Source: an optimization exercise on an open RTL-to-GDS flow (aim: small area and a short achievable clock period). Production flows keep margins and buffers that such runs may drop.
At most, simulation tests tie the RTL to the original design; equivalence was not proved.
Not every run is shown, and edits may drop behaviour that the tests do not exercise.
No functional check of the RTL was part of runs 2 to 8, 10 and 11.
Power and IR drop assume default switching activity.

### flow/constraint.sdc
create_clock -name core_clock -period 20.0 [get_ports {clk}]
set_input_delay 4.0000 -clock core_clock [delete_from_list [all_inputs] [get_ports {clk}]]
set_output_delay 4.0000 -clock core_clock [all_outputs]
set_load 0.01 [all_outputs]
### flow/run.sh
#!/bin/bash
# synth_recipe.tcl (not shown) runs the flow's synth.tcl, then flattens the netlist and writes it again
# the make line also repeats each setting of config.mk as NAME=value (left out here)
make -C /OpenROAD-flow-scripts/flow DESIGN_CONFIG=/design/flow/config.mk WORK_HOME=/design/flow/orfs CLKGATE_MAP_FILE= SYNTH_SCRIPT=/design/flow/synth_recipe.tcl finish
### flow/design.v
`timescale 1ns / 1ps
module v_count(
    input clk,
    input rst,
    input valid,
    input vsync,
    output wire [15:0] o_v_cnt,
    output wire [15:0] o_h_cnt
    );
    reg d_vsync;
    reg d_valid;
    reg [15:0] v_cnt;
    reg [15:0] h_cnt;
    reg init;
    assign o_v_cnt = v_cnt;
    assign o_h_cnt = valid == 1 ? h_cnt : 0;
    always @(posedge clk) begin
      if(rst) begin
        d_vsync <= 1'b0;
        d_valid <= 1'b0;
      end else begin
        d_vsync <= vsync;
        d_valid <= valid;
      end
    end
    always @(posedge clk) begin
      if(rst) begin
        v_cnt <= 0;
        h_cnt <= 0;
      end else begin
      if(d_vsync == 0 && vsync == 1) begin
        v_cnt <= 0;
      end
      if(d_valid == 1 && valid == 0) begin
        v_cnt <= v_cnt + 1;
        h_cnt <= 0;
      end else if(valid == 1) begin
        h_cnt <= h_cnt + 1;
      end
      end
    end
endmodule
`timescale 1ns / 1ps
module data_gen(
    input clk_100mhz,
    output wire d_out,
    input reset,
    input [7:0] red,
    input [7:0] green,
    input [7:0] blue,
    input trig_in,
    output nxt_out,
    output wire t_valid,
    output wire rdy
    );
    localparam T0H=59;  
    localparam T1H=119;  
    localparam T0L=126;  
    localparam T1L=67;  
    localparam minTres=3713;  
    localparam Tres=59400;  
    localparam IDLE=4'b0000, TRANS=4'b0001, TRANS0=4'b0010, TRANS1=4'b0011, UPDATE=4'b0100, FIN=4'b0101; 
    reg [15:0] counter;  
    reg [3:0] state, l_state;
    reg i_out;
    reg trig_reg, trig, d_trig;
    reg [7:0] idx;
    reg [23:0] buf_color;
    reg [23:0] cur_color;  
    reg buf_up;   
    reg nxt;
    assign d_out = i_out;
    assign rdy = (state == IDLE);
    always @(posedge clk_100mhz) begin
	  if(reset) { trig, trig_reg } <= 2'b00;
	  else { trig, trig_reg } <= { trig_reg, trig_in };
	end
    assign t_valid = d_trig;
    assign nxt_out = nxt & !t_valid;
    always @(posedge clk_100mhz) begin
      if(reset) nxt <= 1;
      else if(d_trig == 0 && trig == 1 && (nxt || rdy)) begin
        buf_color <= {green, red, blue};
        nxt <= 0;
      end
      else if(buf_up) nxt <= 1;
      if(reset) d_trig <= 0;
      else d_trig <= trig;
    end
    always @(posedge clk_100mhz) begin
      if(l_state != state) counter <= 0;
      else counter <= counter + 1;
      l_state <= state;
    end
    always @(posedge clk_100mhz) begin
      buf_up <= 0;
      if(reset) begin
        state <= IDLE;
        i_out <= 0;
        idx <= 23;
      end
      else begin
        case(state)
          IDLE: begin
            i_out <= 0;
            if(nxt == 0) begin  
              state <= TRANS;
              cur_color <= buf_color;
              buf_up <= 1;
              idx <= 23;
            end
          end
          TRANS: begin
            i_out <= 0;
            if(cur_color[idx] == 1'b0) state <= TRANS0;
            else state <= TRANS1;
          end
          TRANS0: begin
            if(counter < T0H) i_out <= 1;
            else i_out <= 0;
            if(counter >= T0H+T0L-3) state <= UPDATE;
          end
          TRANS1: begin
            if(counter < T1H) i_out <= 1;
            else i_out <= 0;
            if(counter >= T1H+T1L-3) state <= UPDATE;
          end
          UPDATE: begin
            i_out <= 0;
            if(idx == 0) begin
              if(nxt == 0) begin
                idx <= 23;
                cur_color <= buf_color;
                buf_up <= 1;
                state <= TRANS;
              end else if(counter > minTres) state <= FIN;
            end
            else begin 
              idx <= idx-1;
              state <= TRANS;
            end
          end
          FIN: begin
            i_out <= 0;
            buf_up <= 1;  
            if(counter > Tres - minTres) state <= IDLE;
          end
        endcase
      end
    end
endmodule
`timescale 1ns / 1ps
module get_average_sv #(
    parameter v_pix = 1080,
    parameter h_pix = 1920,
    parameter num_h = 19,
    parameter num_v = 11,
    parameter cnt4pixavg = 64
)(
    input clk,
    input rst,
    input [23:0] rgb,
    input [15:0] h_cnt,
    input [15:0] v_cnt,
    input v_sync,
    input p_valid,
    output reg [23:0] avg_rgb,
    output reg trig,
    input nxt_in,
    input t_valid_in,
    input rdy
    );
    localparam X_BITS = $clog2(cnt4pixavg);  
    localparam MAX_DIST = cnt4pixavg>>($clog2(cnt4pixavg)/2);   
    localparam pix_h = h_pix/num_h;
    localparam pix_v = v_pix/num_v;
    localparam num_leds = num_h+2*num_v-2;
    wire [num_leds:0] [1:0] [15:0] led_pos_lut;  
    genvar gi;
    generate
      for(gi = 0; gi<=num_leds; gi=gi+1) begin : g_lut
        if(gi == num_leds) begin : g_unused
          assign led_pos_lut[gi][0] = 16'd0;
          assign led_pos_lut[gi][1] = 16'd0;
        end else if(gi < num_v) begin : g_left
          assign led_pos_lut[gi][0] = 16'd0;
          assign led_pos_lut[gi][1] = v_pix-pix_v*gi-pix_v/2;
        end else if(gi > num_v+num_h-2) begin : g_right
          assign led_pos_lut[gi][0] = h_pix-1;
          assign led_pos_lut[gi][1] = pix_v/2+pix_v*(gi-num_v-num_h+2);
        end else begin : g_top
          assign led_pos_lut[gi][0] = pix_h/2+pix_h*(gi-num_v+1);
          assign led_pos_lut[gi][1] = 16'd0;
        end
      end
    endgenerate
    wire [7:0] h_pos, v_pos; 
    wire [7:0] led_id;       
    reg [15:0] x_dist;       
    reg [15:0] y_dist;       
    reg d_vsync;             
    reg [7:0] out_cnt;    
    reg t_valid_reg, t_valid;
    reg nxt_reg, nxt;
    reg [23:0] rgb_delayed;
    reg [7:0] led_id_delayed;
    reg buf_valid;
    wire [7+X_BITS:0] r_sum [0:num_leds];
    wire [7+X_BITS:0] g_sum [0:num_leds];
    wire [7+X_BITS:0] b_sum [0:num_leds];
    wire [7+X_BITS:0] out_r_sum [0:num_leds];
    wire [7+X_BITS:0] out_g_sum [0:num_leds];
    wire [7+X_BITS:0] out_b_sum [0:num_leds];
    wire sum_clr;    
    wire sum_add;    
    wire out_load;   
    wire [7+X_BITS:0] r_new, g_new, b_new;
    assign h_pos = h_cnt/pix_h;
    assign v_pos = v_cnt/pix_v;
    assign led_id = (h_pos == 0)       ? num_v-v_pos-1 :  
                    (v_pos == 0)       ? num_v+h_pos-1 :  
                    (h_pos == num_h-1) ? num_v+h_pos+v_pos-1 :  
                    8'hFF;  
    always @(posedge clk) begin
        if(rst) d_vsync <= 1'b0;
        else d_vsync <= v_sync;
    end
    always @(posedge clk) begin
      buf_valid <= 0;
      if(led_id < num_leds && p_valid) begin
        x_dist <= (led_pos_lut[led_id][0]>h_cnt)?(led_pos_lut[led_id][0] - h_cnt):(h_cnt - led_pos_lut[led_id][0]);
        y_dist <= (led_pos_lut[led_id][1]>v_cnt)?(led_pos_lut[led_id][1] - v_cnt):(v_cnt - led_pos_lut[led_id][1]);
        rgb_delayed <= rgb;
        led_id_delayed <= led_id;
        buf_valid <= 1'b1;
      end
      if(rst) buf_valid <= 1'b0;
    end
    assign sum_add = buf_valid && (x_dist+y_dist<MAX_DIST);
    assign sum_clr = rst || (d_vsync == 1 && v_sync == 0);
    assign r_new = r_sum[led_id_delayed] + rgb_delayed[23:16];
    assign g_new = g_sum[led_id_delayed] + rgb_delayed[15:8];
    assign b_new = b_sum[led_id_delayed] + rgb_delayed[7:0];
    genvar li;
    generate
      for(li = 0; li <= num_leds; li = li + 1) begin : g_led
        reg [7+X_BITS:0] r_q, g_q, b_q;
        reg [7+X_BITS:0] out_r_q, out_g_q, out_b_q;
        always @(posedge clk) begin
          if(sum_clr) begin
            r_q <= 0;
            g_q <= 0;
            b_q <= 0;
          end else if(sum_add && led_id_delayed == li) begin
            r_q <= r_new;
            g_q <= g_new;
            b_q <= b_new;
          end
          if(out_load) begin
            out_r_q <= r_q;
            out_g_q <= g_q;
            out_b_q <= b_q;
          end
        end
        assign r_sum[li] = r_q;
        assign g_sum[li] = g_q;
        assign b_sum[li] = b_q;
        assign out_r_sum[li] = out_r_q;
        assign out_g_sum[li] = out_g_q;
        assign out_b_sum[li] = out_b_q;
      end
    endgenerate
    always @(posedge clk) begin
      if(rst) begin
        {t_valid, t_valid_reg} <= 2'b00;
        {nxt, nxt_reg} <= 2'b11;
      end else begin
        {t_valid, t_valid_reg} <= {t_valid_reg, t_valid_in};
        {nxt, nxt_reg} <= {nxt_reg, nxt_in};
      end
    end
    assign out_load = !rst && (d_vsync == 0) && (v_sync == 1) && (out_cnt == num_leds) && rdy;
    always @(posedge clk) begin
      if(rst) begin
        out_cnt <= num_leds;
        trig <= 1'b0;
      end
      else if(out_load) begin
        out_cnt <= 0;
      end
      else if(out_cnt < num_leds) begin
        avg_rgb[23:16] <= out_r_sum[out_cnt][X_BITS+7:X_BITS];
        avg_rgb[15:8] <= out_g_sum[out_cnt][X_BITS+7:X_BITS];
        avg_rgb[7:0] <= out_b_sum[out_cnt][X_BITS+7:X_BITS];
        if(nxt) trig <= 1;
        if(t_valid && trig) begin
          trig <= 0;
          out_cnt <= out_cnt + 1;
        end
      end
      else  
        out_cnt <= num_leds;
    end
endmodule
`timescale 1ns / 1ps
module get_average #(
parameter v_pix = 1080,
    parameter h_pix = 1920,
    parameter num_h = 10,
    parameter num_v = 5,
    parameter cnt4pixavg = 64
)(
    input clk,
    input rst,
    input [23:0] rbg,
    input [15:0] h_cnt,
    input [15:0] v_cnt,
    input p_valid,
    input v_sync,
    output [23:0] avg_rgb,
    output trig,
    input nxt,
    input t_valid,
    input rdy
    );
    wire [23:0] rgb;
    assign rgb = {rbg[23:16], rbg[7:0], rbg[15:8]};
    get_average_sv #(
      .v_pix(v_pix),
      .h_pix(h_pix),
      .num_h(num_h),
      .num_v(num_v),
      .cnt4pixavg(cnt4pixavg)
    ) inst_ave (
      .clk(clk),
      .rst(rst),
      .rgb(rgb),
      .h_cnt(h_cnt),
      .v_cnt(v_cnt),
      .p_valid(p_valid),
      .v_sync(v_sync),
      .avg_rgb(avg_rgb),
      .trig(trig),
      .nxt_in(nxt),
      .t_valid_in(t_valid),
      .rdy(rdy)
    );
endmodule
`timescale 1ns / 1ps
module ambilight (
    input clk,           
    input rst,           
    input [23:0] rbg,    
    input vde,           
    input vsync,         
    output led_data      
    );
    wire [15:0] h_cnt, v_cnt;
    wire [23:0] avg_rgb;
    wire trig, nxt, t_valid, rdy;
    v_count u_v_count (
      .clk(clk),
      .rst(rst),
      .valid(vde),
      .vsync(vsync),
      .o_v_cnt(v_cnt),
      .o_h_cnt(h_cnt)
    );
    get_average #(
      .v_pix(1080),
      .h_pix(1920),
      .num_h(19),
      .num_v(11),
      .cnt4pixavg(64)
    ) u_get_average (
      .clk(clk),
      .rst(rst),
      .rbg(rbg),
      .h_cnt(h_cnt),
      .v_cnt(v_cnt),
      .p_valid(vde),
      .v_sync(vsync),
      .avg_rgb(avg_rgb),
      .trig(trig),
      .nxt(nxt),
      .t_valid(t_valid),
      .rdy(rdy)
    );
    data_gen u_data_gen (
      .clk_100mhz(clk),
      .d_out(led_data),
      .reset(rst),
      .red(avg_rgb[23:16]),
      .green(avg_rgb[15:8]),
      .blue(avg_rgb[7:0]),
      .trig_in(trig),
      .nxt_out(nxt),
      .t_valid(t_valid),
      .rdy(rdy)
    );
endmodule
### flow/config.mk
export PLATFORM = sky130hd
export DESIGN_NAME = ambilight
export DESIGN_NICKNAME = ambilight
export VERILOG_FILES = /design/flow/design.v
export SDC_FILE = /design/flow/constraint.sdc
export NUM_CORES = 8
export LEC_CHECK = 0
export CAP_MARGIN = 40
export CORE_MARGIN = 2
export CORE_UTILIZATION = 40
export SLEW_MARGIN = 40
run_1/clock_wires.png
(1 px per um)
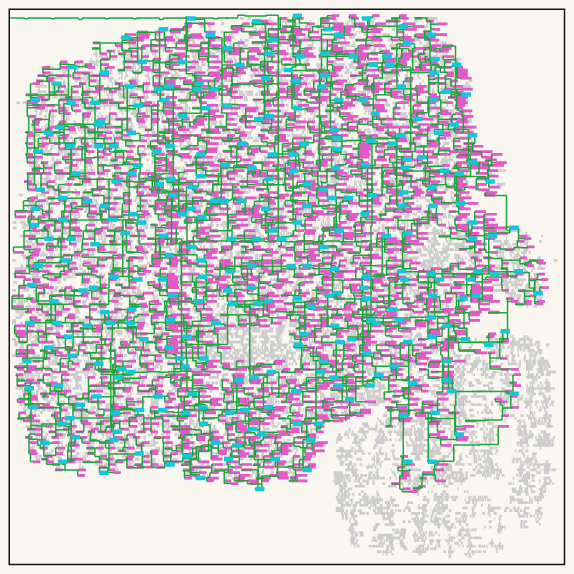
clock-net drivers -> cyan  # count 299
clock wires -> green  # length 34.6 mm
flip-flops -> magenta  # count 2860
flops lie = widely spread
routed clock nets = 300
Clk Latency, worst-skew pair: 910 ps
Clock Skew: 63.0 ps
clock-net power: 5.56 mW
Clk network pwr share: 45.8%

run_1/ff_map.png
(1 px per um) Other sequential cells in the stronger grey, the rest of the logic in the fainter grey.
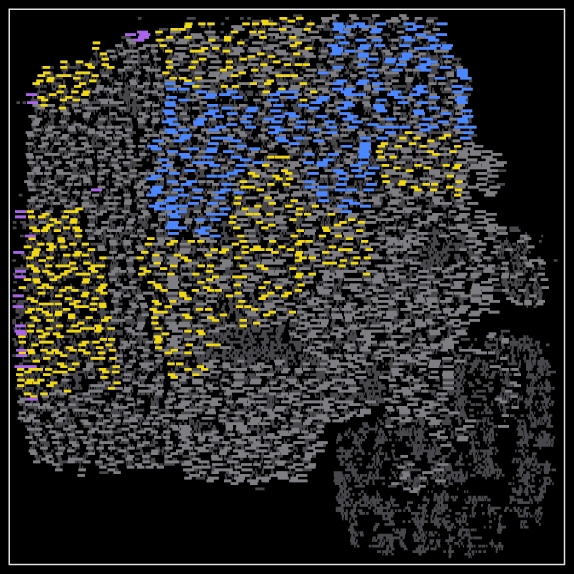
`u_get_average.inst_ave.g_led.b_q` -> yellow  # flops 560
`u_get_average.inst_ave.rgb_delayed` -> purple  # flops 24
`u_get_average.inst_ave.g_led.out_r_q` -> blue  # flops 320
Seq power: 6.14 mW
Util after Layout: 45.9%
sequential portion of the cell area: 49.5%

==> impl_results.md, run 1 <==
- Status: finished clean
- Post-synth EDFFs: 1096
- Met2 WL: 239 mm
- DRT iter0 DRCs: 23709
- Met1 WL: 206 mm
- Synthesized area: 121000 sq um
- Share of cells above drive strength 1: 10.2%
- Seq cells: 2860
- Cell area after layout: 138000 sq um
- Reg area: 68200 sq um
- CP max-delay cell: clkdlybuf4s50_1
- Maxcap violations: 0
- Mapped Avg Cell Area: 9.46 sq um
- Initial core utilization: 40.3%
- Routed Antenna Nets: 0
- Top post-synthesis cells by count: nand2_1 (2204), dfxtp_1 (1764), a21oi_1 (1647), nor2_1 (1538), edfxtp_1 (1096)
- Fmax: 53.3 MHz
- Initial antenna violation count: 72
- Hold buffers post-CTS: 0
- Post-synth top flop: dfxtp_1
- Gr ovfl total: 0
- Core Region: 300000 sq um
- CTS clock-pin slew for the worst setup and hold paths: 60 ps
- Post-synthesis sequential area ratio: 56.4%
- Largest net degree at the start of global routing: 119
- Netlist cell types: 129
- GRT met3 Usage: 13.9%
- Critical path class: in2reg
- Simple-Gate Fraction of Synth Area: 16.1%
- Die H: 554 um
- Die X: 554 um
- Nonclk buf count: 569
- Switching Share: 23.2%
- Final GP Congestion: 0.952
- Commonest non-fill, non-tap cells in the layout: nand2_1 (2163), dfxtp_1 (1764), a21oi_1 (1641), nor2_1 (1448), edfxtp_1 (1096)
- #MultiIn Comb: 8727
- Total Routed Length: 596 mm
- Fraction of area in multi-input gates: 35.9%
- First-pass GRT wire length: 807 mm
- Comb power frac: 3.5%
- Root buf cell: clkbuf_16
- Post-CTS Resized: 0
- # diodes: 55
- CP Capture Type: flop
- CP delay by family, top: compound AO/OA/AOI/OAI gates
- DR top layer: met5
- Post-synthesis mux area share: 0.646%
- Fin crit share: 93.7%
- CP arrival: 19380 ps
- H-Tree Depth: 5
- Final-layout clock buffer total: 426
- Leakage: 46.0 nW
- Non-clock buffer share: 3.75%
- Vias in the first global route: 101155
- CP Capture Point: u_get_average.inst_ave.x_dist[14]$_DFFE_PP_
- Worst slew pin tran: 1040 ps
- Slew Limit Fails: 0
- WL/cell: 35.4 um
- Final min period: 18750 ps
- Gr busiest metal: met2
- DR vias/cell: 6.76
- R2r setup slk: 3400 ps
- Synth Warn #: 3
- FF-to-FF path depth: 66
- Hold_sp: u_data_gen.buf_color[17]$_DFFE_PP_
- CP Buf/Inv Count: 10
- Post-synthesis xor/xnor area fraction: 1.21%
- # setup viols final: 0
- Main combinational cell family by area after synthesis: compound AO/OA/AOI/OAI gates
- Synthesized-area fraction occupied by adder cells: 1.43%
- Die ar.: 307000 sq um
- Detailed Routing Iterations Pass 1: 9
- Cell taking the most area after synthesis: dfxtp_1
- Non-Filler Instances: 16816
- Dpl cell area: 128000 sq um
- Commonest non-fill, non-tap cell in the layout: nand2_1
- Non-clock inverter count in the final layout: 112
- Vias: 113645
- Post-route setup slack: 1250 ps
- GRT Total Usage: 37.2%
- Flop pwr share: 50.6%
- Number of CTS-inserted buffers: 299
- Grt met1 use: 46.3%
- CP Data Required Time: 20640 ps
- Critical path depth: 80
- I/O pins: 29
- Cell count after synthesis: 12783
- Port Buffers: 28
- Dpl cells: 16225
- Worst slack, placed: 405 ps
- Tap cells: 3958
- Hold Slack: 411 ps
- HPWL Detailed: 342 mm
- RSZ-0062 raised after global routing: no
- Filler instances: 28104
- CTS Sinks: 2860
- Pwr top: sequential cells
- Net switching power figure: 2.81 mW
run_1/ir_map.png
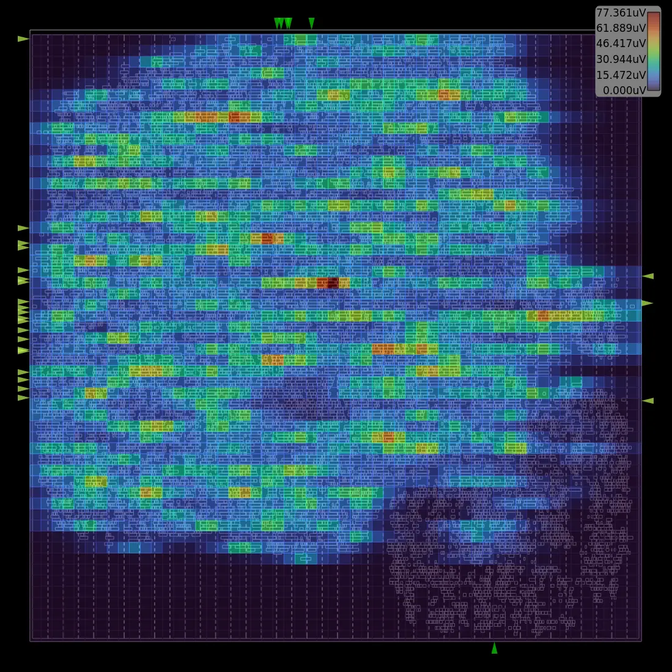
pwr/cell area: 87.9 nW/um^2
cell-internal power: 9.31 mW
Power Total: 12.1 mW

--- run 2 (changed files replaced; the others as in run 1) ---
==> flow/design.v <==
`timescale 1ns / 1ps
module ambilight (
    input clk,           
    input rst,           
    input [23:0] rbg,    
    input vde,           
    input vsync,         
    output led_data      
    );
    localparam N = 39;           
    localparam W = 14;           
    reg d_vsync, d_valid;
    reg [6:0] hs, vs;
    reg [4:0] hp;
    reg [3:0] vp;
    wire rise = vsync & ~d_vsync;
    wire fall = ~vsync & d_vsync;
    wire lend = d_valid & ~vde;
    wire [6:0] hs_inc = (hs == 100) ? 7'd0 : hs + 1'b1;
    wire [4:0] hp_inc = (hs == 100 && hp != 19) ? hp + 1'b1 : hp;
    wire [6:0] vs_inc = (vs == 97) ? 7'd0 : vs + 1'b1;
    wire [3:0] vp_inc = (vs == 97 && vp != 11) ? vp + 1'b1 : vp;
    always @(posedge clk) begin
      d_vsync <= vsync & ~rst;
      d_valid <= vde & ~rst;
      if (rst | lend) begin
        hs <= 0; hp <= 0;
      end else if (vde) begin
        hs <= hs_inc; hp <= hp_inc;
      end
      if (rst | (rise & ~lend)) begin
        vs <= 0; vp <= 0;
      end else if (lend) begin
        vs <= vs_inc; vp <= vp_inc;
      end
    end
    wire [6:0] dvl = (vs > 51) ? vs - 7'd51 : 7'd51 - vs;
    wire [6:0] dvr = (vs > 49) ? vs - 7'd49 : 7'd49 - vs;
    wire [6:0] dht = (hs > 50) ? hs - 7'd50 : 7'd50 - hs;
    wire [6:0] dhr = 7'd101 - hs;
    wire in_l = (hp == 0) && (vp <= 10) && (hs < 8) && (dvl < 8) && (hs + dvl < 8);
    wire in_t = (vp == 0) && (hp != 0) && (hp <= 18) && (dht < 8) && (vs < 8) && (dht + vs < 8);
    wire in_r = (hp == 18) && (vp != 0) && (vp <= 10) && (dhr < 8) && (dvr < 8) && (dhr + dvr < 8);
    wire [5:0] led1 = in_l ? 6'd10 - vp : in_t ? 6'd10 + hp : 6'd28 + vp;
    reg pv;
    reg [5:0] pled;
    reg [23:0] pix;      
    always @(posedge clk) begin
      pv <= vde & ~rst & (in_l | in_t | in_r);
      pled <= led1;
      pix <= {rbg[7:0], rbg[23:16], rbg[15:8]};
    end
    reg clr_r;                       
    always @(posedge clk) clr_r <= rst | fall;
    reg [5:0] pos;                   
    reg [5:0] cc;                    
    reg [3*W*N-1:0] ring;            
    wire [3*W-1:0] rin = ring[3*W*N-1 -: 3*W];
    wire stale = (cc != N) | clr_r;
    reg av, bv;
    reg [5:0] aled, bled;
    reg [3*W-1:0] asum;              
    reg [32:0] bsum;                 
    wire ma = av && (aled == pos) && !clr_r;
    wire mb = bv && (bled == pos) && !clr_r;
    wire [3*W-1:0] bsum_w = {3'b0, bsum[32:22], 3'b0, bsum[21:11], 3'b0, bsum[10:0]};
    wire [3*W-1:0] xadd = ma ? asum : mb ? bsum_w : {3*W{1'b0}};
    wire [3*W-1:0] rbase = stale ? {3*W{1'b0}} : rin;
    wire [3*W-1:0] hsum;
    assign hsum[3*W-1 -: W] = rbase[3*W-1 -: W] + xadd[3*W-1 -: W];
    assign hsum[2*W-1 -: W] = rbase[2*W-1 -: W] + xadd[2*W-1 -: W];
    assign hsum[W-1 -: W]   = rbase[W-1 -: W]   + xadd[W-1 -: W];
    wire a_same = av && (aled == pled) && !clr_r;
    wire [3*W-1:0] abase = (a_same && !ma) ? asum : {3*W{1'b0}};
    wire [3*W-1:0] anew;
    assign anew[3*W-1 -: W] = abase[3*W-1 -: W] + pix[23:16];
    assign anew[2*W-1 -: W] = abase[2*W-1 -: W] + pix[15:8];
    assign anew[W-1 -: W]   = abase[W-1 -: W]   + pix[7:0];
    always @(posedge clk) begin
      if (rst) pos <= 0;
      else pos <= (pos == N-1) ? 6'd0 : pos + 1'b1;
      if (clr_r) cc <= 1;
      else if (cc != N) cc <= cc + 1'b1;
      ring <= {ring[3*W*(N-1)-1:0], hsum};
      if (clr_r) begin
        av <= pv; aled <= pled; asum <= anew; bv <= 1'b0;
      end else begin
        if (ma) av <= 1'b0;
        if (mb) bv <= 1'b0;
        if (pv) begin
          av <= 1'b1; aled <= pled; asum <= anew;
          if (!a_same && av && !ma) begin
            bv <= 1'b1; bled <= aled;
            bsum <= {asum[3*W-4 -: 11], asum[2*W-4 -: 11], asum[W-4 -: 11]};
          end
        end
      end
    end
    reg [5:0] out_cnt;
    reg rdy;
    wire load = ~rst & rise & (out_cnt == N) & rdy;
    reg fact;                        
    reg [5:0] fd;                    
    reg [5:0] sleft;                 
    reg sav, sbv;
    reg [5:0] saled, sbled;
    reg [3*W-1:0] sasum;
    reg [32:0] sbsum;
    wire flast = (fd == 0);          
    wire sma = sav && (saled == pos) && !flast;
    wire smb = sbv && (sbled == pos) && !flast;
    wire [3*W-1:0] sbsum_w = {3'b0, sbsum[32:22], 3'b0, sbsum[21:11], 3'b0, sbsum[10:0]};
    wire [3*W-1:0] sxadd = sma ? sasum : smb ? sbsum_w : {3*W{1'b0}};
    wire [3*W-1:0] sbase = (sleft != 0) ? {3*W{1'b0}} : rin;
    wire [3*W-1:0] fsum;
    assign fsum[3*W-1 -: W] = sbase[3*W-1 -: W] + sxadd[3*W-1 -: W];
    assign fsum[2*W-1 -: W] = sbase[2*W-1 -: W] + sxadd[2*W-1 -: W];
    assign fsum[W-1 -: W]   = sbase[W-1 -: W]   + sxadd[W-1 -: W];
    wire [23:0] fval = {fsum[3*W-1 -: 8], fsum[2*W-1 -: 8], fsum[W-1 -: 8]};
    reg [24*N-1:0] oring;            
    reg [5:0] opos;
    always @(posedge clk) begin
      if (rst) begin
        fact <= 1'b0;
      end else if (load) begin
        fact <= 1'b1; fd <= N-1;
        sleft <= (stale | (cc == N-1)) ? (N-1) - (clr_r ? 6'd0 : cc) : 6'd0;
      end else if (fact) begin
        if (flast) fact <= 1'b0;
        fd <= fd - 1'b1;
        if (sleft != 0) sleft <= sleft - 1'b1;
      end
      if (!fact) begin
        sav <= av & ~clr_r; sbv <= bv & ~clr_r;
        saled <= aled; sbled <= bled; sasum <= asum; sbsum <= bsum;
      end
      oring <= {oring[24*(N-1)-1:0], fact ? fval : oring[24*N-1 -: 24]};
      opos <= pos;
    end
    reg trig, t_valid_reg, t_valid, nxt_reg, nxt_s;
    reg [5:0] avg_led;
    wire d_trig_w;
    wire nxt_out_w;
    always @(posedge clk) begin
      if (rst) begin
        {t_valid, t_valid_reg} <= 2'b00;
        {nxt_s, nxt_reg} <= 2'b11;
      end else begin
        {t_valid, t_valid_reg} <= {t_valid_reg, d_trig_w};
        {nxt_s, nxt_reg} <= {nxt_reg, nxt_out_w};
      end
      if (rst) begin
        out_cnt <= N;
        trig <= 1'b0;
      end else if (load) begin
        out_cnt <= 0;
      end else if (out_cnt < N) begin
        avg_led <= out_cnt;
        if (nxt_s) trig <= 1'b1;
        if (t_valid && trig) begin
          trig <= 1'b0;
          out_cnt <= out_cnt + 1'b1;
        end
      end else
        out_cnt <= N;
    end
    localparam IDLE=3'd0, TRANS=3'd1, TRANSX=3'd2, UPDATE=3'd4, FIN=3'd5;
    reg [2:0] state;
    reg [15:0] counter;
    reg chg;
    reg i_out;
    reg dg_trig_reg, dg_trig, d_trig;
    reg [4:0] idx;
    reg [5:0] buf_led, cur_led;
    reg cur_bit;
    reg buf_up;
    reg nxt;
    reg [2:0] state_n;
    assign led_data = i_out;
    assign d_trig_w = d_trig;
    assign nxt_out_w = nxt & ~d_trig;
    always @(*) rdy = (state == IDLE);
    wire capture = ~d_trig & dg_trig & (nxt | rdy);
    always @(posedge clk) begin
      if (rst) {dg_trig, dg_trig_reg} <= 2'b00;
      else {dg_trig, dg_trig_reg} <= {dg_trig_reg, trig};
      if (rst) nxt <= 1'b1;
      else if (capture) begin
        buf_led <= avg_led;
        nxt <= 1'b0;
      end else if (buf_up) nxt <= 1'b1;
      if (rst) d_trig <= 1'b0;
      else d_trig <= dg_trig;
      if (opos == cur_led) cur_bit <= oring[idx];
    end
    always @(*) begin
      state_n = state;
      if (rst) state_n = IDLE;
      else case (state)
        IDLE:   if (!nxt) state_n = TRANS;
        TRANS:  state_n = TRANSX;
        TRANSX: if (counter >= 16'd182 + cur_bit) state_n = UPDATE;
        UPDATE: if (idx == 0) begin
                  if (!nxt) state_n = TRANS;
                  else if (counter > 16'd3713) state_n = FIN;
                end else state_n = TRANS;
        FIN:    if (counter > 16'd55687) state_n = IDLE;
        default: ;
      endcase
    end
    always @(posedge clk) begin
      counter <= chg ? 16'd0 : counter + 1'b1;
      chg <= (state_n != state);
      state <= state_n;
      buf_up <= 1'b0;
      if (rst) begin
        i_out <= 1'b0;
        idx <= 5'd23;
      end else begin
        case (state)
          IDLE: begin
            i_out <= 1'b0;
            if (!nxt) begin
              cur_led <= buf_led; buf_up <= 1'b1; idx <= 5'd23;
            end
          end
          TRANS: i_out <= 1'b0;
          TRANSX: i_out <= (counter < 16'd59) | ((counter < 16'd119) & cur_bit);
          UPDATE: begin
            i_out <= 1'b0;
            if (idx == 0) begin
              if (!nxt) begin
                idx <= 5'd23; cur_led <= buf_led; buf_up <= 1'b1;
              end
            end else idx <= idx - 1'b1;
          end
          FIN: begin
            i_out <= 1'b0;
            buf_up <= 1'b1;
          end
          default: ;
        endcase
      end
    end
endmodule
run_2/clock_wires.png
(1.5 px per um)
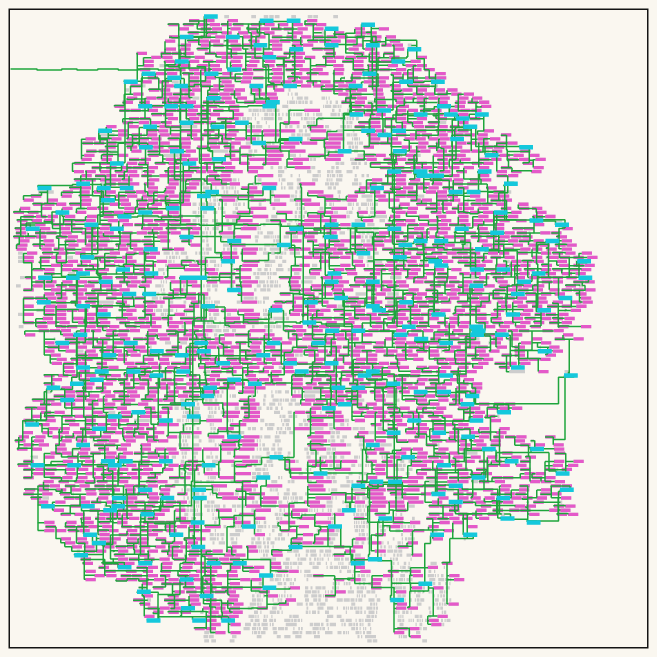
clock-net drivers -> cyan  # count 284
flip-flops -> magenta  # count 2901
clock wires -> green  # length 28.5 mm
flops lie = widely spread
routed clock nets = 285
Clk network pwr share: 44.5%
Clock Skew: 54.2 ps
clock-net power: 5.07 mW
Clk Latency, worst-skew pair: 890 ps

run_2/ir_map.png
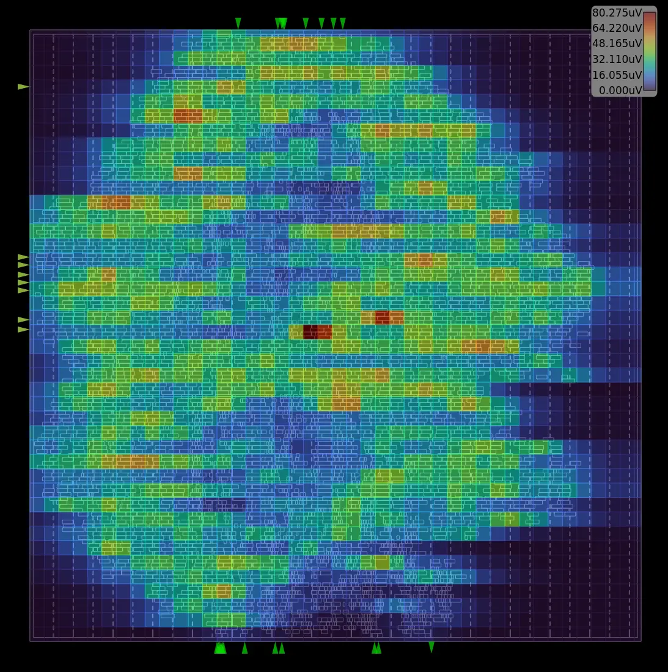
cell-internal power: 9.16 mW
Power Total: 11.4 mW
pwr/cell area: 137 nW/um^2
net switching power figure: 2.24 mW

==> run 2 against run 1 <==
  * Critical path depth shrank 79
  * Core utilization is 1.2 points higher
  * Via count fell by 73%
  * Non-clock buffer count down 526
  * Cell count down 57%
  * Critical path type is now reg2out
  * Setup slack improved by 13000 ps
  * Still clean
  * First-iteration DRC count decreased by 94%
==> impl_results.md, run 2 <==
- Synthesized-area fraction occupied by adder cells: 2.96%
- Cell taking the most area after synthesis: dfxtp_1
- RSZ-0062 raised after global routing: no
- CP delay by family, top: buffers and inverters
- Detailed Routing Iterations Pass 1: 5
- Die ar.: 180000 sq um
- Gr busiest metal: met2
- Flop pwr share: 53.9%
- Hold Slack: 287 ps
- Post-synth EDFFs: 208
- Simple-Gate Fraction of Synth Area: 4.45%
- GRT met3 Usage: 2.90%
- Dpl cell area: 73900 sq um
- Final GP Congestion: 0.784
- H-Tree Depth: 5
- Synth Warn #: 1
- Filler instances: 14793
- Main combinational cell family by area after synthesis: simple AND/OR/NAND/NOR gates
- Pwr top: sequential cells
- R2r setup slk: 15040 ps
- Seq power: 6.14 mW
- Mapped Avg Cell Area: 15.8 sq um
- Commonest non-fill, non-tap cells in the layout: dfxtp_1 (2692), clkbuf_16 (289), edfxtp_1 (208), nor2_1 (165), ha_1 (158)
- Dpl cells: 6778
- First-pass GRT wire length: 158 mm
- Switching Share: 19.6%
- Gr ovfl total: 0
- Port Buffers: 28
- CP max-delay cell: clkdlybuf4s50_1
- WL/cell: 13.3 um
- Post-route setup slack: 14250 ps
- Comb power frac: 1.6%
- DR top layer: met4
- Worst slack, placed: 13700 ps
- CP Capture Point: led_data
- Non-Filler Instances: 7262
- Util after Layout: 47.1%
- Post-synthesis mux area share: 0.829%
- Netlist cell types: 85
- Die X: 425 um
- CP Buf/Inv Count: 1
- DR vias/cell: 4.16
- Cell count after synthesis: 4468
- Tap cells: 2340
- DRT iter0 DRCs: 1431
- Met1 WL: 48.6 mm
- Hold_sp: oring[491]$_DFF_P_
- Post-CTS Resized: 0
- Non-clock buffer share: 0.489%
- Critical path depth: 1
- Initial antenna violation count: 3
- Share of cells above drive strength 1: 10.7%
- Maxcap violations: 0
- FF-to-FF path depth: 18
- Vias in the first global route: 30210
- Number of CTS-inserted buffers: 284
- CP arrival: 1750 ps
- Total Routed Length: 96.6 mm
- # diodes: 0
- Core Region: 176000 sq um
- CP Capture Type: output pin
- HPWL Detailed: 57.1 mm
- # setup viols final: 0
- Met2 WL: 40.6 mm
- #MultiIn Comb: 1384
- Reg area: 60200 sq um
- Routed Antenna Nets: 0
- Post-synthesis sequential area ratio: 85.0%
- Root buf cell: clkbuf_16
- Worst slew pin tran: 803 ps
- Commonest non-fill, non-tap cell in the layout: dfxtp_1
- Fin crit share: 28.7%
- Initial core utilization: 40.2%
- Slew Limit Fails: 0
- Status: finished clean
- Grt met1 use: 15.2%
- Fmax: 174 MHz
- Final-layout clock buffer total: 393
- Hold buffers post-CTS: 0
- Sequential portion of the cell area: 72.5%
- Cell area after layout: 82900 sq um
- Synthesized area: 70800 sq um
run_2/sizing.png
(1.5 px per um)
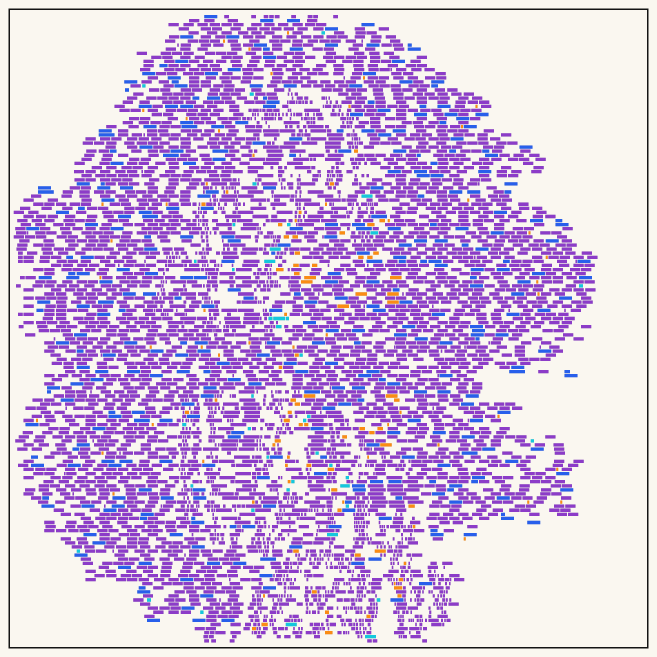
x1 and smaller -> purple  # cells 4394, share 89%
x2 -> orange  # cells 119, share 2.4%
x3 and x4 -> cyan  # cells 41, share 0.83%
x6 and larger -> blue  # cells 368, share 7.5%
synth-to-layout area growth: 17.2%
nonclk buf count: 43

run_2/ff_map.png
(1 px per um) Other sequential cells in the stronger grey, the rest of the logic in the fainter grey.
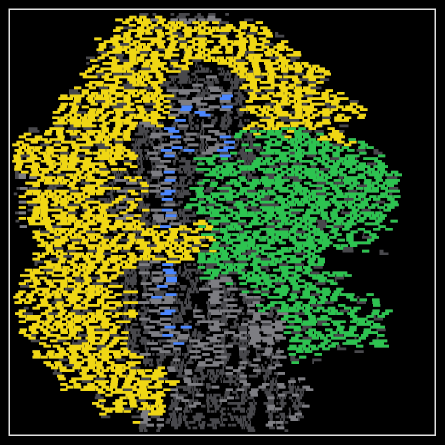

--- run 3 (diff from run 2) ---
--- a/flow/config.mk
+++ b/flow/config.mk
@@ -8,4 +8,7 @@
 export CAP_MARGIN = 40
 export CORE_MARGIN = 2
 export CORE_UTILIZATION = 40
+export CTS_BUF_LIST = sky130_fd_sc_hd__clkbuf_16
+export CTS_CLUSTER_DIAMETER = 60
+export CTS_CLUSTER_SIZE = 30
 export SLEW_MARGIN = 40
run_3/ff_map.png
(1 px per um) Other sequential cells in the stronger grey, the rest of the logic in the fainter grey.
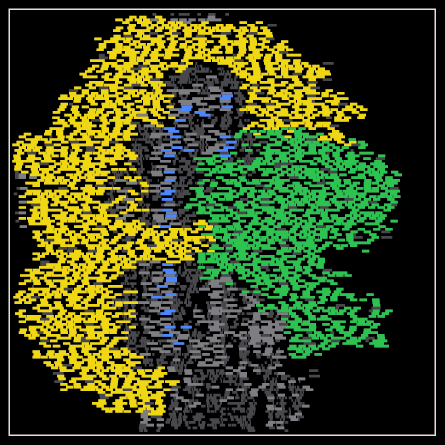
`sasum` -> blue  # flops 42
`ring` -> yellow  # flops 1638
`oring` -> green  # flops 936
not coloured = 285
Reg area: 60200 sq um
Util after Layout: 44.7%
Seq power: 6.13 mW
sequential portion of the cell area: 76.5%

run_3/sizing.png
(1.5 px per um)
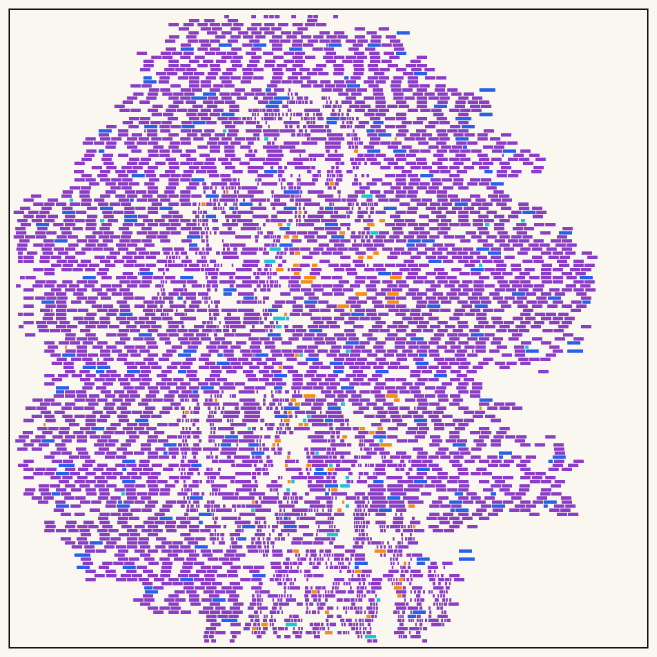
x6 and larger -> blue  # cells 206, share 4.4%
x1 and smaller -> purple  # cells 4352, share 93%
x2 -> orange  # cells 77, share 1.6%
x3 and x4 -> cyan  # cells 36, share 0.77%
post-route setup slack: 14320 ps
cell area after layout: 78700 sq um

run_3/clock_wires.png
(1.5 px per um)
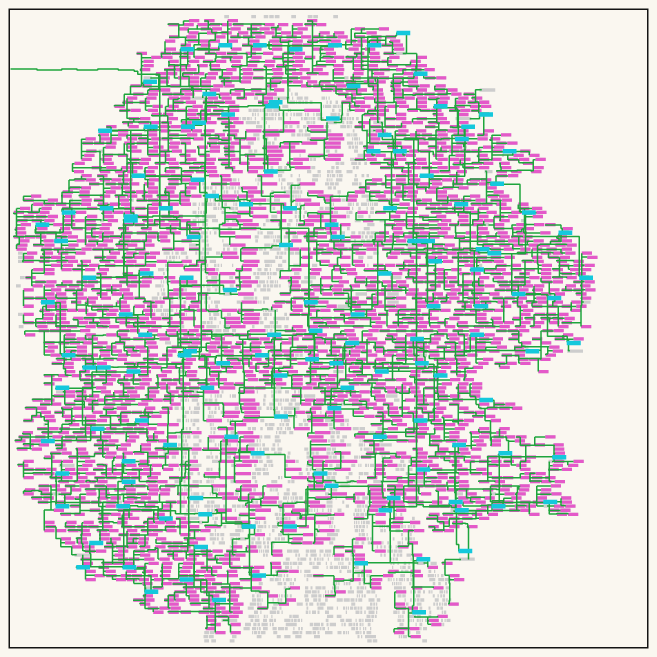
clock-net drivers -> cyan  # count 140
flip-flops -> magenta  # count 2901
clock wires -> green  # length 24.9 mm
routed clock nets = 141
flops lie = widely spread
Clk Latency, worst-skew pair: 800 ps
clock-net power: 3.32 mW
Clk network pwr share: 34.4%
Clock Skew: 41.9 ps

==> run 3 against run 2 <==
  * Cell count fell by 3.4%
  * Sequential cell count unchanged
  * Maximum frequency increased by 1.2%
  * Critical endpoint unchanged
  * Worst hold slack better by 7.2 ps
  * Die area is the same
  * Via count is 3.6% lower
==> impl_results.md, run 3 <==
- Hold buffers post-CTS: 0
- Initial core utilization: 40.2%
- Post-synthesis xor/xnor area fraction: 2.23%
- Dpl cell area: 73900 sq um
- CP Capture Type: output pin
- Maxcap violations: 0
- Die X: 425 um
- Main combinational cell family by area after synthesis: simple AND/OR/NAND/NOR gates
- Power Total: 9.63 mW
- CP max-delay cell: clkdlybuf4s50_1
- Cell taking the most area after synthesis: dfxtp_1
- CTS clock-pin slew for the worst setup and hold paths: 100 ps
- FF-to-FF path depth: 18
- Vias: 29099
- DRT iter0 DRCs: 1505
- Met1 WL: 47.7 mm
- WL/cell: 13.1 um
- CP Capture Point: led_data
- Critical path depth: 1
- Status: finished clean
- Non-clock inverter count in the final layout: 110
- First-pass GRT wire length: 150 mm
- # diodes: 1
- Mapped Avg Cell Area: 15.8 sq um
- Slew Limit Fails: 0
- Worst slew pin tran: 790 ps
- Routed Antenna Nets: 0
- Share of cells above drive strength 1: 6.83%
- Pwr top: sequential cells
- Gr busiest metal: met2
- Nonclk buf count: 43
- Tap cells: 2340
- Comb power frac: 1.9%
- Hold_sp: oring[419]$_DFF_P_
- Synthesized-area fraction occupied by adder cells: 2.96%
- Gr ovfl total: 0
- Commonest non-fill, non-tap cells in the layout: dfxtp_1 (2692), edfxtp_1 (208), nor2_1 (165), ha_1 (158), clkbuf_16 (141)
- Post-synthesis mux area share: 0.829%
- Final min period: 5680 ps
- Flop pwr share: 63.6%
- DR vias/cell: 4.15
- Leakage: 31.0 nW
run_3/ir_map.png
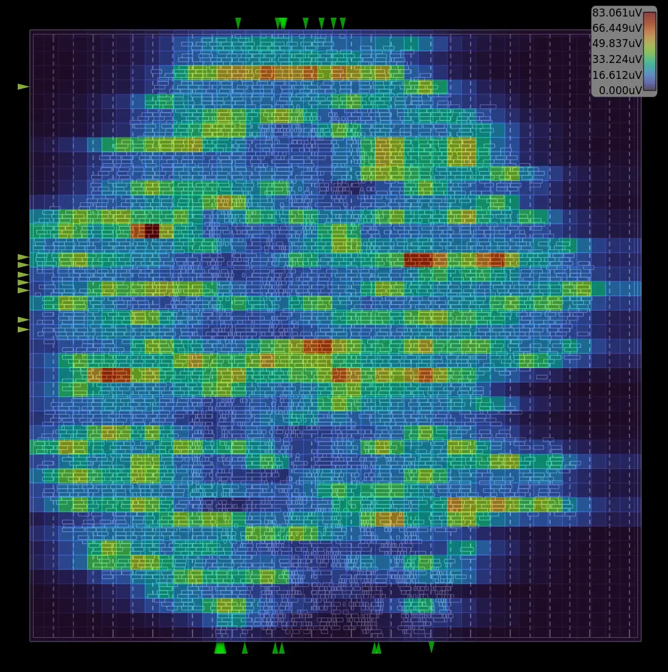

--- run 4 (diff from run 3) ---
--- a/flow/config.mk
+++ b/flow/config.mk
@@ -9,6 +9,6 @@
 export CORE_MARGIN = 2
 export CORE_UTILIZATION = 40
 export CTS_BUF_LIST = sky130_fd_sc_hd__clkbuf_16
-export CTS_CLUSTER_DIAMETER = 60
-export CTS_CLUSTER_SIZE = 30
+export CTS_CLUSTER_DIAMETER = 50
+export CTS_CLUSTER_SIZE = 36
 export SLEW_MARGIN = 40
run_4/ir_map.png
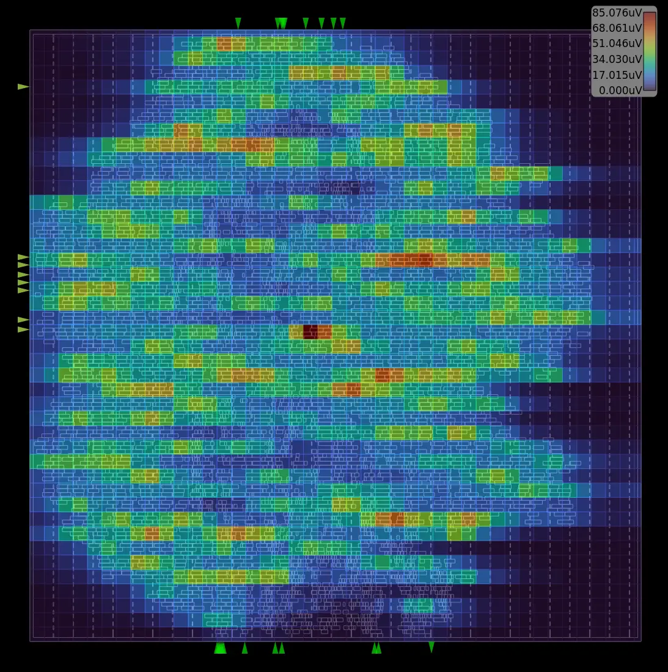
net switching power figure: 2.38 mW
cell-internal power: 7.85 mW
Power Total: 10.2 mW
pwr/cell area: 128 nW/um^2

run_4/sizing.png
(1.5 px per um)
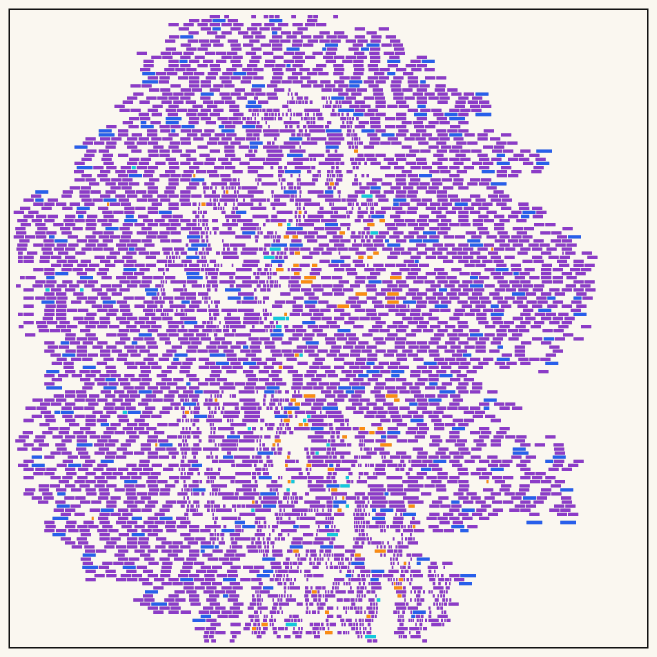
x1 and smaller -> purple  # cells 4344, share 92%
x3 and x4 -> cyan  # cells 28, share 0.59%
x2 -> orange  # cells 78, share 1.6%
x6 and larger -> blue  # cells 281, share 5.9%
post-route setup slack: 14310 ps
synth-to-layout area growth: 13.4%
cell area after layout: 80200 sq um

==> run 4 against run 3 <==
  * Largest cell class unchanged
  * Routed wire length is 0.74% higher
  * Maximum frequency decreased by 0.12%
  * Clock power rose by 18%
  * Die area is the same
  * First-iteration DRC count increased by 1.3%
  * Critical path type unchanged
  * Sequential share of layout area fell by 1.5 points
  * Synthesized area unchanged
==> impl_results.md, run 4 <==
- Hold buffers post-CTS: 0
- CP Capture Point: led_data
- Critical path depth: 1
- Share of cells above drive strength 1: 8.18%
- Non-clock inverter count in the final layout: 110
- Clk network pwr share: 38.2%
- Post-synth EDFFs: 208
- CP max-delay cell: clkdlybuf4s50_1
- Tap cells: 2340
- Number of CTS-inserted buffers: 158
- Post-synthesis xor/xnor area fraction: 2.23%
- Non-Filler Instances: 7072
- First-pass GRT wire length: 150 mm
- Commonest non-fill, non-tap cell in the layout: dfxtp_1
- Seq power: 6.13 mW
- Met1 WL: 47.8 mm
- Largest net degree at the start of global routing: 51
- Flop pwr share: 59.9%
- Final-layout clock buffer total: 159
- Gr ovfl total: 0
- Clock Skew: 50.7 ps
- Final min period: 5690 ps
- Hold Slack: 297 ps
- RSZ-0062 raised after global routing: no
- CP Buf/Inv Count: 1
- CP delay by family, top: buffers and inverters
- CP Capture Type: output pin
- Gr busiest metal: met2
- # setup viols final: 0
- Met2 WL: 38.7 mm
- Dpl cells: 6778
- Post-synth top flop: dfxtp_1
- Switching Share: 23.2%
- Top post-synthesis cells by count: dfxtp_1 (2693), edfxtp_1 (208), nor2_1 (167), ha_1 (158), nand2_1 (132)
- Pwr top: sequential cells
- Initial antenna violation count: 4
- Reg area: 60200 sq um
- Commonest non-fill, non-tap cells in the layout: dfxtp_1 (2692), edfxtp_1 (208), nor2_1 (165), clkbuf_16 (159), ha_1 (158)
- Vias in the first global route: 28530
- Detailed Routing Iterations Pass 1: 5
- Worst slack, placed: 13700 ps
- Die X: 425 um
- Filler instances: 15025
- Comb power frac: 1.8%
- Slew Limit Fails: 0
- CP Data Required Time: 16000 ps
- WL/cell: 13.1 um
- Initial core utilization: 40.2%
- Final GP Congestion: 0.784
- DRT iter0 DRCs: 1524
- Post-CTS Resized: 0
- Hold_sp: ring[536]$_DFF_P_
- Clk Latency, worst-skew pair: 820 ps
- Vias: 29254
- Cell count after synthesis: 4468
- Worst slew pin tran: 788 ps
- Simple-Gate Fraction of Synth Area: 4.45%
- Mapped Avg Cell Area: 15.8 sq um
- Root buf cell: clkbuf_16
- Leakage: 31.7 nW
- HPWL Detailed: 57.1 mm
- DR top layer: met4
- DR vias/cell: 4.14
- Synthesized-area fraction occupied by adder cells: 2.96%
- Fraction of area in multi-input gates: 12.4%
- FF-to-FF path depth: 18
- Status: finished clean
- Fin crit share: 28.4%
- Post-synthesis sequential area ratio: 85.0%
- Clock-net power: 3.91 mW
- Fmax: 176 MHz
run_4/ff_map.png
(1 px per um) Other sequential cells in the stronger grey, the rest of the logic in the fainter grey.
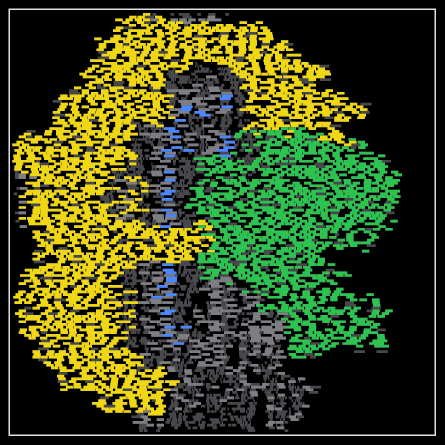
`sasum` -> blue  # flops 42
`oring` -> green  # flops 936
`ring` -> yellow  # flops 1638
Util after Layout: 45.6%
sequential portion of the cell area: 75.0%

run_4/clock_wires.png
(1.5 px per um)
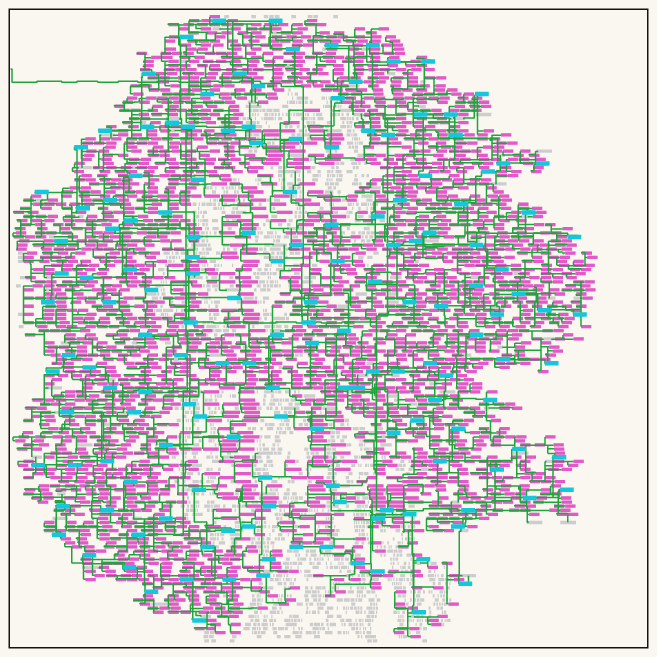

--- run 5 (diff from run 4) ---
--- a/flow/config.mk
+++ b/flow/config.mk
@@ -7,8 +7,8 @@
 export LEC_CHECK = 0
 export CAP_MARGIN = 40
 export CORE_MARGIN = 2
-export CORE_UTILIZATION = 40
+export CORE_UTILIZATION = 60
 export CTS_BUF_LIST = sky130_fd_sc_hd__clkbuf_16
 export CTS_CLUSTER_DIAMETER = 50
-export CTS_CLUSTER_SIZE = 36
+export CTS_CLUSTER_SIZE = 24
 export SLEW_MARGIN = 40
run_5/clock_wires.png
(1.5 px per um)
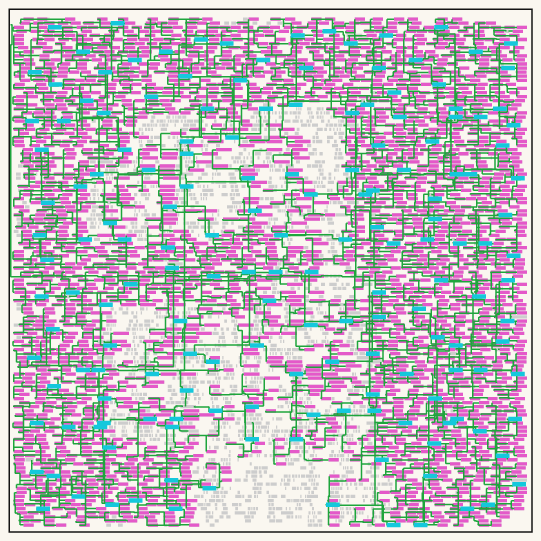
flip-flops -> magenta  # count 2901
clock-net drivers -> cyan  # count 168
clock wires -> green  # length 24.5 mm
flops lie = widely spread
routed clock nets = 169
clock-net power: 3.63 mW
Clk Latency, worst-skew pair: 790 ps
Clk network pwr share: 36.5%

run_5/sizing.png
(1.5 px per um)
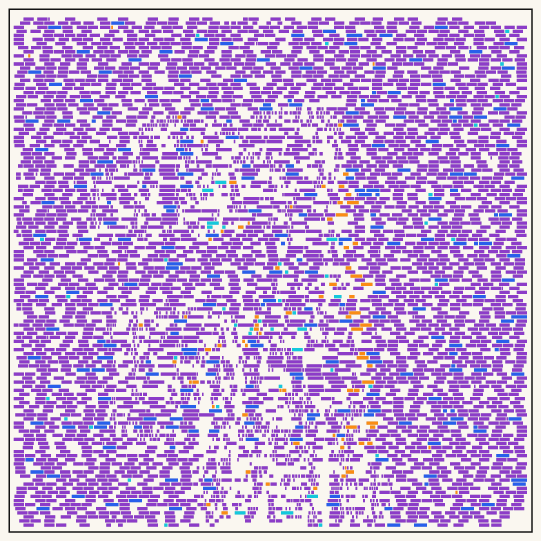
x3 and x4 -> cyan  # cells 48, share 1.0%
x1 and smaller -> purple  # cells 4363, share 92%
x6 and larger -> blue  # cells 237, share 5.0%
x2 -> orange  # cells 77, share 1.6%
post-route setup slack: 14330 ps
nonclk buf count: 44
synth-to-layout area growth: 10.9%

run_5/gates.png
(1.5 px per um)
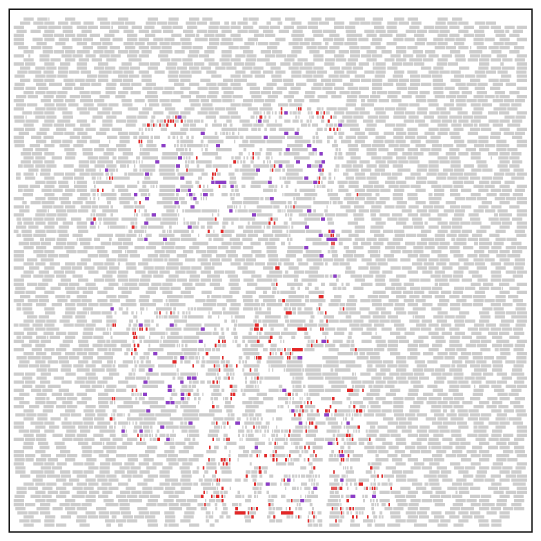
nor cells -> red  # cells 260, most used nor2_1
non-inverting ao/oa cells -> purple  # cells 103, most used a22o_1
fraction of area in multi-input gates: 12.7%
commonest non-fill, non-tap cell in the layout: dfxtp_1
Non-Filler Instances: 6253

==> run 5 against run 4 <==
  * Register-to-register slack improved by 30 ps
  * Sequential share of layout area is 1.7 points higher
  * Die area down 33%
  * Sequential power hardly changed
  * Largest power group unchanged
  * Combinational power is essentially flat
  * Routed wire length is 0.48% higher
  * Setup slack improved by 21 ps
==> impl_results.md, run 5 <==
- Dpl cell area: 72800 sq um
- I/O pins: 29
- # diodes: 4
- Hold_sp: oring[460]$_DFF_P_
- Fmax: 177 MHz
- CTS clock-pin slew for the worst setup and hold paths: 80 ps
- CP Buf/Inv Count: 1
- Final-layout clock buffer total: 169
- Synthesized-area fraction occupied by adder cells: 2.96%
- Post-synthesis xor/xnor area fraction: 2.23%
- Worst slack, placed: 13710 ps
- GRT Total Usage: 15.6%
- Seq power: 6.13 mW
- CTS Sinks: 2901
- Share of cells above drive strength 1: 7.66%
- Synth Warn #: 1
- Pwr/cell area: 127 nW/um^2
- Post-synth EDFFs: 208
- Top post-synthesis cells by count: dfxtp_1 (2693), edfxtp_1 (208), nor2_1 (167), ha_1 (158), nand2_1 (132)
- Seq cells: 2901
- H-Tree Depth: 4
- Non-clock inverter count in the final layout: 110
- Cell-internal power: 7.82 mW
- Met2 WL: 39.2 mm
- CP Capture Point: led_data
- Commonest non-fill, non-tap cells in the layout: dfxtp_1 (2692), edfxtp_1 (208), clkbuf_16 (169), nor2_1 (165), ha_1 (158)
- Cell area after layout: 78500 sq um
- Worst slew pin tran: 780 ps
- Switching Share: 21.3%
- Clock Skew: 34.2 ps
- Simple-Gate Fraction of Synth Area: 4.45%
- Die H: 347 um
- Synthesized area: 70800 sq um
- Filler instances: 8102
- Netlist cell types: 85
- Flop pwr share: 61.6%
- Cell count after synthesis: 4468
- Sequential portion of the cell area: 76.7%
- Core Region: 117000 sq um
- # setup viols final: 0
- CP arrival: 1670 ps
- Cell taking the most area after synthesis: dfxtp_1
- Total Routed Length: 93.0 mm
- R2r setup slk: 15130 ps
- DRT iter0 DRCs: 1655
- Vias in the first global route: 28408
- Largest net degree at the start of global routing: 56
- Initial core utilization: 60.7%
- Met1 WL: 48.0 mm
- Hold buffers post-CTS: 0
- Post-synthesis mux area share: 0.829%
- WL/cell: 14.9 um
- Final GP Congestion: 0.810
- Status: finished clean
- Critical path depth: 1
- HPWL Detailed: 56.2 mm
- GRT met3 Usage: 2.86%
- Slew Limit Fails: 0
- DR vias/cell: 4.69
- Post-synth top flop: dfxtp_1
- Post-CTS Resized: 0
- Tap cells: 1524
- Final min period: 5670 ps
- Gr ovfl total: 0
- FF-to-FF path depth: 18
- Root buf cell: clkbuf_16
- Die X: 347 um
- Main combinational cell family by area after synthesis: simple AND/OR/NAND/NOR gates
- Port Buffers: 28
- Hold Slack: 316 ps
- Detailed Routing Iterations Pass 1: 5
- Maxcap violations: 0
- Mapped Avg Cell Area: 15.8 sq um
- CP Capture Type: output pin
- RSZ-0062 raised after global routing: no
- Non-clock buffer share: 0.510%
- Net switching power figure: 2.12 mW
- Grt met1 use: 23.2%
- Power Total: 9.94 mW
- #MultiIn Comb: 1384
- Initial antenna violation count: 8
- Number of CTS-inserted buffers: 168
- CP Data Required Time: 16000 ps
- Die ar.: 121000 sq um
run_5/ir_map.png
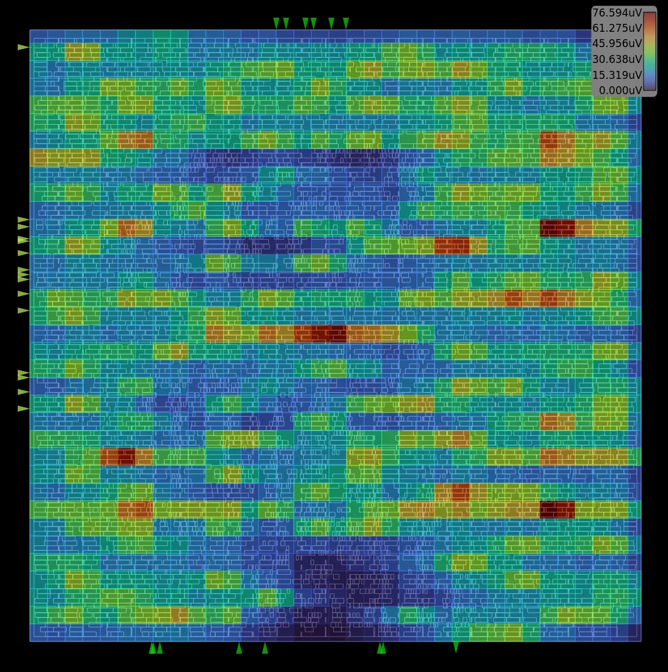

--- run 6 (diff from run 5) ---
==> flow/flow/run.sh (new file) <==
#!/bin/bash
# Standard layout, with the port buffers made from buf_4 cells instead of
# the default (slow delay) buffer cell.
bash standard.sh "BUFFER_PORTS_ARGS=-buffer_cell sky130_fd_sc_hd__buf_4" finish > standard.log 2>&1
==> flow/standard.sh (new file) <==
#!/bin/bash
# synth_recipe.tcl (not shown) runs the flow's synth.tcl, then flattens the netlist and writes it again
# the make line also repeats each setting of config.mk as NAME=value (left out here)
make -C /OpenROAD-flow-scripts/flow DESIGN_CONFIG=/design/flow/config.mk WORK_HOME=/design/flow/orfs CLKGATE_MAP_FILE= SYNTH_SCRIPT=/design/flow/synth_recipe.tcl "${@:-finish}"
--- a/flow/config.mk
+++ b/flow/config.mk
@@ -7,8 +7,8 @@
 export LEC_CHECK = 0
 export CAP_MARGIN = 40
 export CORE_MARGIN = 2
-export CORE_UTILIZATION = 60
+export CORE_UTILIZATION = 40
 export CTS_BUF_LIST = sky130_fd_sc_hd__clkbuf_16
-export CTS_CLUSTER_DIAMETER = 50
-export CTS_CLUSTER_SIZE = 24
+export CTS_CLUSTER_DIAMETER = 60
+export CTS_CLUSTER_SIZE = 30
 export SLEW_MARGIN = 40
removed: flow/run.sh
run_6/ir_map.png
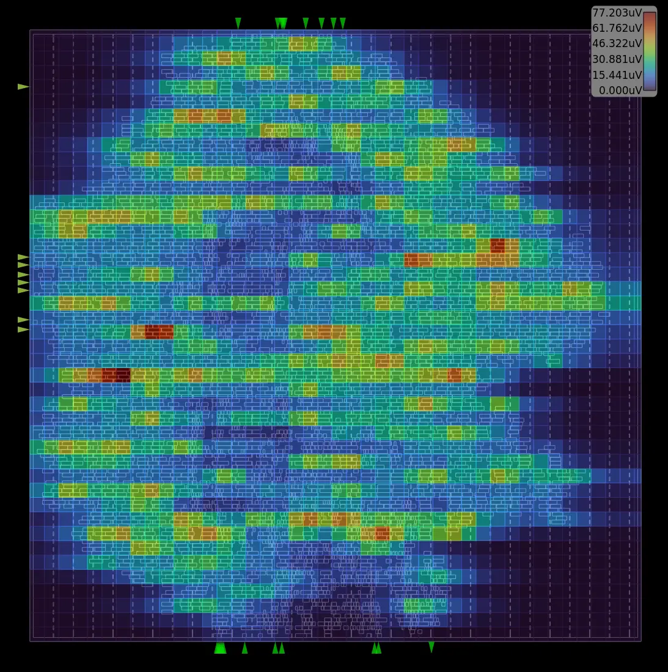
Power Total: 9.66 mW
cell-internal power: 7.57 mW

run_6/ff_map.png
(1 px per um) Other sequential cells in the stronger grey, the rest of the logic in the fainter grey.
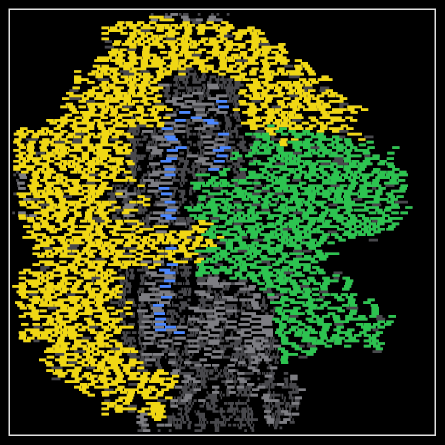
`oring` -> green  # flops 936
`ring` -> yellow  # flops 1638
`sasum` -> blue  # flops 42
Util after Layout: 44.7%
sequential portion of the cell area: 76.4%

run_6/sizing.png
(1.5 px per um)
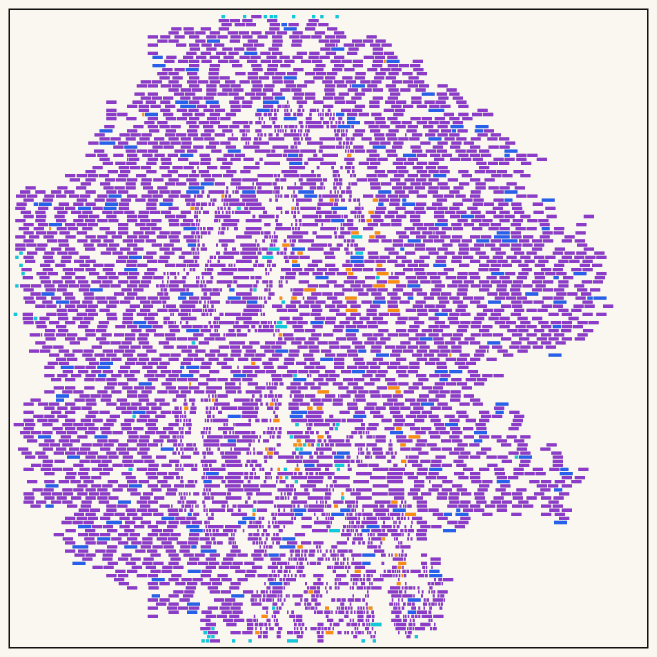
x2 -> orange  # cells 75, share 1.6%
x6 and larger -> blue  # cells 208, share 4.5%
x3 and x4 -> cyan  # cells 61, share 1.3%
x1 and smaller -> purple  # cells 4330, share 93%
post-route setup slack: 14710 ps
nonclk buf count: 45
cell area after layout: 78700 sq um

==> run 6 against run 5 <==
  * Maximum frequency is 7.1% higher
  * Global-route usage decreased by 5.3 points
  * Die area up 49%
  * Critical path type unchanged
  * Largest power group unchanged
==> impl_results.md, run 6 <==
- DRT iter0 DRCs: 1747
- Clk Latency, worst-skew pair: 800 ps
- Port Buffers: 28
- Netlist cell types: 85
- Clock Skew: 37.6 ps
- Routed Antenna Nets: 0
- Number of CTS-inserted buffers: 140
- Post-synthesis xor/xnor area fraction: 2.23%
- Pwr/cell area: 123 nW/um^2
- Commonest non-fill, non-tap cells in the layout: dfxtp_1 (2692), edfxtp_1 (208), nor2_1 (165), ha_1 (158), clkbuf_16 (142)
- Met2 WL: 38.2 mm
- Fin crit share: 26.5%
- Grt met1 use: 14.9%
- HPWL Detailed: 57.4 mm
- Synthesized area: 70800 sq um
- Largest net degree at the start of global routing: 50
- Status: finished clean
- Simple-Gate Fraction of Synth Area: 4.45%
- Root buf cell: clkbuf_16
- Fraction of area in multi-input gates: 12.7%
- Synth Warn #: 1
- Initial core utilization: 40.2%
- WL/cell: 13.2 um
- Share of cells above drive strength 1: 7.36%
- # diodes: 1
- CTS Sinks: 2901
- Post-synthesis sequential area ratio: 85.0%
- Initial antenna violation count: 2
- Post-synth EDFFs: 208
- Vias in the first global route: 28476
- CP Data Required Time: 16000 ps
- Main combinational cell family by area after synthesis: simple AND/OR/NAND/NOR gates
- R2r setup slk: 15090 ps
- Leakage: 31.1 nW
- CTS clock-pin slew for the worst setup and hold paths: 100 ps
- CP max-delay cell: dfxtp_1
- DR vias/cell: 4.15
- Net switching power figure: 2.09 mW
- Clock-net power: 3.35 mW
- Worst slack, placed: 14130 ps
- Post-synthesis mux area share: 0.829%
- Post-synth top flop: dfxtp_1
- Hold buffers post-CTS: 0
- Hold Slack: 299 ps
- CP delay by family, top: flip-flops
- GRT Total Usage: 10.3%
- Dpl cells: 6780
- Cell taking the most area after synthesis: dfxtp_1
- CP Capture Point: led_data
- RSZ-0062 raised after global routing: no
- #MultiIn Comb: 1384
- CP arrival: 1290 ps
- Top post-synthesis cells by count: dfxtp_1 (2693), edfxtp_1 (208), nor2_1 (167), ha_1 (158), nand2_1 (132)
- CP Capture Type: output pin
- Filler instances: 15239
- Worst slew pin tran: 805 ps
- Non-clock buffer share: 0.445%
- Flop pwr share: 63.4%
- Pwr top: sequential cells
- Total Routed Length: 92.4 mm
- Tap cells: 2340
- Switching Share: 21.6%
- Seq cells: 2901
run_6/clock_wires.png
(1.5 px per um)
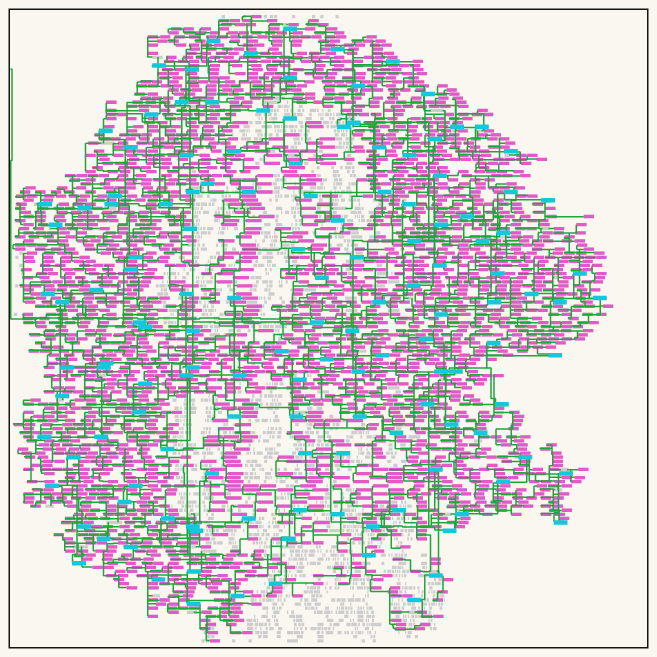

--- run 7 (diff from run 6) ---
==> flow/flow/run.sh (replaced) <==
#!/bin/bash
bash standard.sh "BUFFER_PORTS_ARGS=-buffer_cell sky130_fd_sc_hd__buf_4" "CTS_ARGS=-sink_clustering_enable -repair_clock_nets -sink_clustering_size 30 -sink_clustering_max_diameter 60 -buf_list sky130_fd_sc_hd__clkbuf_16 -dont_use_dummy_load" finish > standard.log 2>&1
--- a/flow/config.mk
+++ b/flow/config.mk
@@ -8,7 +8,4 @@
 export CAP_MARGIN = 40
 export CORE_MARGIN = 2
 export CORE_UTILIZATION = 40
-export CTS_BUF_LIST = sky130_fd_sc_hd__clkbuf_16
-export CTS_CLUSTER_DIAMETER = 60
-export CTS_CLUSTER_SIZE = 30
 export SLEW_MARGIN = 40
run_7/clock_wires.png
(1.5 px per um)
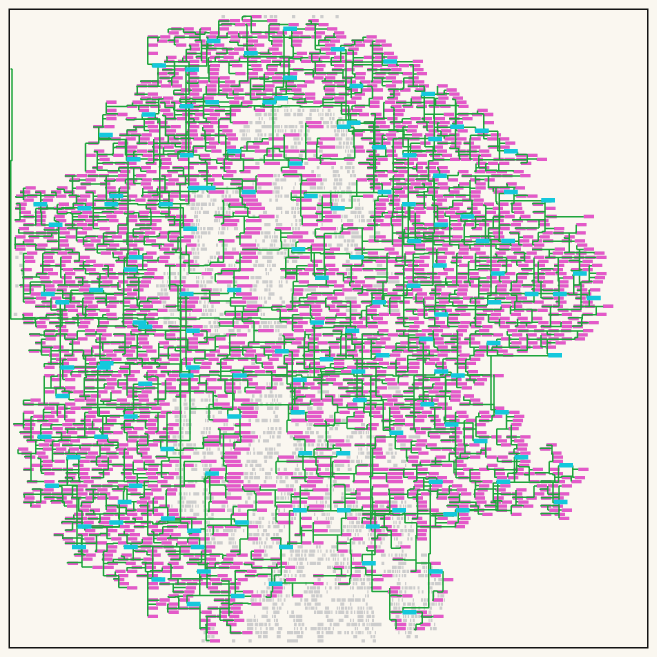
flip-flops -> magenta  # count 2901
clock wires -> green  # length 24.7 mm
clock-net drivers -> cyan  # count 140
routed clock nets = 141
Clk Latency, worst-skew pair: 770 ps
Clock Skew: 88.2 ps
Clk network pwr share: 31.0%

run_7/ff_map.png
(1 px per um) Other sequential cells in the stronger grey, the rest of the logic in the fainter grey.
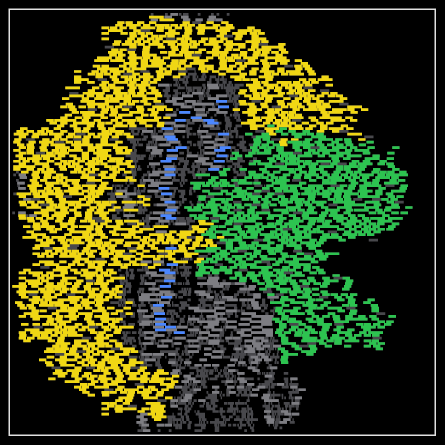
`oring` -> green  # flops 936
`ring` -> yellow  # flops 1638
`sasum` -> blue  # flops 42
not coloured = 285
Util after Layout: 43.9%
sequential portion of the cell area: 77.8%

run_7/sizing.png
(1.5 px per um)
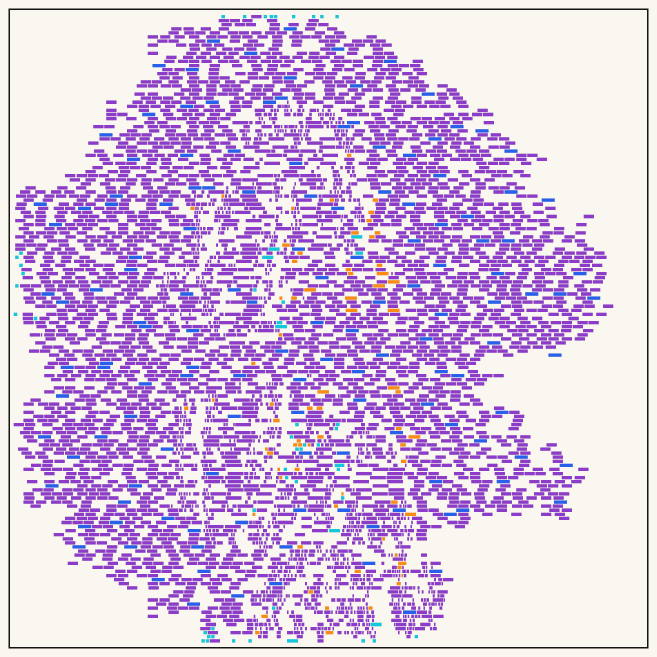
x1 and smaller -> purple  # cells 4315, share 94%
x3 and x4 -> cyan  # cells 54, share 1.2%
x6 and larger -> blue  # cells 141, share 3.1%
x2 -> orange  # cells 70, share 1.5%
synth-to-layout area growth: 9.25%
cell area after layout: 77300 sq um
post-route setup slack: 14780 ps

==> run 7 against run 6 <==
  * Clock power decreased by 15%
  * Global-route usage decreased by 0.086 points
  * Highest routed layer unchanged
  * Sequential share of layout area increased by 1.4 points
  * Combinational power about the same
  * Total power decreased by 5.2%
  * Final area decreased by 1.8%
==> impl_results.md, run 7 <==
- Met1 WL: 47.8 mm
- Switching Share: 19.5%
- Post-synth EDFFs: 208
- Netlist cell types: 85
- Non-clock buffer share: 0.453%
- Mapped Avg Cell Area: 15.8 sq um
- DRT iter0 DRCs: 1649
- Critical path depth: 1
- R2r setup slk: 15090 ps
- CTS clock-pin slew for the worst setup and hold paths: 100 ps
- Final GP Congestion: 0.791
- Reg area: 60200 sq um
- Slew Limit Fails: 0
- # diodes: 1
- Seq power: 6.13 mW
- Synthesized-area fraction occupied by adder cells: 2.96%
- CP delay by family, top: flip-flops
- Vias in the first global route: 28311
- Status: finished clean
- VDD IR max: 0.0891 mV
- Post-CTS Resized: 0
- DR top layer: met4
- Met2 WL: 37.9 mm
- First-pass GRT wire length: 148 mm
- CP Data Required Time: 16000 ps
- CP Buf/Inv Count: 1
- Core Region: 176000 sq um
- CP cell instances: buf_4
- Pwr/cell area: 118 nW/um^2
- Critical path class: reg2out
- Total Routed Length: 91.9 mm
- Post-synthesis sequential area ratio: 85.0%
- Filler instances: 15362
- Cell-internal power: 7.37 mW
- Flop pwr share: 66.9%
- Commonest non-fill, non-tap cell in the layout: dfxtp_1
- Initial core utilization: 40.2%
- Dpl cell area: 73800 sq um
- Commonest non-fill, non-tap cells in the layout: dfxtp_1 (2692), edfxtp_1 (208), nor2_1 (165), ha_1 (158), clkbuf_16 (140)
- Leakage: 30.5 nW
- Worst slew pin tran: 810 ps
- #MultiIn Comb: 1384
- Nonclk buf count: 45
- Routed Antenna Nets: 0
- Final-layout clock buffer total: 140
- Non-Filler Instances: 6921
- Die X: 425 um
- DR vias/cell: 4.18
- Seq cells: 2901
- Top post-synthesis cells by count: dfxtp_1 (2693), edfxtp_1 (208), nor2_1 (167), ha_1 (158), nand2_1 (132)
- Initial antenna violation count: 2
- Hold buffers post-CTS: 0
- Non-clock inverter count in the final layout: 110
- Synth Warn #: 1
- Tap cells: 2340
- CP max-delay cell: dfxtp_1
- Simple-Gate Fraction of Synth Area: 4.45%
- Hold Slack: 226 ps
- Die ar.: 180000 sq um
- Share of cells above drive strength 1: 5.79%
- GRT Total Usage: 10.3%
- CP Capture Type: output pin
- H-Tree Depth: 4
- Final min period: 5220 ps
- Post-synth top flop: dfxtp_1
- Fin crit share: 26.1%
- Power Total: 9.16 mW
- Port Buffers: 28
- Largest net degree at the start of global routing: 50
- Fraction of area in multi-input gates: 12.9%
- Gr ovfl total: 0
- Comb power frac: 2.0%
- CP arrival: 1220 ps
- Post-synthesis mux area share: 0.829%
- Die H: 425 um
- Post-synthesis xor/xnor area fraction: 2.23%
- WL/cell: 13.3 um
- Clock-net power: 2.84 mW
- Synthesized area: 70800 sq um
- Maxcap violations: 0
- # setup viols final: 0
- Hold_sp: ring[576]$_DFF_P_
- Pwr top: sequential cells
- GRT met3 Usage: 2.17%
- I/O pins: 29
- Root buf cell: clkbuf_16
- Cell count after synthesis: 4468
- Grt met1 use: 14.7%
- Number of CTS-inserted buffers: 140
- Gr busiest metal: met2
- TritonCTS clock tree: done
- Worst slack, placed: 14130 ps
run_7/ir_map.png
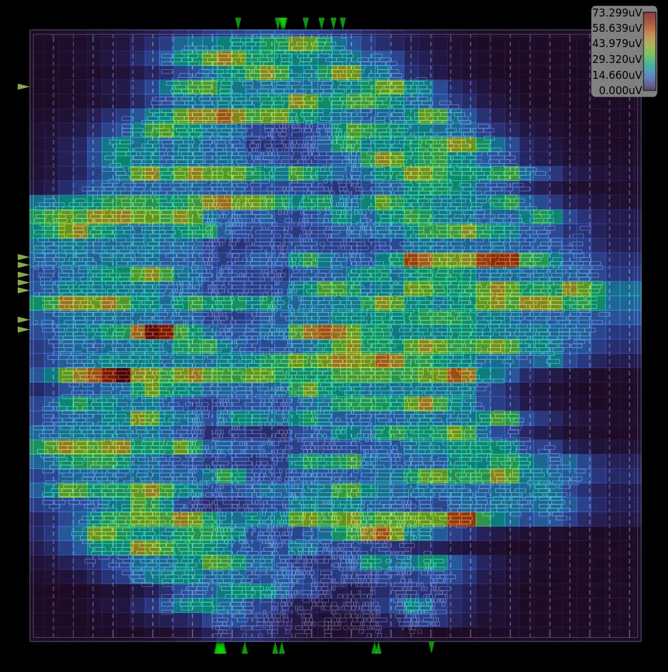

--- run 8 (diff from run 7) ---
==> flow/flow/run.sh (replaced) <==
#!/bin/bash
bash standard.sh "BUFFER_PORTS_ARGS=-buffer_cell sky130_fd_sc_hd__buf_4" "CTS_ARGS=-sink_clustering_enable -repair_clock_nets -sink_clustering_size 20 -sink_clustering_max_diameter 50 -buf_list sky130_fd_sc_hd__clkbuf_8 -dont_use_dummy_load" finish > standard.log 2>&1
run_8/ir_map.png
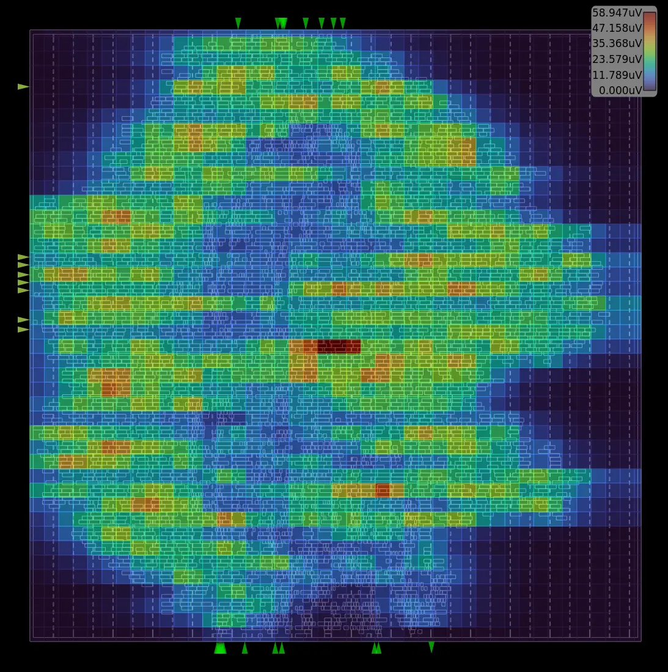
cell-internal power: 6.97 mW
Power Total: 8.73 mW
net switching power figure: 1.75 mW
pwr/cell area: 114 nW/um^2

run_8/ff_map.png
(1 px per um) Other sequential cells in the stronger grey, the rest of the logic in the fainter grey.
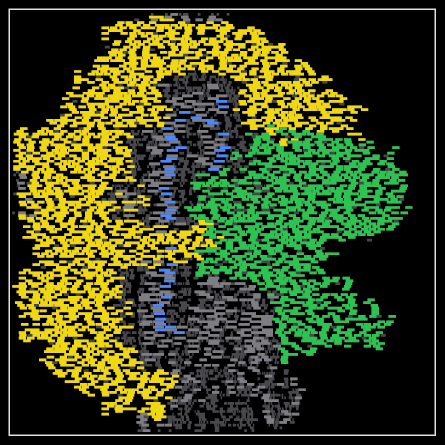
`ring` -> yellow  # flops 1638
`oring` -> green  # flops 936
`sasum` -> blue  # flops 42
Util after Layout: 43.4%
sequential portion of the cell area: 78.7%

run_8/clock_wires.png
(1.5 px per um)
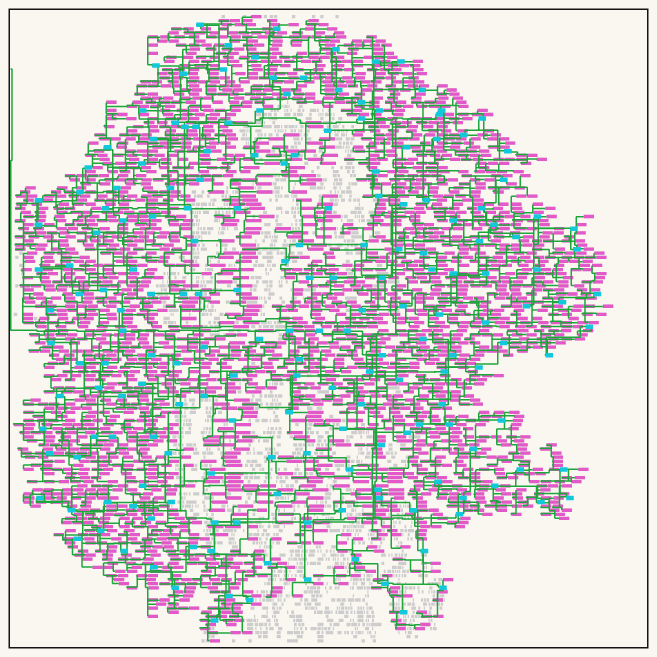
flip-flops -> magenta  # count 2901
clock-net drivers -> cyan  # count 190
clock wires -> green  # length 25.6 mm
flops lie = widely spread
Clock Skew: 122 ps
Clk network pwr share: 27.6%
clock-net power: 2.41 mW
Clk Latency, worst-skew pair: 930 ps

==> run 8 against run 7 <==
  * Total power down 4.8%
  * Worst hold slack worse by 33 ps
  * Sequential power about the same
  * Die area unchanged
  * Final area down 1.1%
  * Clock skew up 34 ps
  * Global-route usage up 0.078 points
  * Critical path depth unchanged
  * First-iteration DRC count down 0.97%
  * Core utilization down 0.50 points
  * Critical endpoint unchanged
==> impl_results.md, run 8 <==
- Hold_sp: oring[855]$_DFF_P_
- HPWL Detailed: 57.4 mm
- Clock tree buffer depth: 3
- Comb power frac: 2.1%
- Root buf cell: clkbuf_8
- DRT iter0 DRCs: 1633
- First-pass GRT wire length: 150 mm
- Top cell category: flip-flops and latches
- Die X: 425 um
- Non-clock inverter count in the final layout: 110
- Vias: 29143
- Number of CTS-inserted buffers: 190
- Slew Limit Fails: 0
- Status: finished clean
- Most flop-heavy register: ring
- Cell count after synthesis: 4468
- Tap cells: 2340
- Main combinational cell family by area after synthesis: simple AND/OR/NAND/NOR gates
- Non-Filler Instances: 6971
- I/O pins: 29
- Rows: 154
- Cell area after layout: 76400 sq um
- CP cell instances: buf_4
- CTS Sinks: 2901
- Fraction of area in multi-input gates: 13.0%
- Worst slack, placed: 14130 ps
- H-Tree Depth: 4
- Commonest non-fill, non-tap cells in the layout: dfxtp_1 (2692), edfxtp_1 (208), clkbuf_8 (190), nor2_1 (165), ha_1 (158)
- Leakage: 30.1 nW
- Filler instances: 15478
- CTS clock-pin slew for the worst setup and hold paths: 80 ps
- Switching Share: 20.1%
- Hold Slack: 193 ps
- Critical path class: reg2out
- CP max-delay cell: dfxtp_1
- Met2 WL: 38.2 mm
- Final min period: 5370 ps
- #MultiIn Comb: 1384
- Pwr top: sequential cells
- Fmax: 186 MHz
- Post-CTS Resized: 0
- Hold buffers post-CTS: 0
- CP Data Required Time: 16000 ps
- DR vias/cell: 4.18
- Seq power: 6.13 mW
- Dpl cell area: 73800 sq um
- Largest net degree at the start of global routing: 50
- Simple-Gate Fraction of Synth Area: 4.45%
- Grt met1 use: 14.7%
- Seq cells: 2901
- Vias in the first global route: 28773
- Synthesized area: 70800 sq um
- RSZ-0062 raised after global routing: no
- CP Capture Type: output pin
- Post-route setup slack: 14630 ps
- GRT met3 Usage: 2.50%
- CP delay by family, top: flip-flops
- VDD IR max: 0.0810 mV
- Nonclk buf count: 45
- # diodes: 1
- Post-synthesis mux area share: 0.829%
- TritonCTS clock tree: done
- Cell taking the most area after synthesis: dfxtp_1
- Post-synth top flop: dfxtp_1
- Initial antenna violation count: 4
- CP Capture Point: led_data
- Share of cells above drive strength 1: 6.80%
- R2r setup slk: 15050 ps
- Post-synth EDFFs: 208
- Die ar.: 180000 sq um
- Dpl cells: 6780
- Flop pwr share: 70.3%
- Commonest non-fill, non-tap cell in the layout: dfxtp_1
- Non-clock buffer share: 0.458%
- Reg area: 60200 sq um
- Final-layout clock buffer total: 190
- Gr ovfl total: 0
- Final GP Congestion: 0.791
- Mapped Avg Cell Area: 15.8 sq um
- Port Buffers: 28
- Synth-to-layout area growth: 7.99%
- Total Routed Length: 92.3 mm
- Gr busiest metal: met2
- Worst slew pin tran: 811 ps
- Synth Warn #: 1
- Initial core utilization: 40.2%
- GRT Total Usage: 10.3%
- Detailed Routing Iterations Pass 1: 5
- DR top layer: met4
- Netlist cell types: 85
- Die H: 425 um
- Routed Antenna Nets: 0
- Critical path depth: 1
- Post-synthesis sequential area ratio: 85.0%
- Maxcap violations: 0
- Core Region: 176000 sq um
- Fin crit share: 26.9%
- Top post-synthesis cells by count: dfxtp_1 (2693), edfxtp_1 (208), nor2_1 (167), ha_1 (158), nand2_1 (132)
- Synthesized-area fraction occupied by adder cells: 2.96%
- Top post-synthesis cells by area: dfxtp_1 (76%), edfxtp_1 (8.8%), ha_1 (2.8%)
- CP arrival: 1370 ps
- # setup viols final: 0
- CP Buf/Inv Count: 1
- FF-to-FF path depth: 18
- WL/cell: 13.2 um
- Post-synthesis xor/xnor area fraction: 2.23%
- Met1 WL: 47.8 mm
- Count leader, synth: dfxtp_1
run_8/sizing.png
(1.5 px per um)
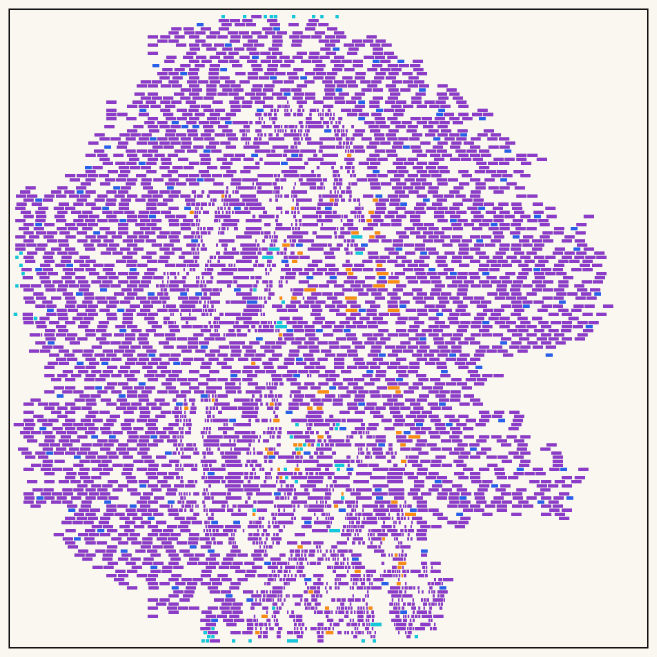

--- run 9 (diff from run 8) ---
--- a/flow/design.v
+++ b/flow/design.v
@@ -16,22 +16,27 @@
     wire rise = vsync & ~d_vsync;
     wire fall = ~vsync & d_vsync;
     wire lend = d_valid & ~vde;
-    wire [6:0] hs_inc = (hs == 100) ? 7'd0 : hs + 1'b1;
-    wire [4:0] hp_inc = (hs == 100 && hp != 19) ? hp + 1'b1 : hp;
-    wire [6:0] vs_inc = (vs == 97) ? 7'd0 : vs + 1'b1;
-    wire [3:0] vp_inc = (vs == 97 && vp != 11) ? vp + 1'b1 : vp;
-    always @(posedge clk) begin
-      d_vsync <= vsync & ~rst;
-      d_valid <= vde & ~rst;
-      if (rst | lend) begin
-        hs <= 0; hp <= 0;
-      end else if (vde) begin
-        hs <= hs_inc; hp <= hp_inc;
-      end
-      if (rst | (rise & ~lend)) begin
-        vs <= 0; vp <= 0;
-      end else if (lend) begin
-        vs <= vs_inc; vp <= vp_inc;
+    always @(posedge clk) begin
+      if (rst) begin
+        d_vsync <= 1'b0; d_valid <= 1'b0;
+        hs <= 0; hp <= 0; vs <= 0; vp <= 0;
+      end else begin
+        d_vsync <= vsync; d_valid <= vde;
+        if (lend) begin
+          hs <= 0; hp <= 0;
+          if (vs == 97) begin
+            vs <= 0;
+            if (vp != 11) vp <= vp + 1'b1;
+          end else vs <= vs + 1'b1;
+        end else begin
+          if (vde) begin
+            if (hs == 100) begin
+              hs <= 0;
+              if (hp != 19) hp <= hp + 1'b1;
+            end else hs <= hs + 1'b1;
+          end
+          if (rise) begin vs <= 0; vp <= 0; end
+        end
       end
     end
     wire [6:0] dvl = (vs > 51) ? vs - 7'd51 : 7'd51 - vs;
@@ -50,19 +55,18 @@
       pled <= led1;
       pix <= {rbg[7:0], rbg[23:16], rbg[15:8]};
     end
-    reg clr_r;                       
-    always @(posedge clk) clr_r <= rst | fall;
+    wire clr = rst | fall;
     reg [5:0] pos;                   
     reg [5:0] cc;                    
     reg [3*W*N-1:0] ring;            
     wire [3*W-1:0] rin = ring[3*W*N-1 -: 3*W];
-    wire stale = (cc != N) | clr_r;
+    wire stale = (cc != N);
     reg av, bv;
     reg [5:0] aled, bled;
     reg [3*W-1:0] asum;              
     reg [32:0] bsum;                 
-    wire ma = av && (aled == pos) && !clr_r;
-    wire mb = bv && (bled == pos) && !clr_r;
+    wire ma = av && (aled == pos);
+    wire mb = bv && (bled == pos);
     wire [3*W-1:0] bsum_w = {3'b0, bsum[32:22], 3'b0, bsum[21:11], 3'b0, bsum[10:0]};
     wire [3*W-1:0] xadd = ma ? asum : mb ? bsum_w : {3*W{1'b0}};
     wire [3*W-1:0] rbase = stale ? {3*W{1'b0}} : rin;
@@ -70,7 +74,7 @@
     assign hsum[3*W-1 -: W] = rbase[3*W-1 -: W] + xadd[3*W-1 -: W];
     assign hsum[2*W-1 -: W] = rbase[2*W-1 -: W] + xadd[2*W-1 -: W];
     assign hsum[W-1 -: W]   = rbase[W-1 -: W]   + xadd[W-1 -: W];
-    wire a_same = av && (aled == pled) && !clr_r;
+    wire a_same = av && (aled == pled);
     wire [3*W-1:0] abase = (a_same && !ma) ? asum : {3*W{1'b0}};
     wire [3*W-1:0] anew;
     assign anew[3*W-1 -: W] = abase[3*W-1 -: W] + pix[23:16];
@@ -79,11 +83,11 @@
     always @(posedge clk) begin
       if (rst) pos <= 0;
       else pos <= (pos == N-1) ? 6'd0 : pos + 1'b1;
-      if (clr_r) cc <= 1;
+      if (clr) cc <= 1;
       else if (cc != N) cc <= cc + 1'b1;
-      ring <= {ring[3*W*(N-1)-1:0], hsum};
-      if (clr_r) begin
-        av <= pv; aled <= pled; asum <= anew; bv <= 1'b0;
+      ring <= {ring[3*W*(N-1)-1:0], clr ? {3*W{1'b0}} : hsum};
+      if (clr) begin
+        av <= 1'b0; bv <= 1'b0;
       end else begin
         if (ma) av <= 1'b0;
         if (mb) bv <= 1'b0;
@@ -96,6 +100,7 @@
         end
       end
     end
+    reg [6:0] out_cnt_dummy;   
     reg [5:0] out_cnt;
     reg rdy;
     wire load = ~rst & rise & (out_cnt == N) & rdy;
@@ -106,9 +111,8 @@
     reg [5:0] saled, sbled;
     reg [3*W-1:0] sasum;
     reg [32:0] sbsum;
-    wire flast = (fd == 0);          
-    wire sma = sav && (saled == pos) && !flast;
-    wire smb = sbv && (sbled == pos) && !flast;
+    wire sma = sav && (saled == pos);
+    wire smb = sbv && (sbled == pos);
     wire [3*W-1:0] sbsum_w = {3'b0, sbsum[32:22], 3'b0, sbsum[21:11], 3'b0, sbsum[10:0]};
     wire [3*W-1:0] sxadd = sma ? sasum : smb ? sbsum_w : {3*W{1'b0}};
     wire [3*W-1:0] sbase = (sleft != 0) ? {3*W{1'b0}} : rin;
@@ -116,25 +120,25 @@
     assign fsum[3*W-1 -: W] = sbase[3*W-1 -: W] + sxadd[3*W-1 -: W];
     assign fsum[2*W-1 -: W] = sbase[2*W-1 -: W] + sxadd[2*W-1 -: W];
     assign fsum[W-1 -: W]   = sbase[W-1 -: W]   + sxadd[W-1 -: W];
-    wire [23:0] fval = {fsum[3*W-1 -: 8], fsum[2*W-1 -: 8], fsum[W-1 -: 8]};
+    wire [3*W-1:0] fsel = load ? hsum : fsum;
+    wire [23:0] fval = {fsel[3*W-1 -: 8], fsel[2*W-1 -: 8], fsel[W-1 -: 8]};
     reg [24*N-1:0] oring;            
     reg [5:0] opos;
     always @(posedge clk) begin
       if (rst) begin
         fact <= 1'b0;
       end else if (load) begin
-        fact <= 1'b1; fd <= N-1;
-        sleft <= (stale | (cc == N-1)) ? (N-1) - (clr_r ? 6'd0 : cc) : 6'd0;
+        fact <= 1'b1; fd <= N-2;
+        sleft <= stale ? (N-1) - cc : 6'd0;
       end else if (fact) begin
-        if (flast) fact <= 1'b0;
+        if (fd == 0) fact <= 1'b0;
         fd <= fd - 1'b1;
         if (sleft != 0) sleft <= sleft - 1'b1;
       end
       if (!fact) begin
-        sav <= av & ~clr_r; sbv <= bv & ~clr_r;
-        saled <= aled; sbled <= bled; sasum <= asum; sbsum <= bsum;
-      end
-      oring <= {oring[24*(N-1)-1:0], fact ? fval : oring[24*N-1 -: 24]};
+        sav <= av; sbv <= bv; saled <= aled; sbled <= bled; sasum <= asum; sbsum <= bsum;
+      end
+      oring <= {oring[24*(N-1)-1:0], (load | fact) ? fval : oring[24*N-1 -: 24]};
       opos <= pos;
     end
     reg trig, t_valid_reg, t_valid, nxt_reg, nxt_s;
==> flow/run.sh (new file) <==
#!/bin/bash
# synth_recipe.tcl (not shown) runs the flow's synth.tcl, then flattens the netlist and writes it again
# the make line also repeats each setting of config.mk as NAME=value (left out here)
make -C /OpenROAD-flow-scripts/flow DESIGN_CONFIG=/design/flow/config.mk WORK_HOME=/design/flow/orfs CLKGATE_MAP_FILE= SYNTH_SCRIPT=/design/flow/synth_recipe.tcl finish
removed: flow/flow/run.sh
removed: flow/standard.sh
run_9/sizing.png
(1.5 px per um)
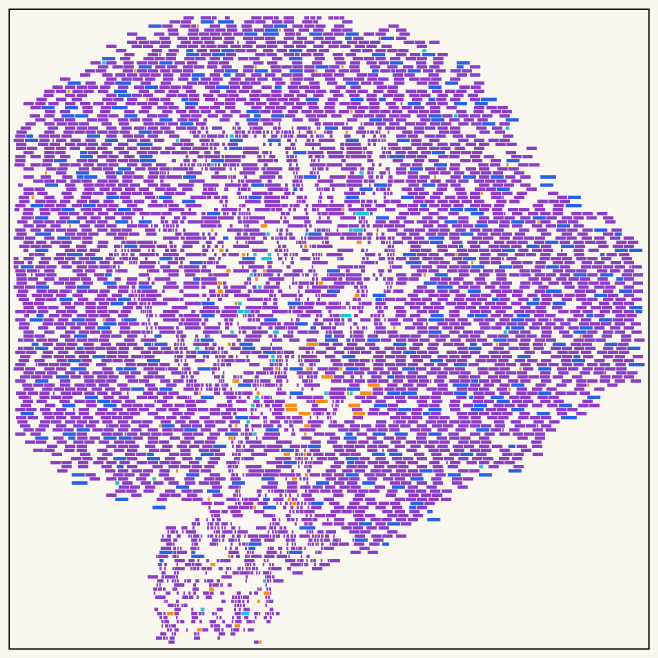
x3 and x4 -> cyan  # cells 40, share 0.81%
x2 -> orange  # cells 87, share 1.8%
x6 and larger -> blue  # cells 373, share 7.5%
x1 and smaller -> purple  # cells 4459, share 90%
cell area after layout: 83300 sq um
post-route setup slack: 13860 ps

run_9/ir_map.png
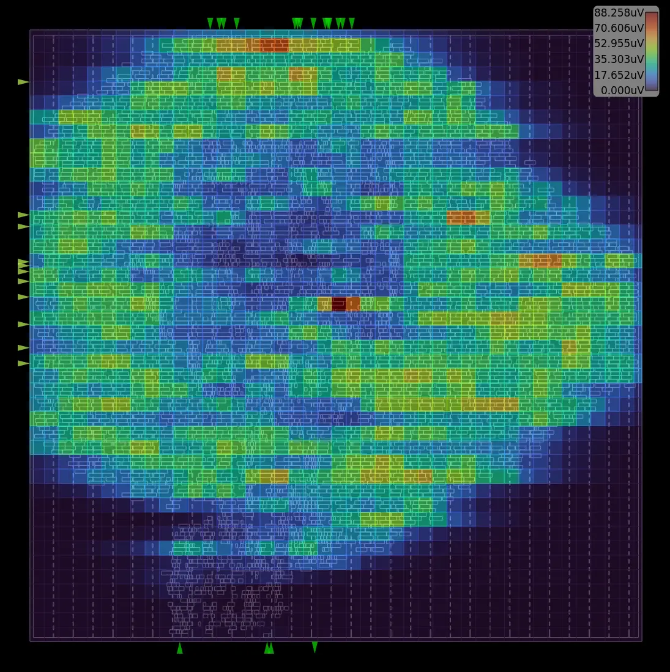
net switching power figure: 2.24 mW
Power Total: 11.6 mW
cell-internal power: 9.35 mW
pwr/cell area: 139 nW/um^2

run_9/clock_wires.png
(1.5 px per um)
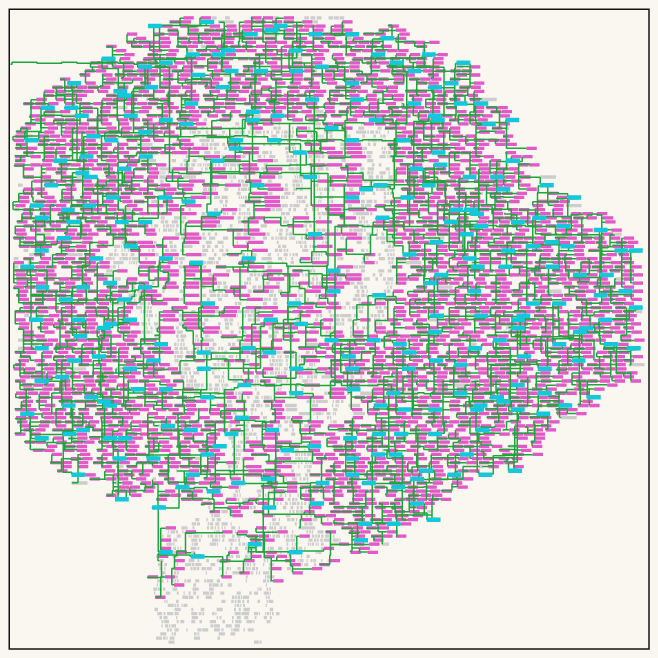
flip-flops -> magenta  # count 2900
clock-net drivers -> cyan  # count 278
clock wires -> green  # length 28.1 mm
routed clock nets = 279
clock-net power: 5.16 mW
Clk network pwr share: 44.5%

==> run 9 against run 8 <==
  * Maximum frequency is 12% lower
  * Critical path depth increased by 6
  * Count of clock-buffer cells in the layout is 196 higher
  * Sequential cell count is 1 lower
  * Sequential power rose by 2%
  * Cell count grew 4.7%
  * Highest routed layer unchanged
  * Global-route usage grew 1.1 points
==> impl_results.md, run 9 <==
- Status: finished clean
- Hold Slack: 285 ps
- Met2 WL: 45.1 mm
- CP Data Required Time: 20470 ps
- Share of cells above drive strength 1: 10.1%
- Switching Share: 19.4%
- Worst slew pin tran: 807 ps
- CP arrival: 6600 ps
- GRT met3 Usage: 2.87%
- DR vias/cell: 4.23
- Final min period: 6140 ps
- Seq power: 6.27 mW
- Total Routed Length: 104 mm
- Clock tree buffer depth: 4
- Non-clock inverter count in the final layout: 76
- Filler instances: 14964
- FF-to-FF path depth: 16
- Post-synth EDFFs: 207
- Post-synthesis mux area share: 0.569%
- Die H: 426 um
- I/O pins: 29
- Gr ovfl total: 0
- Hold_sp: ring[1068]$_DFF_P_
- Tap cells: 2340
- HPWL Detailed: 62.2 mm
- CP max-delay cell: and3_4
- Post-synthesis sequential area ratio: 84.6%
- RSZ-0062 raised after global routing: no
- CP Capture Point: bsum[4]$_DFFE_PP_
- Commonest non-fill, non-tap cell in the layout: dfxtp_1
- Vias: 30914
- Flop pwr share: 54.0%
- Core Region: 176000 sq um
- Nonclk buf count: 47
- Die X: 426 um
- # setup viols final: 0
- Critical path depth: 7
- Dpl cells: 6823
- Simple-Gate Fraction of Synth Area: 4.63%
- TritonCTS clock tree: done
- Critical path class: in2reg
- Top post-synthesis cells by count: dfxtp_1 (2693), edfxtp_1 (207), nor2_1 (200), ha_1 (156), nand2_1 (123)
- Seq cells: 2900
- Clock Skew: 61.0 ps
- Cell count after synthesis: 4522
- Netlist cell types: 92
- DRT iter0 DRCs: 1420
- Cell taking the most area after synthesis: dfxtp_1
- Post-CTS Resized: 0
- Fraction of area in multi-input gates: 12.4%
- Worst slack, placed: 12910 ps
- Non-Filler Instances: 7302
- Die ar.: 181000 sq um
- Post-synth top flop: dfxtp_1
- First-pass GRT wire length: 164 mm
- Non-clock buffer share: 0.511%
- DR top layer: met4
run_9/ff_map.png
(1 px per um) Other sequential cells in the stronger grey, the rest of the logic in the fainter grey.
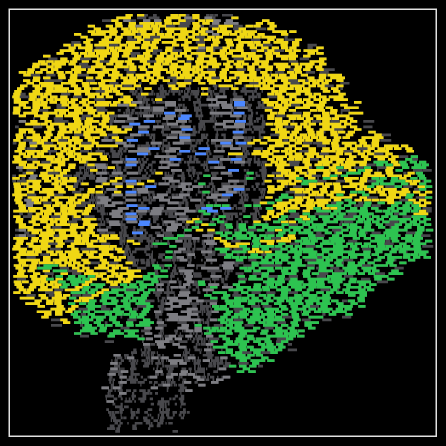

## Run 10: large edit since run 9, in outline
flow/design.v: 249 -> 261 lines; modules unchanged: 0
  ambilight: edited, 248 -> 260 lines
==> flow/flow/run.sh (new file) <==
#!/bin/bash
bash standard.sh "BUFFER_PORTS_ARGS=-buffer_cell sky130_fd_sc_hd__buf_4" "CTS_ARGS=-sink_clustering_enable -repair_clock_nets -sink_clustering_size 30 -sink_clustering_max_diameter 60 -buf_list sky130_fd_sc_hd__clkbuf_16 -dont_use_dummy_load" finish > standard.log 2>&1
==> flow/standard.sh (new file) <==
#!/bin/bash
# synth_recipe.tcl (not shown) runs the flow's synth.tcl, then flattens the netlist and writes it again
# the make line also repeats each setting of config.mk as NAME=value (left out here)
make -C /OpenROAD-flow-scripts/flow DESIGN_CONFIG=/design/flow/config.mk WORK_HOME=/design/flow/orfs CLKGATE_MAP_FILE= SYNTH_SCRIPT=/design/flow/synth_recipe.tcl "${@:-finish}"
removed: flow/run.sh
run_10/ff_map.png
(1 px per um) Other sequential cells in the stronger grey, the rest of the logic in the fainter grey.
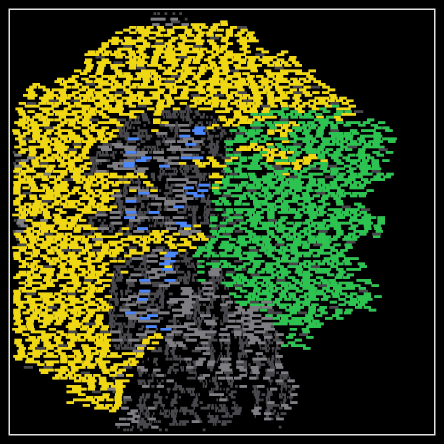
`ring` -> yellow  # flops 1638
`sasum` -> blue  # flops 42
`oring` -> green  # flops 936
Util after Layout: 43.8%
Reg area: 60200 sq um

run_10/clock_wires.png
(1.5 px per um)
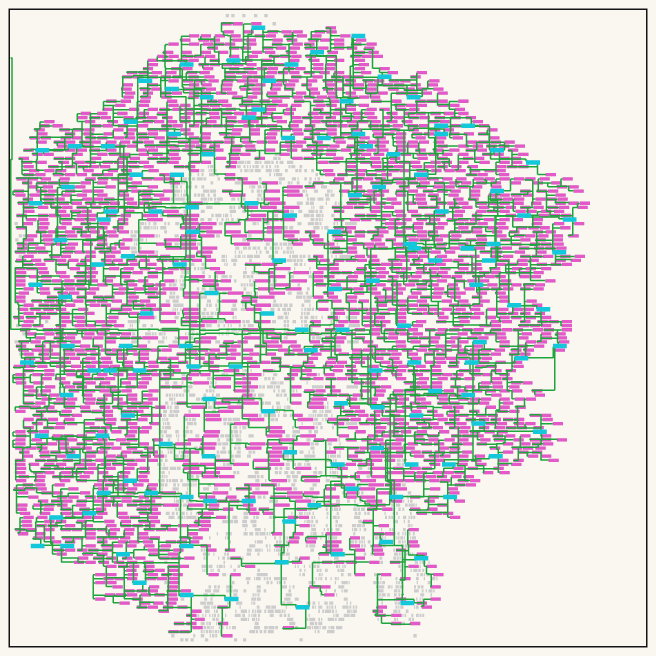
clock wires -> green  # length 24.6 mm
flip-flops -> magenta  # count 2903
clock-net drivers -> cyan  # count 139
flops lie = widely spread
routed clock nets = 140
Clk network pwr share: 31.4%
clock-net power: 2.83 mW

==> run 10 against run 9 <==
  * Still clean on timing, DRC and antenna
  * Sequential power decreased by 3.2%
  * Die area decreased by 0.72%
  * Synthesized area decreased by 0.73%
  * Sequential cell count increased by 3
  * Global-route usage decreased by 1.2 points
  * First-iteration DRC count decreased by 27%
  * Count of clock-buffer cells in the layout decreased by 247
  * Routed wire length decreased by 11%
  * Critical path type is now reg2reg
==> impl_results.md, run 10 <==
- Status: finished clean
- CP max-delay cell: nor3_1
- Switching Share: 19.0%
- Commonest non-fill, non-tap cells in the layout: dfxtp_1 (2693), edfxtp_1 (208), nor2_1 (163), ha_1 (154), clkbuf_16 (139)
- Sequential portion of the cell area: 78.2%
- Non-clock buffer share: 0.405%
- Main combinational cell family by area after synthesis: simple AND/OR/NAND/NOR gates
- Met2 WL: 37.7 mm
- Largest net degree at the start of global routing: 86
- Maxcap violations: 0
- Grt met1 use: 15.0%
- Post-CTS Resized: 0
- Comb power frac: 1.2%
- Most flop-heavy register: ring
- Final min period: 5310 ps
- Dpl cell area: 73500 sq um
- Die X: 424 um
- Vias: 28731
- Clock Skew: 81.6 ps
- CTS clock-pin slew for the worst setup and hold paths: 100 ps
- Dpl cells: 6752
- Die H: 424 um
- Rows: 154
- Die ar.: 180000 sq um
- Synth-to-layout area growth: 9.16%
- Fin crit share: 26.5%
- Hold Slack: 245 ps
- Final-layout clock buffer total: 139
- CTS Sinks: 2903
- Fraction of area in multi-input gates: 12.6%
- Synth Warn #: 1
- Routed Antenna Nets: 0
- DR vias/cell: 4.17
- Core Region: 176000 sq um
- Met1 WL: 48.4 mm
- Nonclk buf count: 41
- Hold buffers post-CTS: 0
- DR top layer: met4
- GRT Total Usage: 10.3%
- Detailed Routing Iterations Pass 1: 5
- Clock tree buffer depth: 3
- Worst slack, placed: 14440 ps
- VDD IR max: 0.0935 mV
- CP cell instances: inv_1 -> ha_1 -> nor3b_2 -> and3_1 -> nor3_1 -> nor2b_2 -> buf_4 -> a22o_1 -> ha_1 -> a21o_1 -> a2111oi_0 -> o21bai_1 -> a221oi_2 -> o21ai_2 -> o41ai_1 -> xnor2_1 -> a21oi_1
- Hold_sp: ring[787]$_DFF_P_
- Non-Filler Instances: 6894
- CP Capture Type: flop
- Root buf cell: clkbuf_16
- Critical path class: reg2reg
- CP arrival: 5950 ps
- Mapped Avg Cell Area: 15.9 sq um
- Port Buffers: 28
- CP Capture Point: oring[23]$_DFF_P_
- Leakage: 30.5 nW
- First-pass GRT wire length: 147 mm
- Post-synth EDFFs: 208
- Vias in the first global route: 27754
- Seq power: 6.07 mW
- Share of cells above drive strength 1: 5.01%
- HPWL Detailed: 57.0 mm
- Flop pwr share: 67.4%
- WL/cell: 13.4 um
- Synthesized area: 70500 sq um
- Commonest non-fill, non-tap cell in the layout: dfxtp_1
- I/O pins: 29
- Slew Limit Fails: 0
- Number of CTS-inserted buffers: 139
run_10/ir_map.png
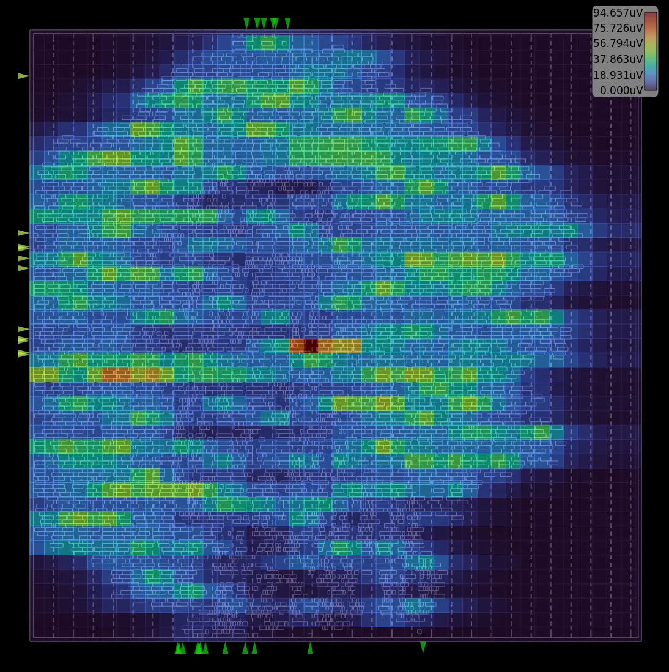
pwr/cell area: 117 nW/um^2
net switching power figure: 1.72 mW
Power Total: 9.01 mW
cell-internal power: 7.29 mW

run_10/sizing.png
(1.5 px per um)
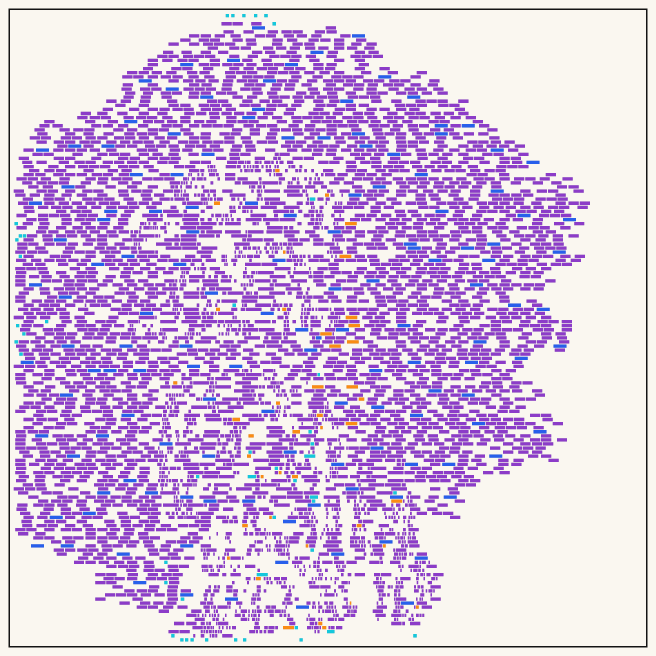

--- run 11 (diff from run 10) ---
==> flow/flow/run.sh (replaced) <==
#!/bin/bash
bash standard.sh "BUFFER_PORTS_ARGS=-buffer_cell sky130_fd_sc_hd__buf_4" "CTS_ARGS=-sink_clustering_enable -repair_clock_nets -sink_clustering_size 24 -sink_clustering_max_diameter 45 -buf_list sky130_fd_sc_hd__clkbuf_16 -dont_use_dummy_load" finish > standard.log 2>&1
run_11/sizing.png
(1.5 px per um)
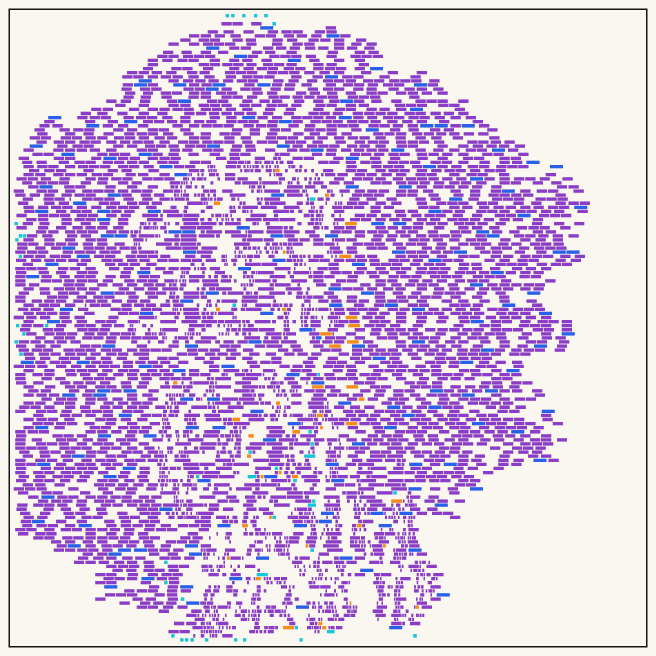
x3 and x4 -> cyan  # cells 47, share 1.0%
x6 and larger -> blue  # cells 191, share 4.2%
x2 -> orange  # cells 41, share 0.89%
x1 and smaller -> purple  # cells 4323, share 94%
post-route setup slack: 14760 ps
nonclk buf count: 41

run_11/ir_map.png
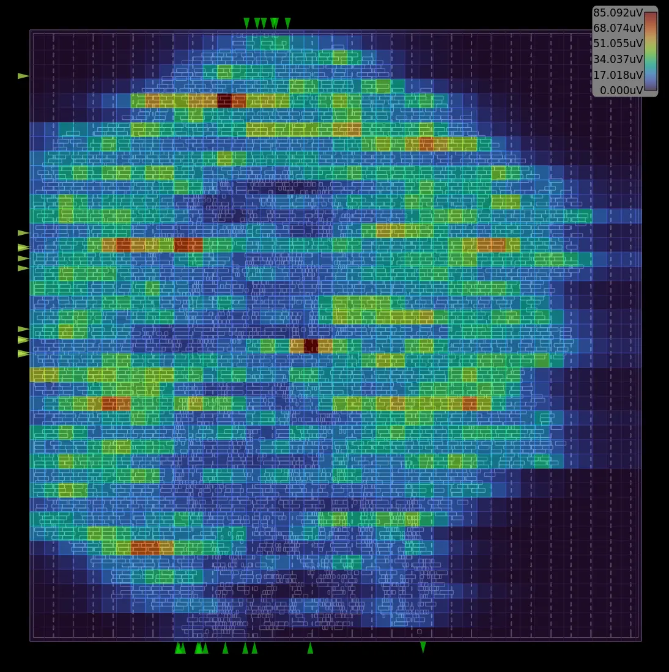
net switching power figure: 1.80 mW
cell-internal power: 7.72 mW
Power Total: 9.52 mW
pwr/cell area: 122 nW/um^2

==> run 11 against run 10 <==
  * Still clean
  * First-iteration DRC count down 6.1%
  * Register-to-register slack better by 70 ps
  * Sequential power about the same
  * Synthesized cell count unchanged
  * Maximum frequency up 1.3%
  * Worst hold slack worse by 27 ps
  * Synthesized area unchanged
  * Global-route usage up 0.17 points
  * Sequential cell count unchanged
  * Clock power up 18%
  * Largest power group unchanged
==> impl_results.md, run 11 <==
- Final GP Congestion: 0.768
- Clock tree buffer depth: 3
- Switching Share: 18.9%
- Comb power frac: 1.1%
- Number of CTS-inserted buffers: 190
- Routed Antenna Nets: 0
- Share of cells above drive strength 1: 6.06%
- CP cell instances: inv_1 -> ha_1 -> nor3b_2 -> and3_1 -> nor3_1 -> nor2b_2 -> buf_4 -> a22o_1 -> ha_1 -> a21o_1 -> a2111oi_0 -> o21bai_1 -> a221oi_2 -> o21ai_2 -> o41ai_1 -> xnor2_1 -> a21oi_1
- Post-synthesis sequential area ratio: 85.3%
- Cell area after layout: 78300 sq um
- Gr busiest metal: met2
- Hold buffers post-CTS: 0
- Mapped Avg Cell Area: 15.9 sq um
- CP max-delay cell: nor3_1
- Met1 WL: 48.4 mm
- CP Data Required Time: 20630 ps
- Dpl cells: 6752
- FF-to-FF path depth: 17
- Netlist cell types: 80
- Clk Latency, worst-skew pair: 830 ps
- Worst slack, placed: 14440 ps
- Non-clock buffer share: 0.398%
- Synth-to-layout area growth: 11.0%
- Dpl cell area: 73500 sq um
- Simple-Gate Fraction of Synth Area: 4.73%
- CTS clock-pin slew for the worst setup and hold paths: 80 ps
- Die X: 424 um
- Post-synthesis mux area share: 0.573%
- Critical path depth: 17
- Fraction of area in multi-input gates: 12.4%
- DRT iter0 DRCs: 968
- Filler instances: 15430
- DR vias/cell: 4.18
- Initial core utilization: 40.1%
- Critical path class: reg2reg
- First-pass GRT wire length: 150 mm
- Non-Filler Instances: 6946
- CP arrival: 5860 ps
- Die H: 424 um
- Vias: 29058
- Clk network pwr share: 35.1%
- CP Buf/Inv Count: 2
- Post-synthesis xor/xnor area fraction: 1.99%
- Seq power: 6.07 mW
- HPWL Detailed: 57.0 mm
- CTS Sinks: 2903
- Status: finished clean
- Final-layout clock buffer total: 190
- Synthesized-area fraction occupied by adder cells: 2.90%
- CP Capture Type: flop
- TritonCTS clock tree: done
- Commonest non-fill, non-tap cell in the layout: dfxtp_1
run_11/clock_wires.png
(1.5 px per um)
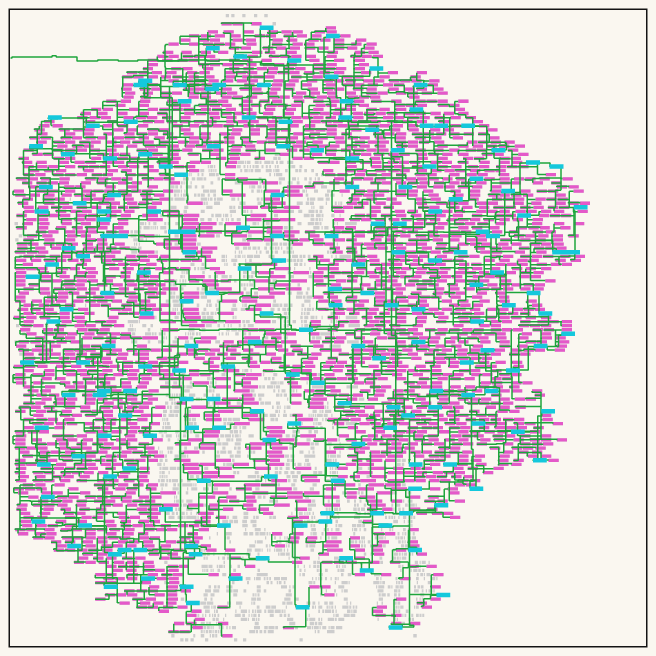
flip-flops -> magenta  # count 2903
clock-net drivers -> cyan  # count 190
clock wires -> green  # length 25.4 mm
flops lie = widely spread
routed clock nets = 191
clock-net power: 3.34 mW
Clock Skew: 106 ps

## static timing again, ports no longer ideal
The results above use ideal ports. As a check the final layouts listed here were re-extracted and re-timed, cells and wires unchanged. Step 1, drivers: a clkbuf_16 drives clk and a buf_2 each remaining input, both assumed. Step 2 also shifts input and output timing later by t, the mid clock arrival at the registers, as if the neighbouring blocks saw the same clock. Slacks: no drivers / after step 1 / after step 2; pairs: no drivers / after step 1.
run	t (ns)	slack for setup (ns)	hold WS [ns]	worst setup path after step 2	worst data-port slew with drivers (ns)
run 1	0.980	1.253 / 1.230 / 0.250	0.411 / 0.411 / 0.411	input to register	0.12
run 2	0.931	14.250 / 14.172 / 13.756	0.287 / 0.287 / 0.287	input to register	0.04
run 3	0.859	14.321 / 14.243 / 13.778	0.295 / 0.295 / 0.295	input to register	0.04
run 4	0.879	14.314 / 14.236 / 13.751	0.297 / 0.297 / 0.297	input to register	0.04
run 5	0.835	14.335 / 14.268 / 13.749	0.316 / 0.316 / 0.316	input to register	0.04
run 6	0.853	14.709 / 14.637 / 14.207	0.299 / 0.299 / 0.299	input to register	0.04
run 7	0.816	14.783 / 14.711 / 14.181	0.226 / 0.226 / 0.226	input to register	0.04
run 8	0.934	14.626 / 14.555 / 14.193	0.193 / 0.193 / 0.193	input to register	0.04
run 9	0.929	13.863 / 13.916 / 12.987	0.285 / 0.285 / 0.285	input to register	0.05
run 10	0.824	14.695 / 14.695 / 14.426	0.245 / 0.245 / 0.245	input to register	0.05
run 11	0.859	14.764 / 14.735 / 14.381	0.218 / 0.218 / 0.218	input to register	0.05
After both steps setup and hold are still met in every run listed. For run 1, which loses most, drivers alone change the setup slack by -0.023 ns; drivers and shift together by -1.003 ns.
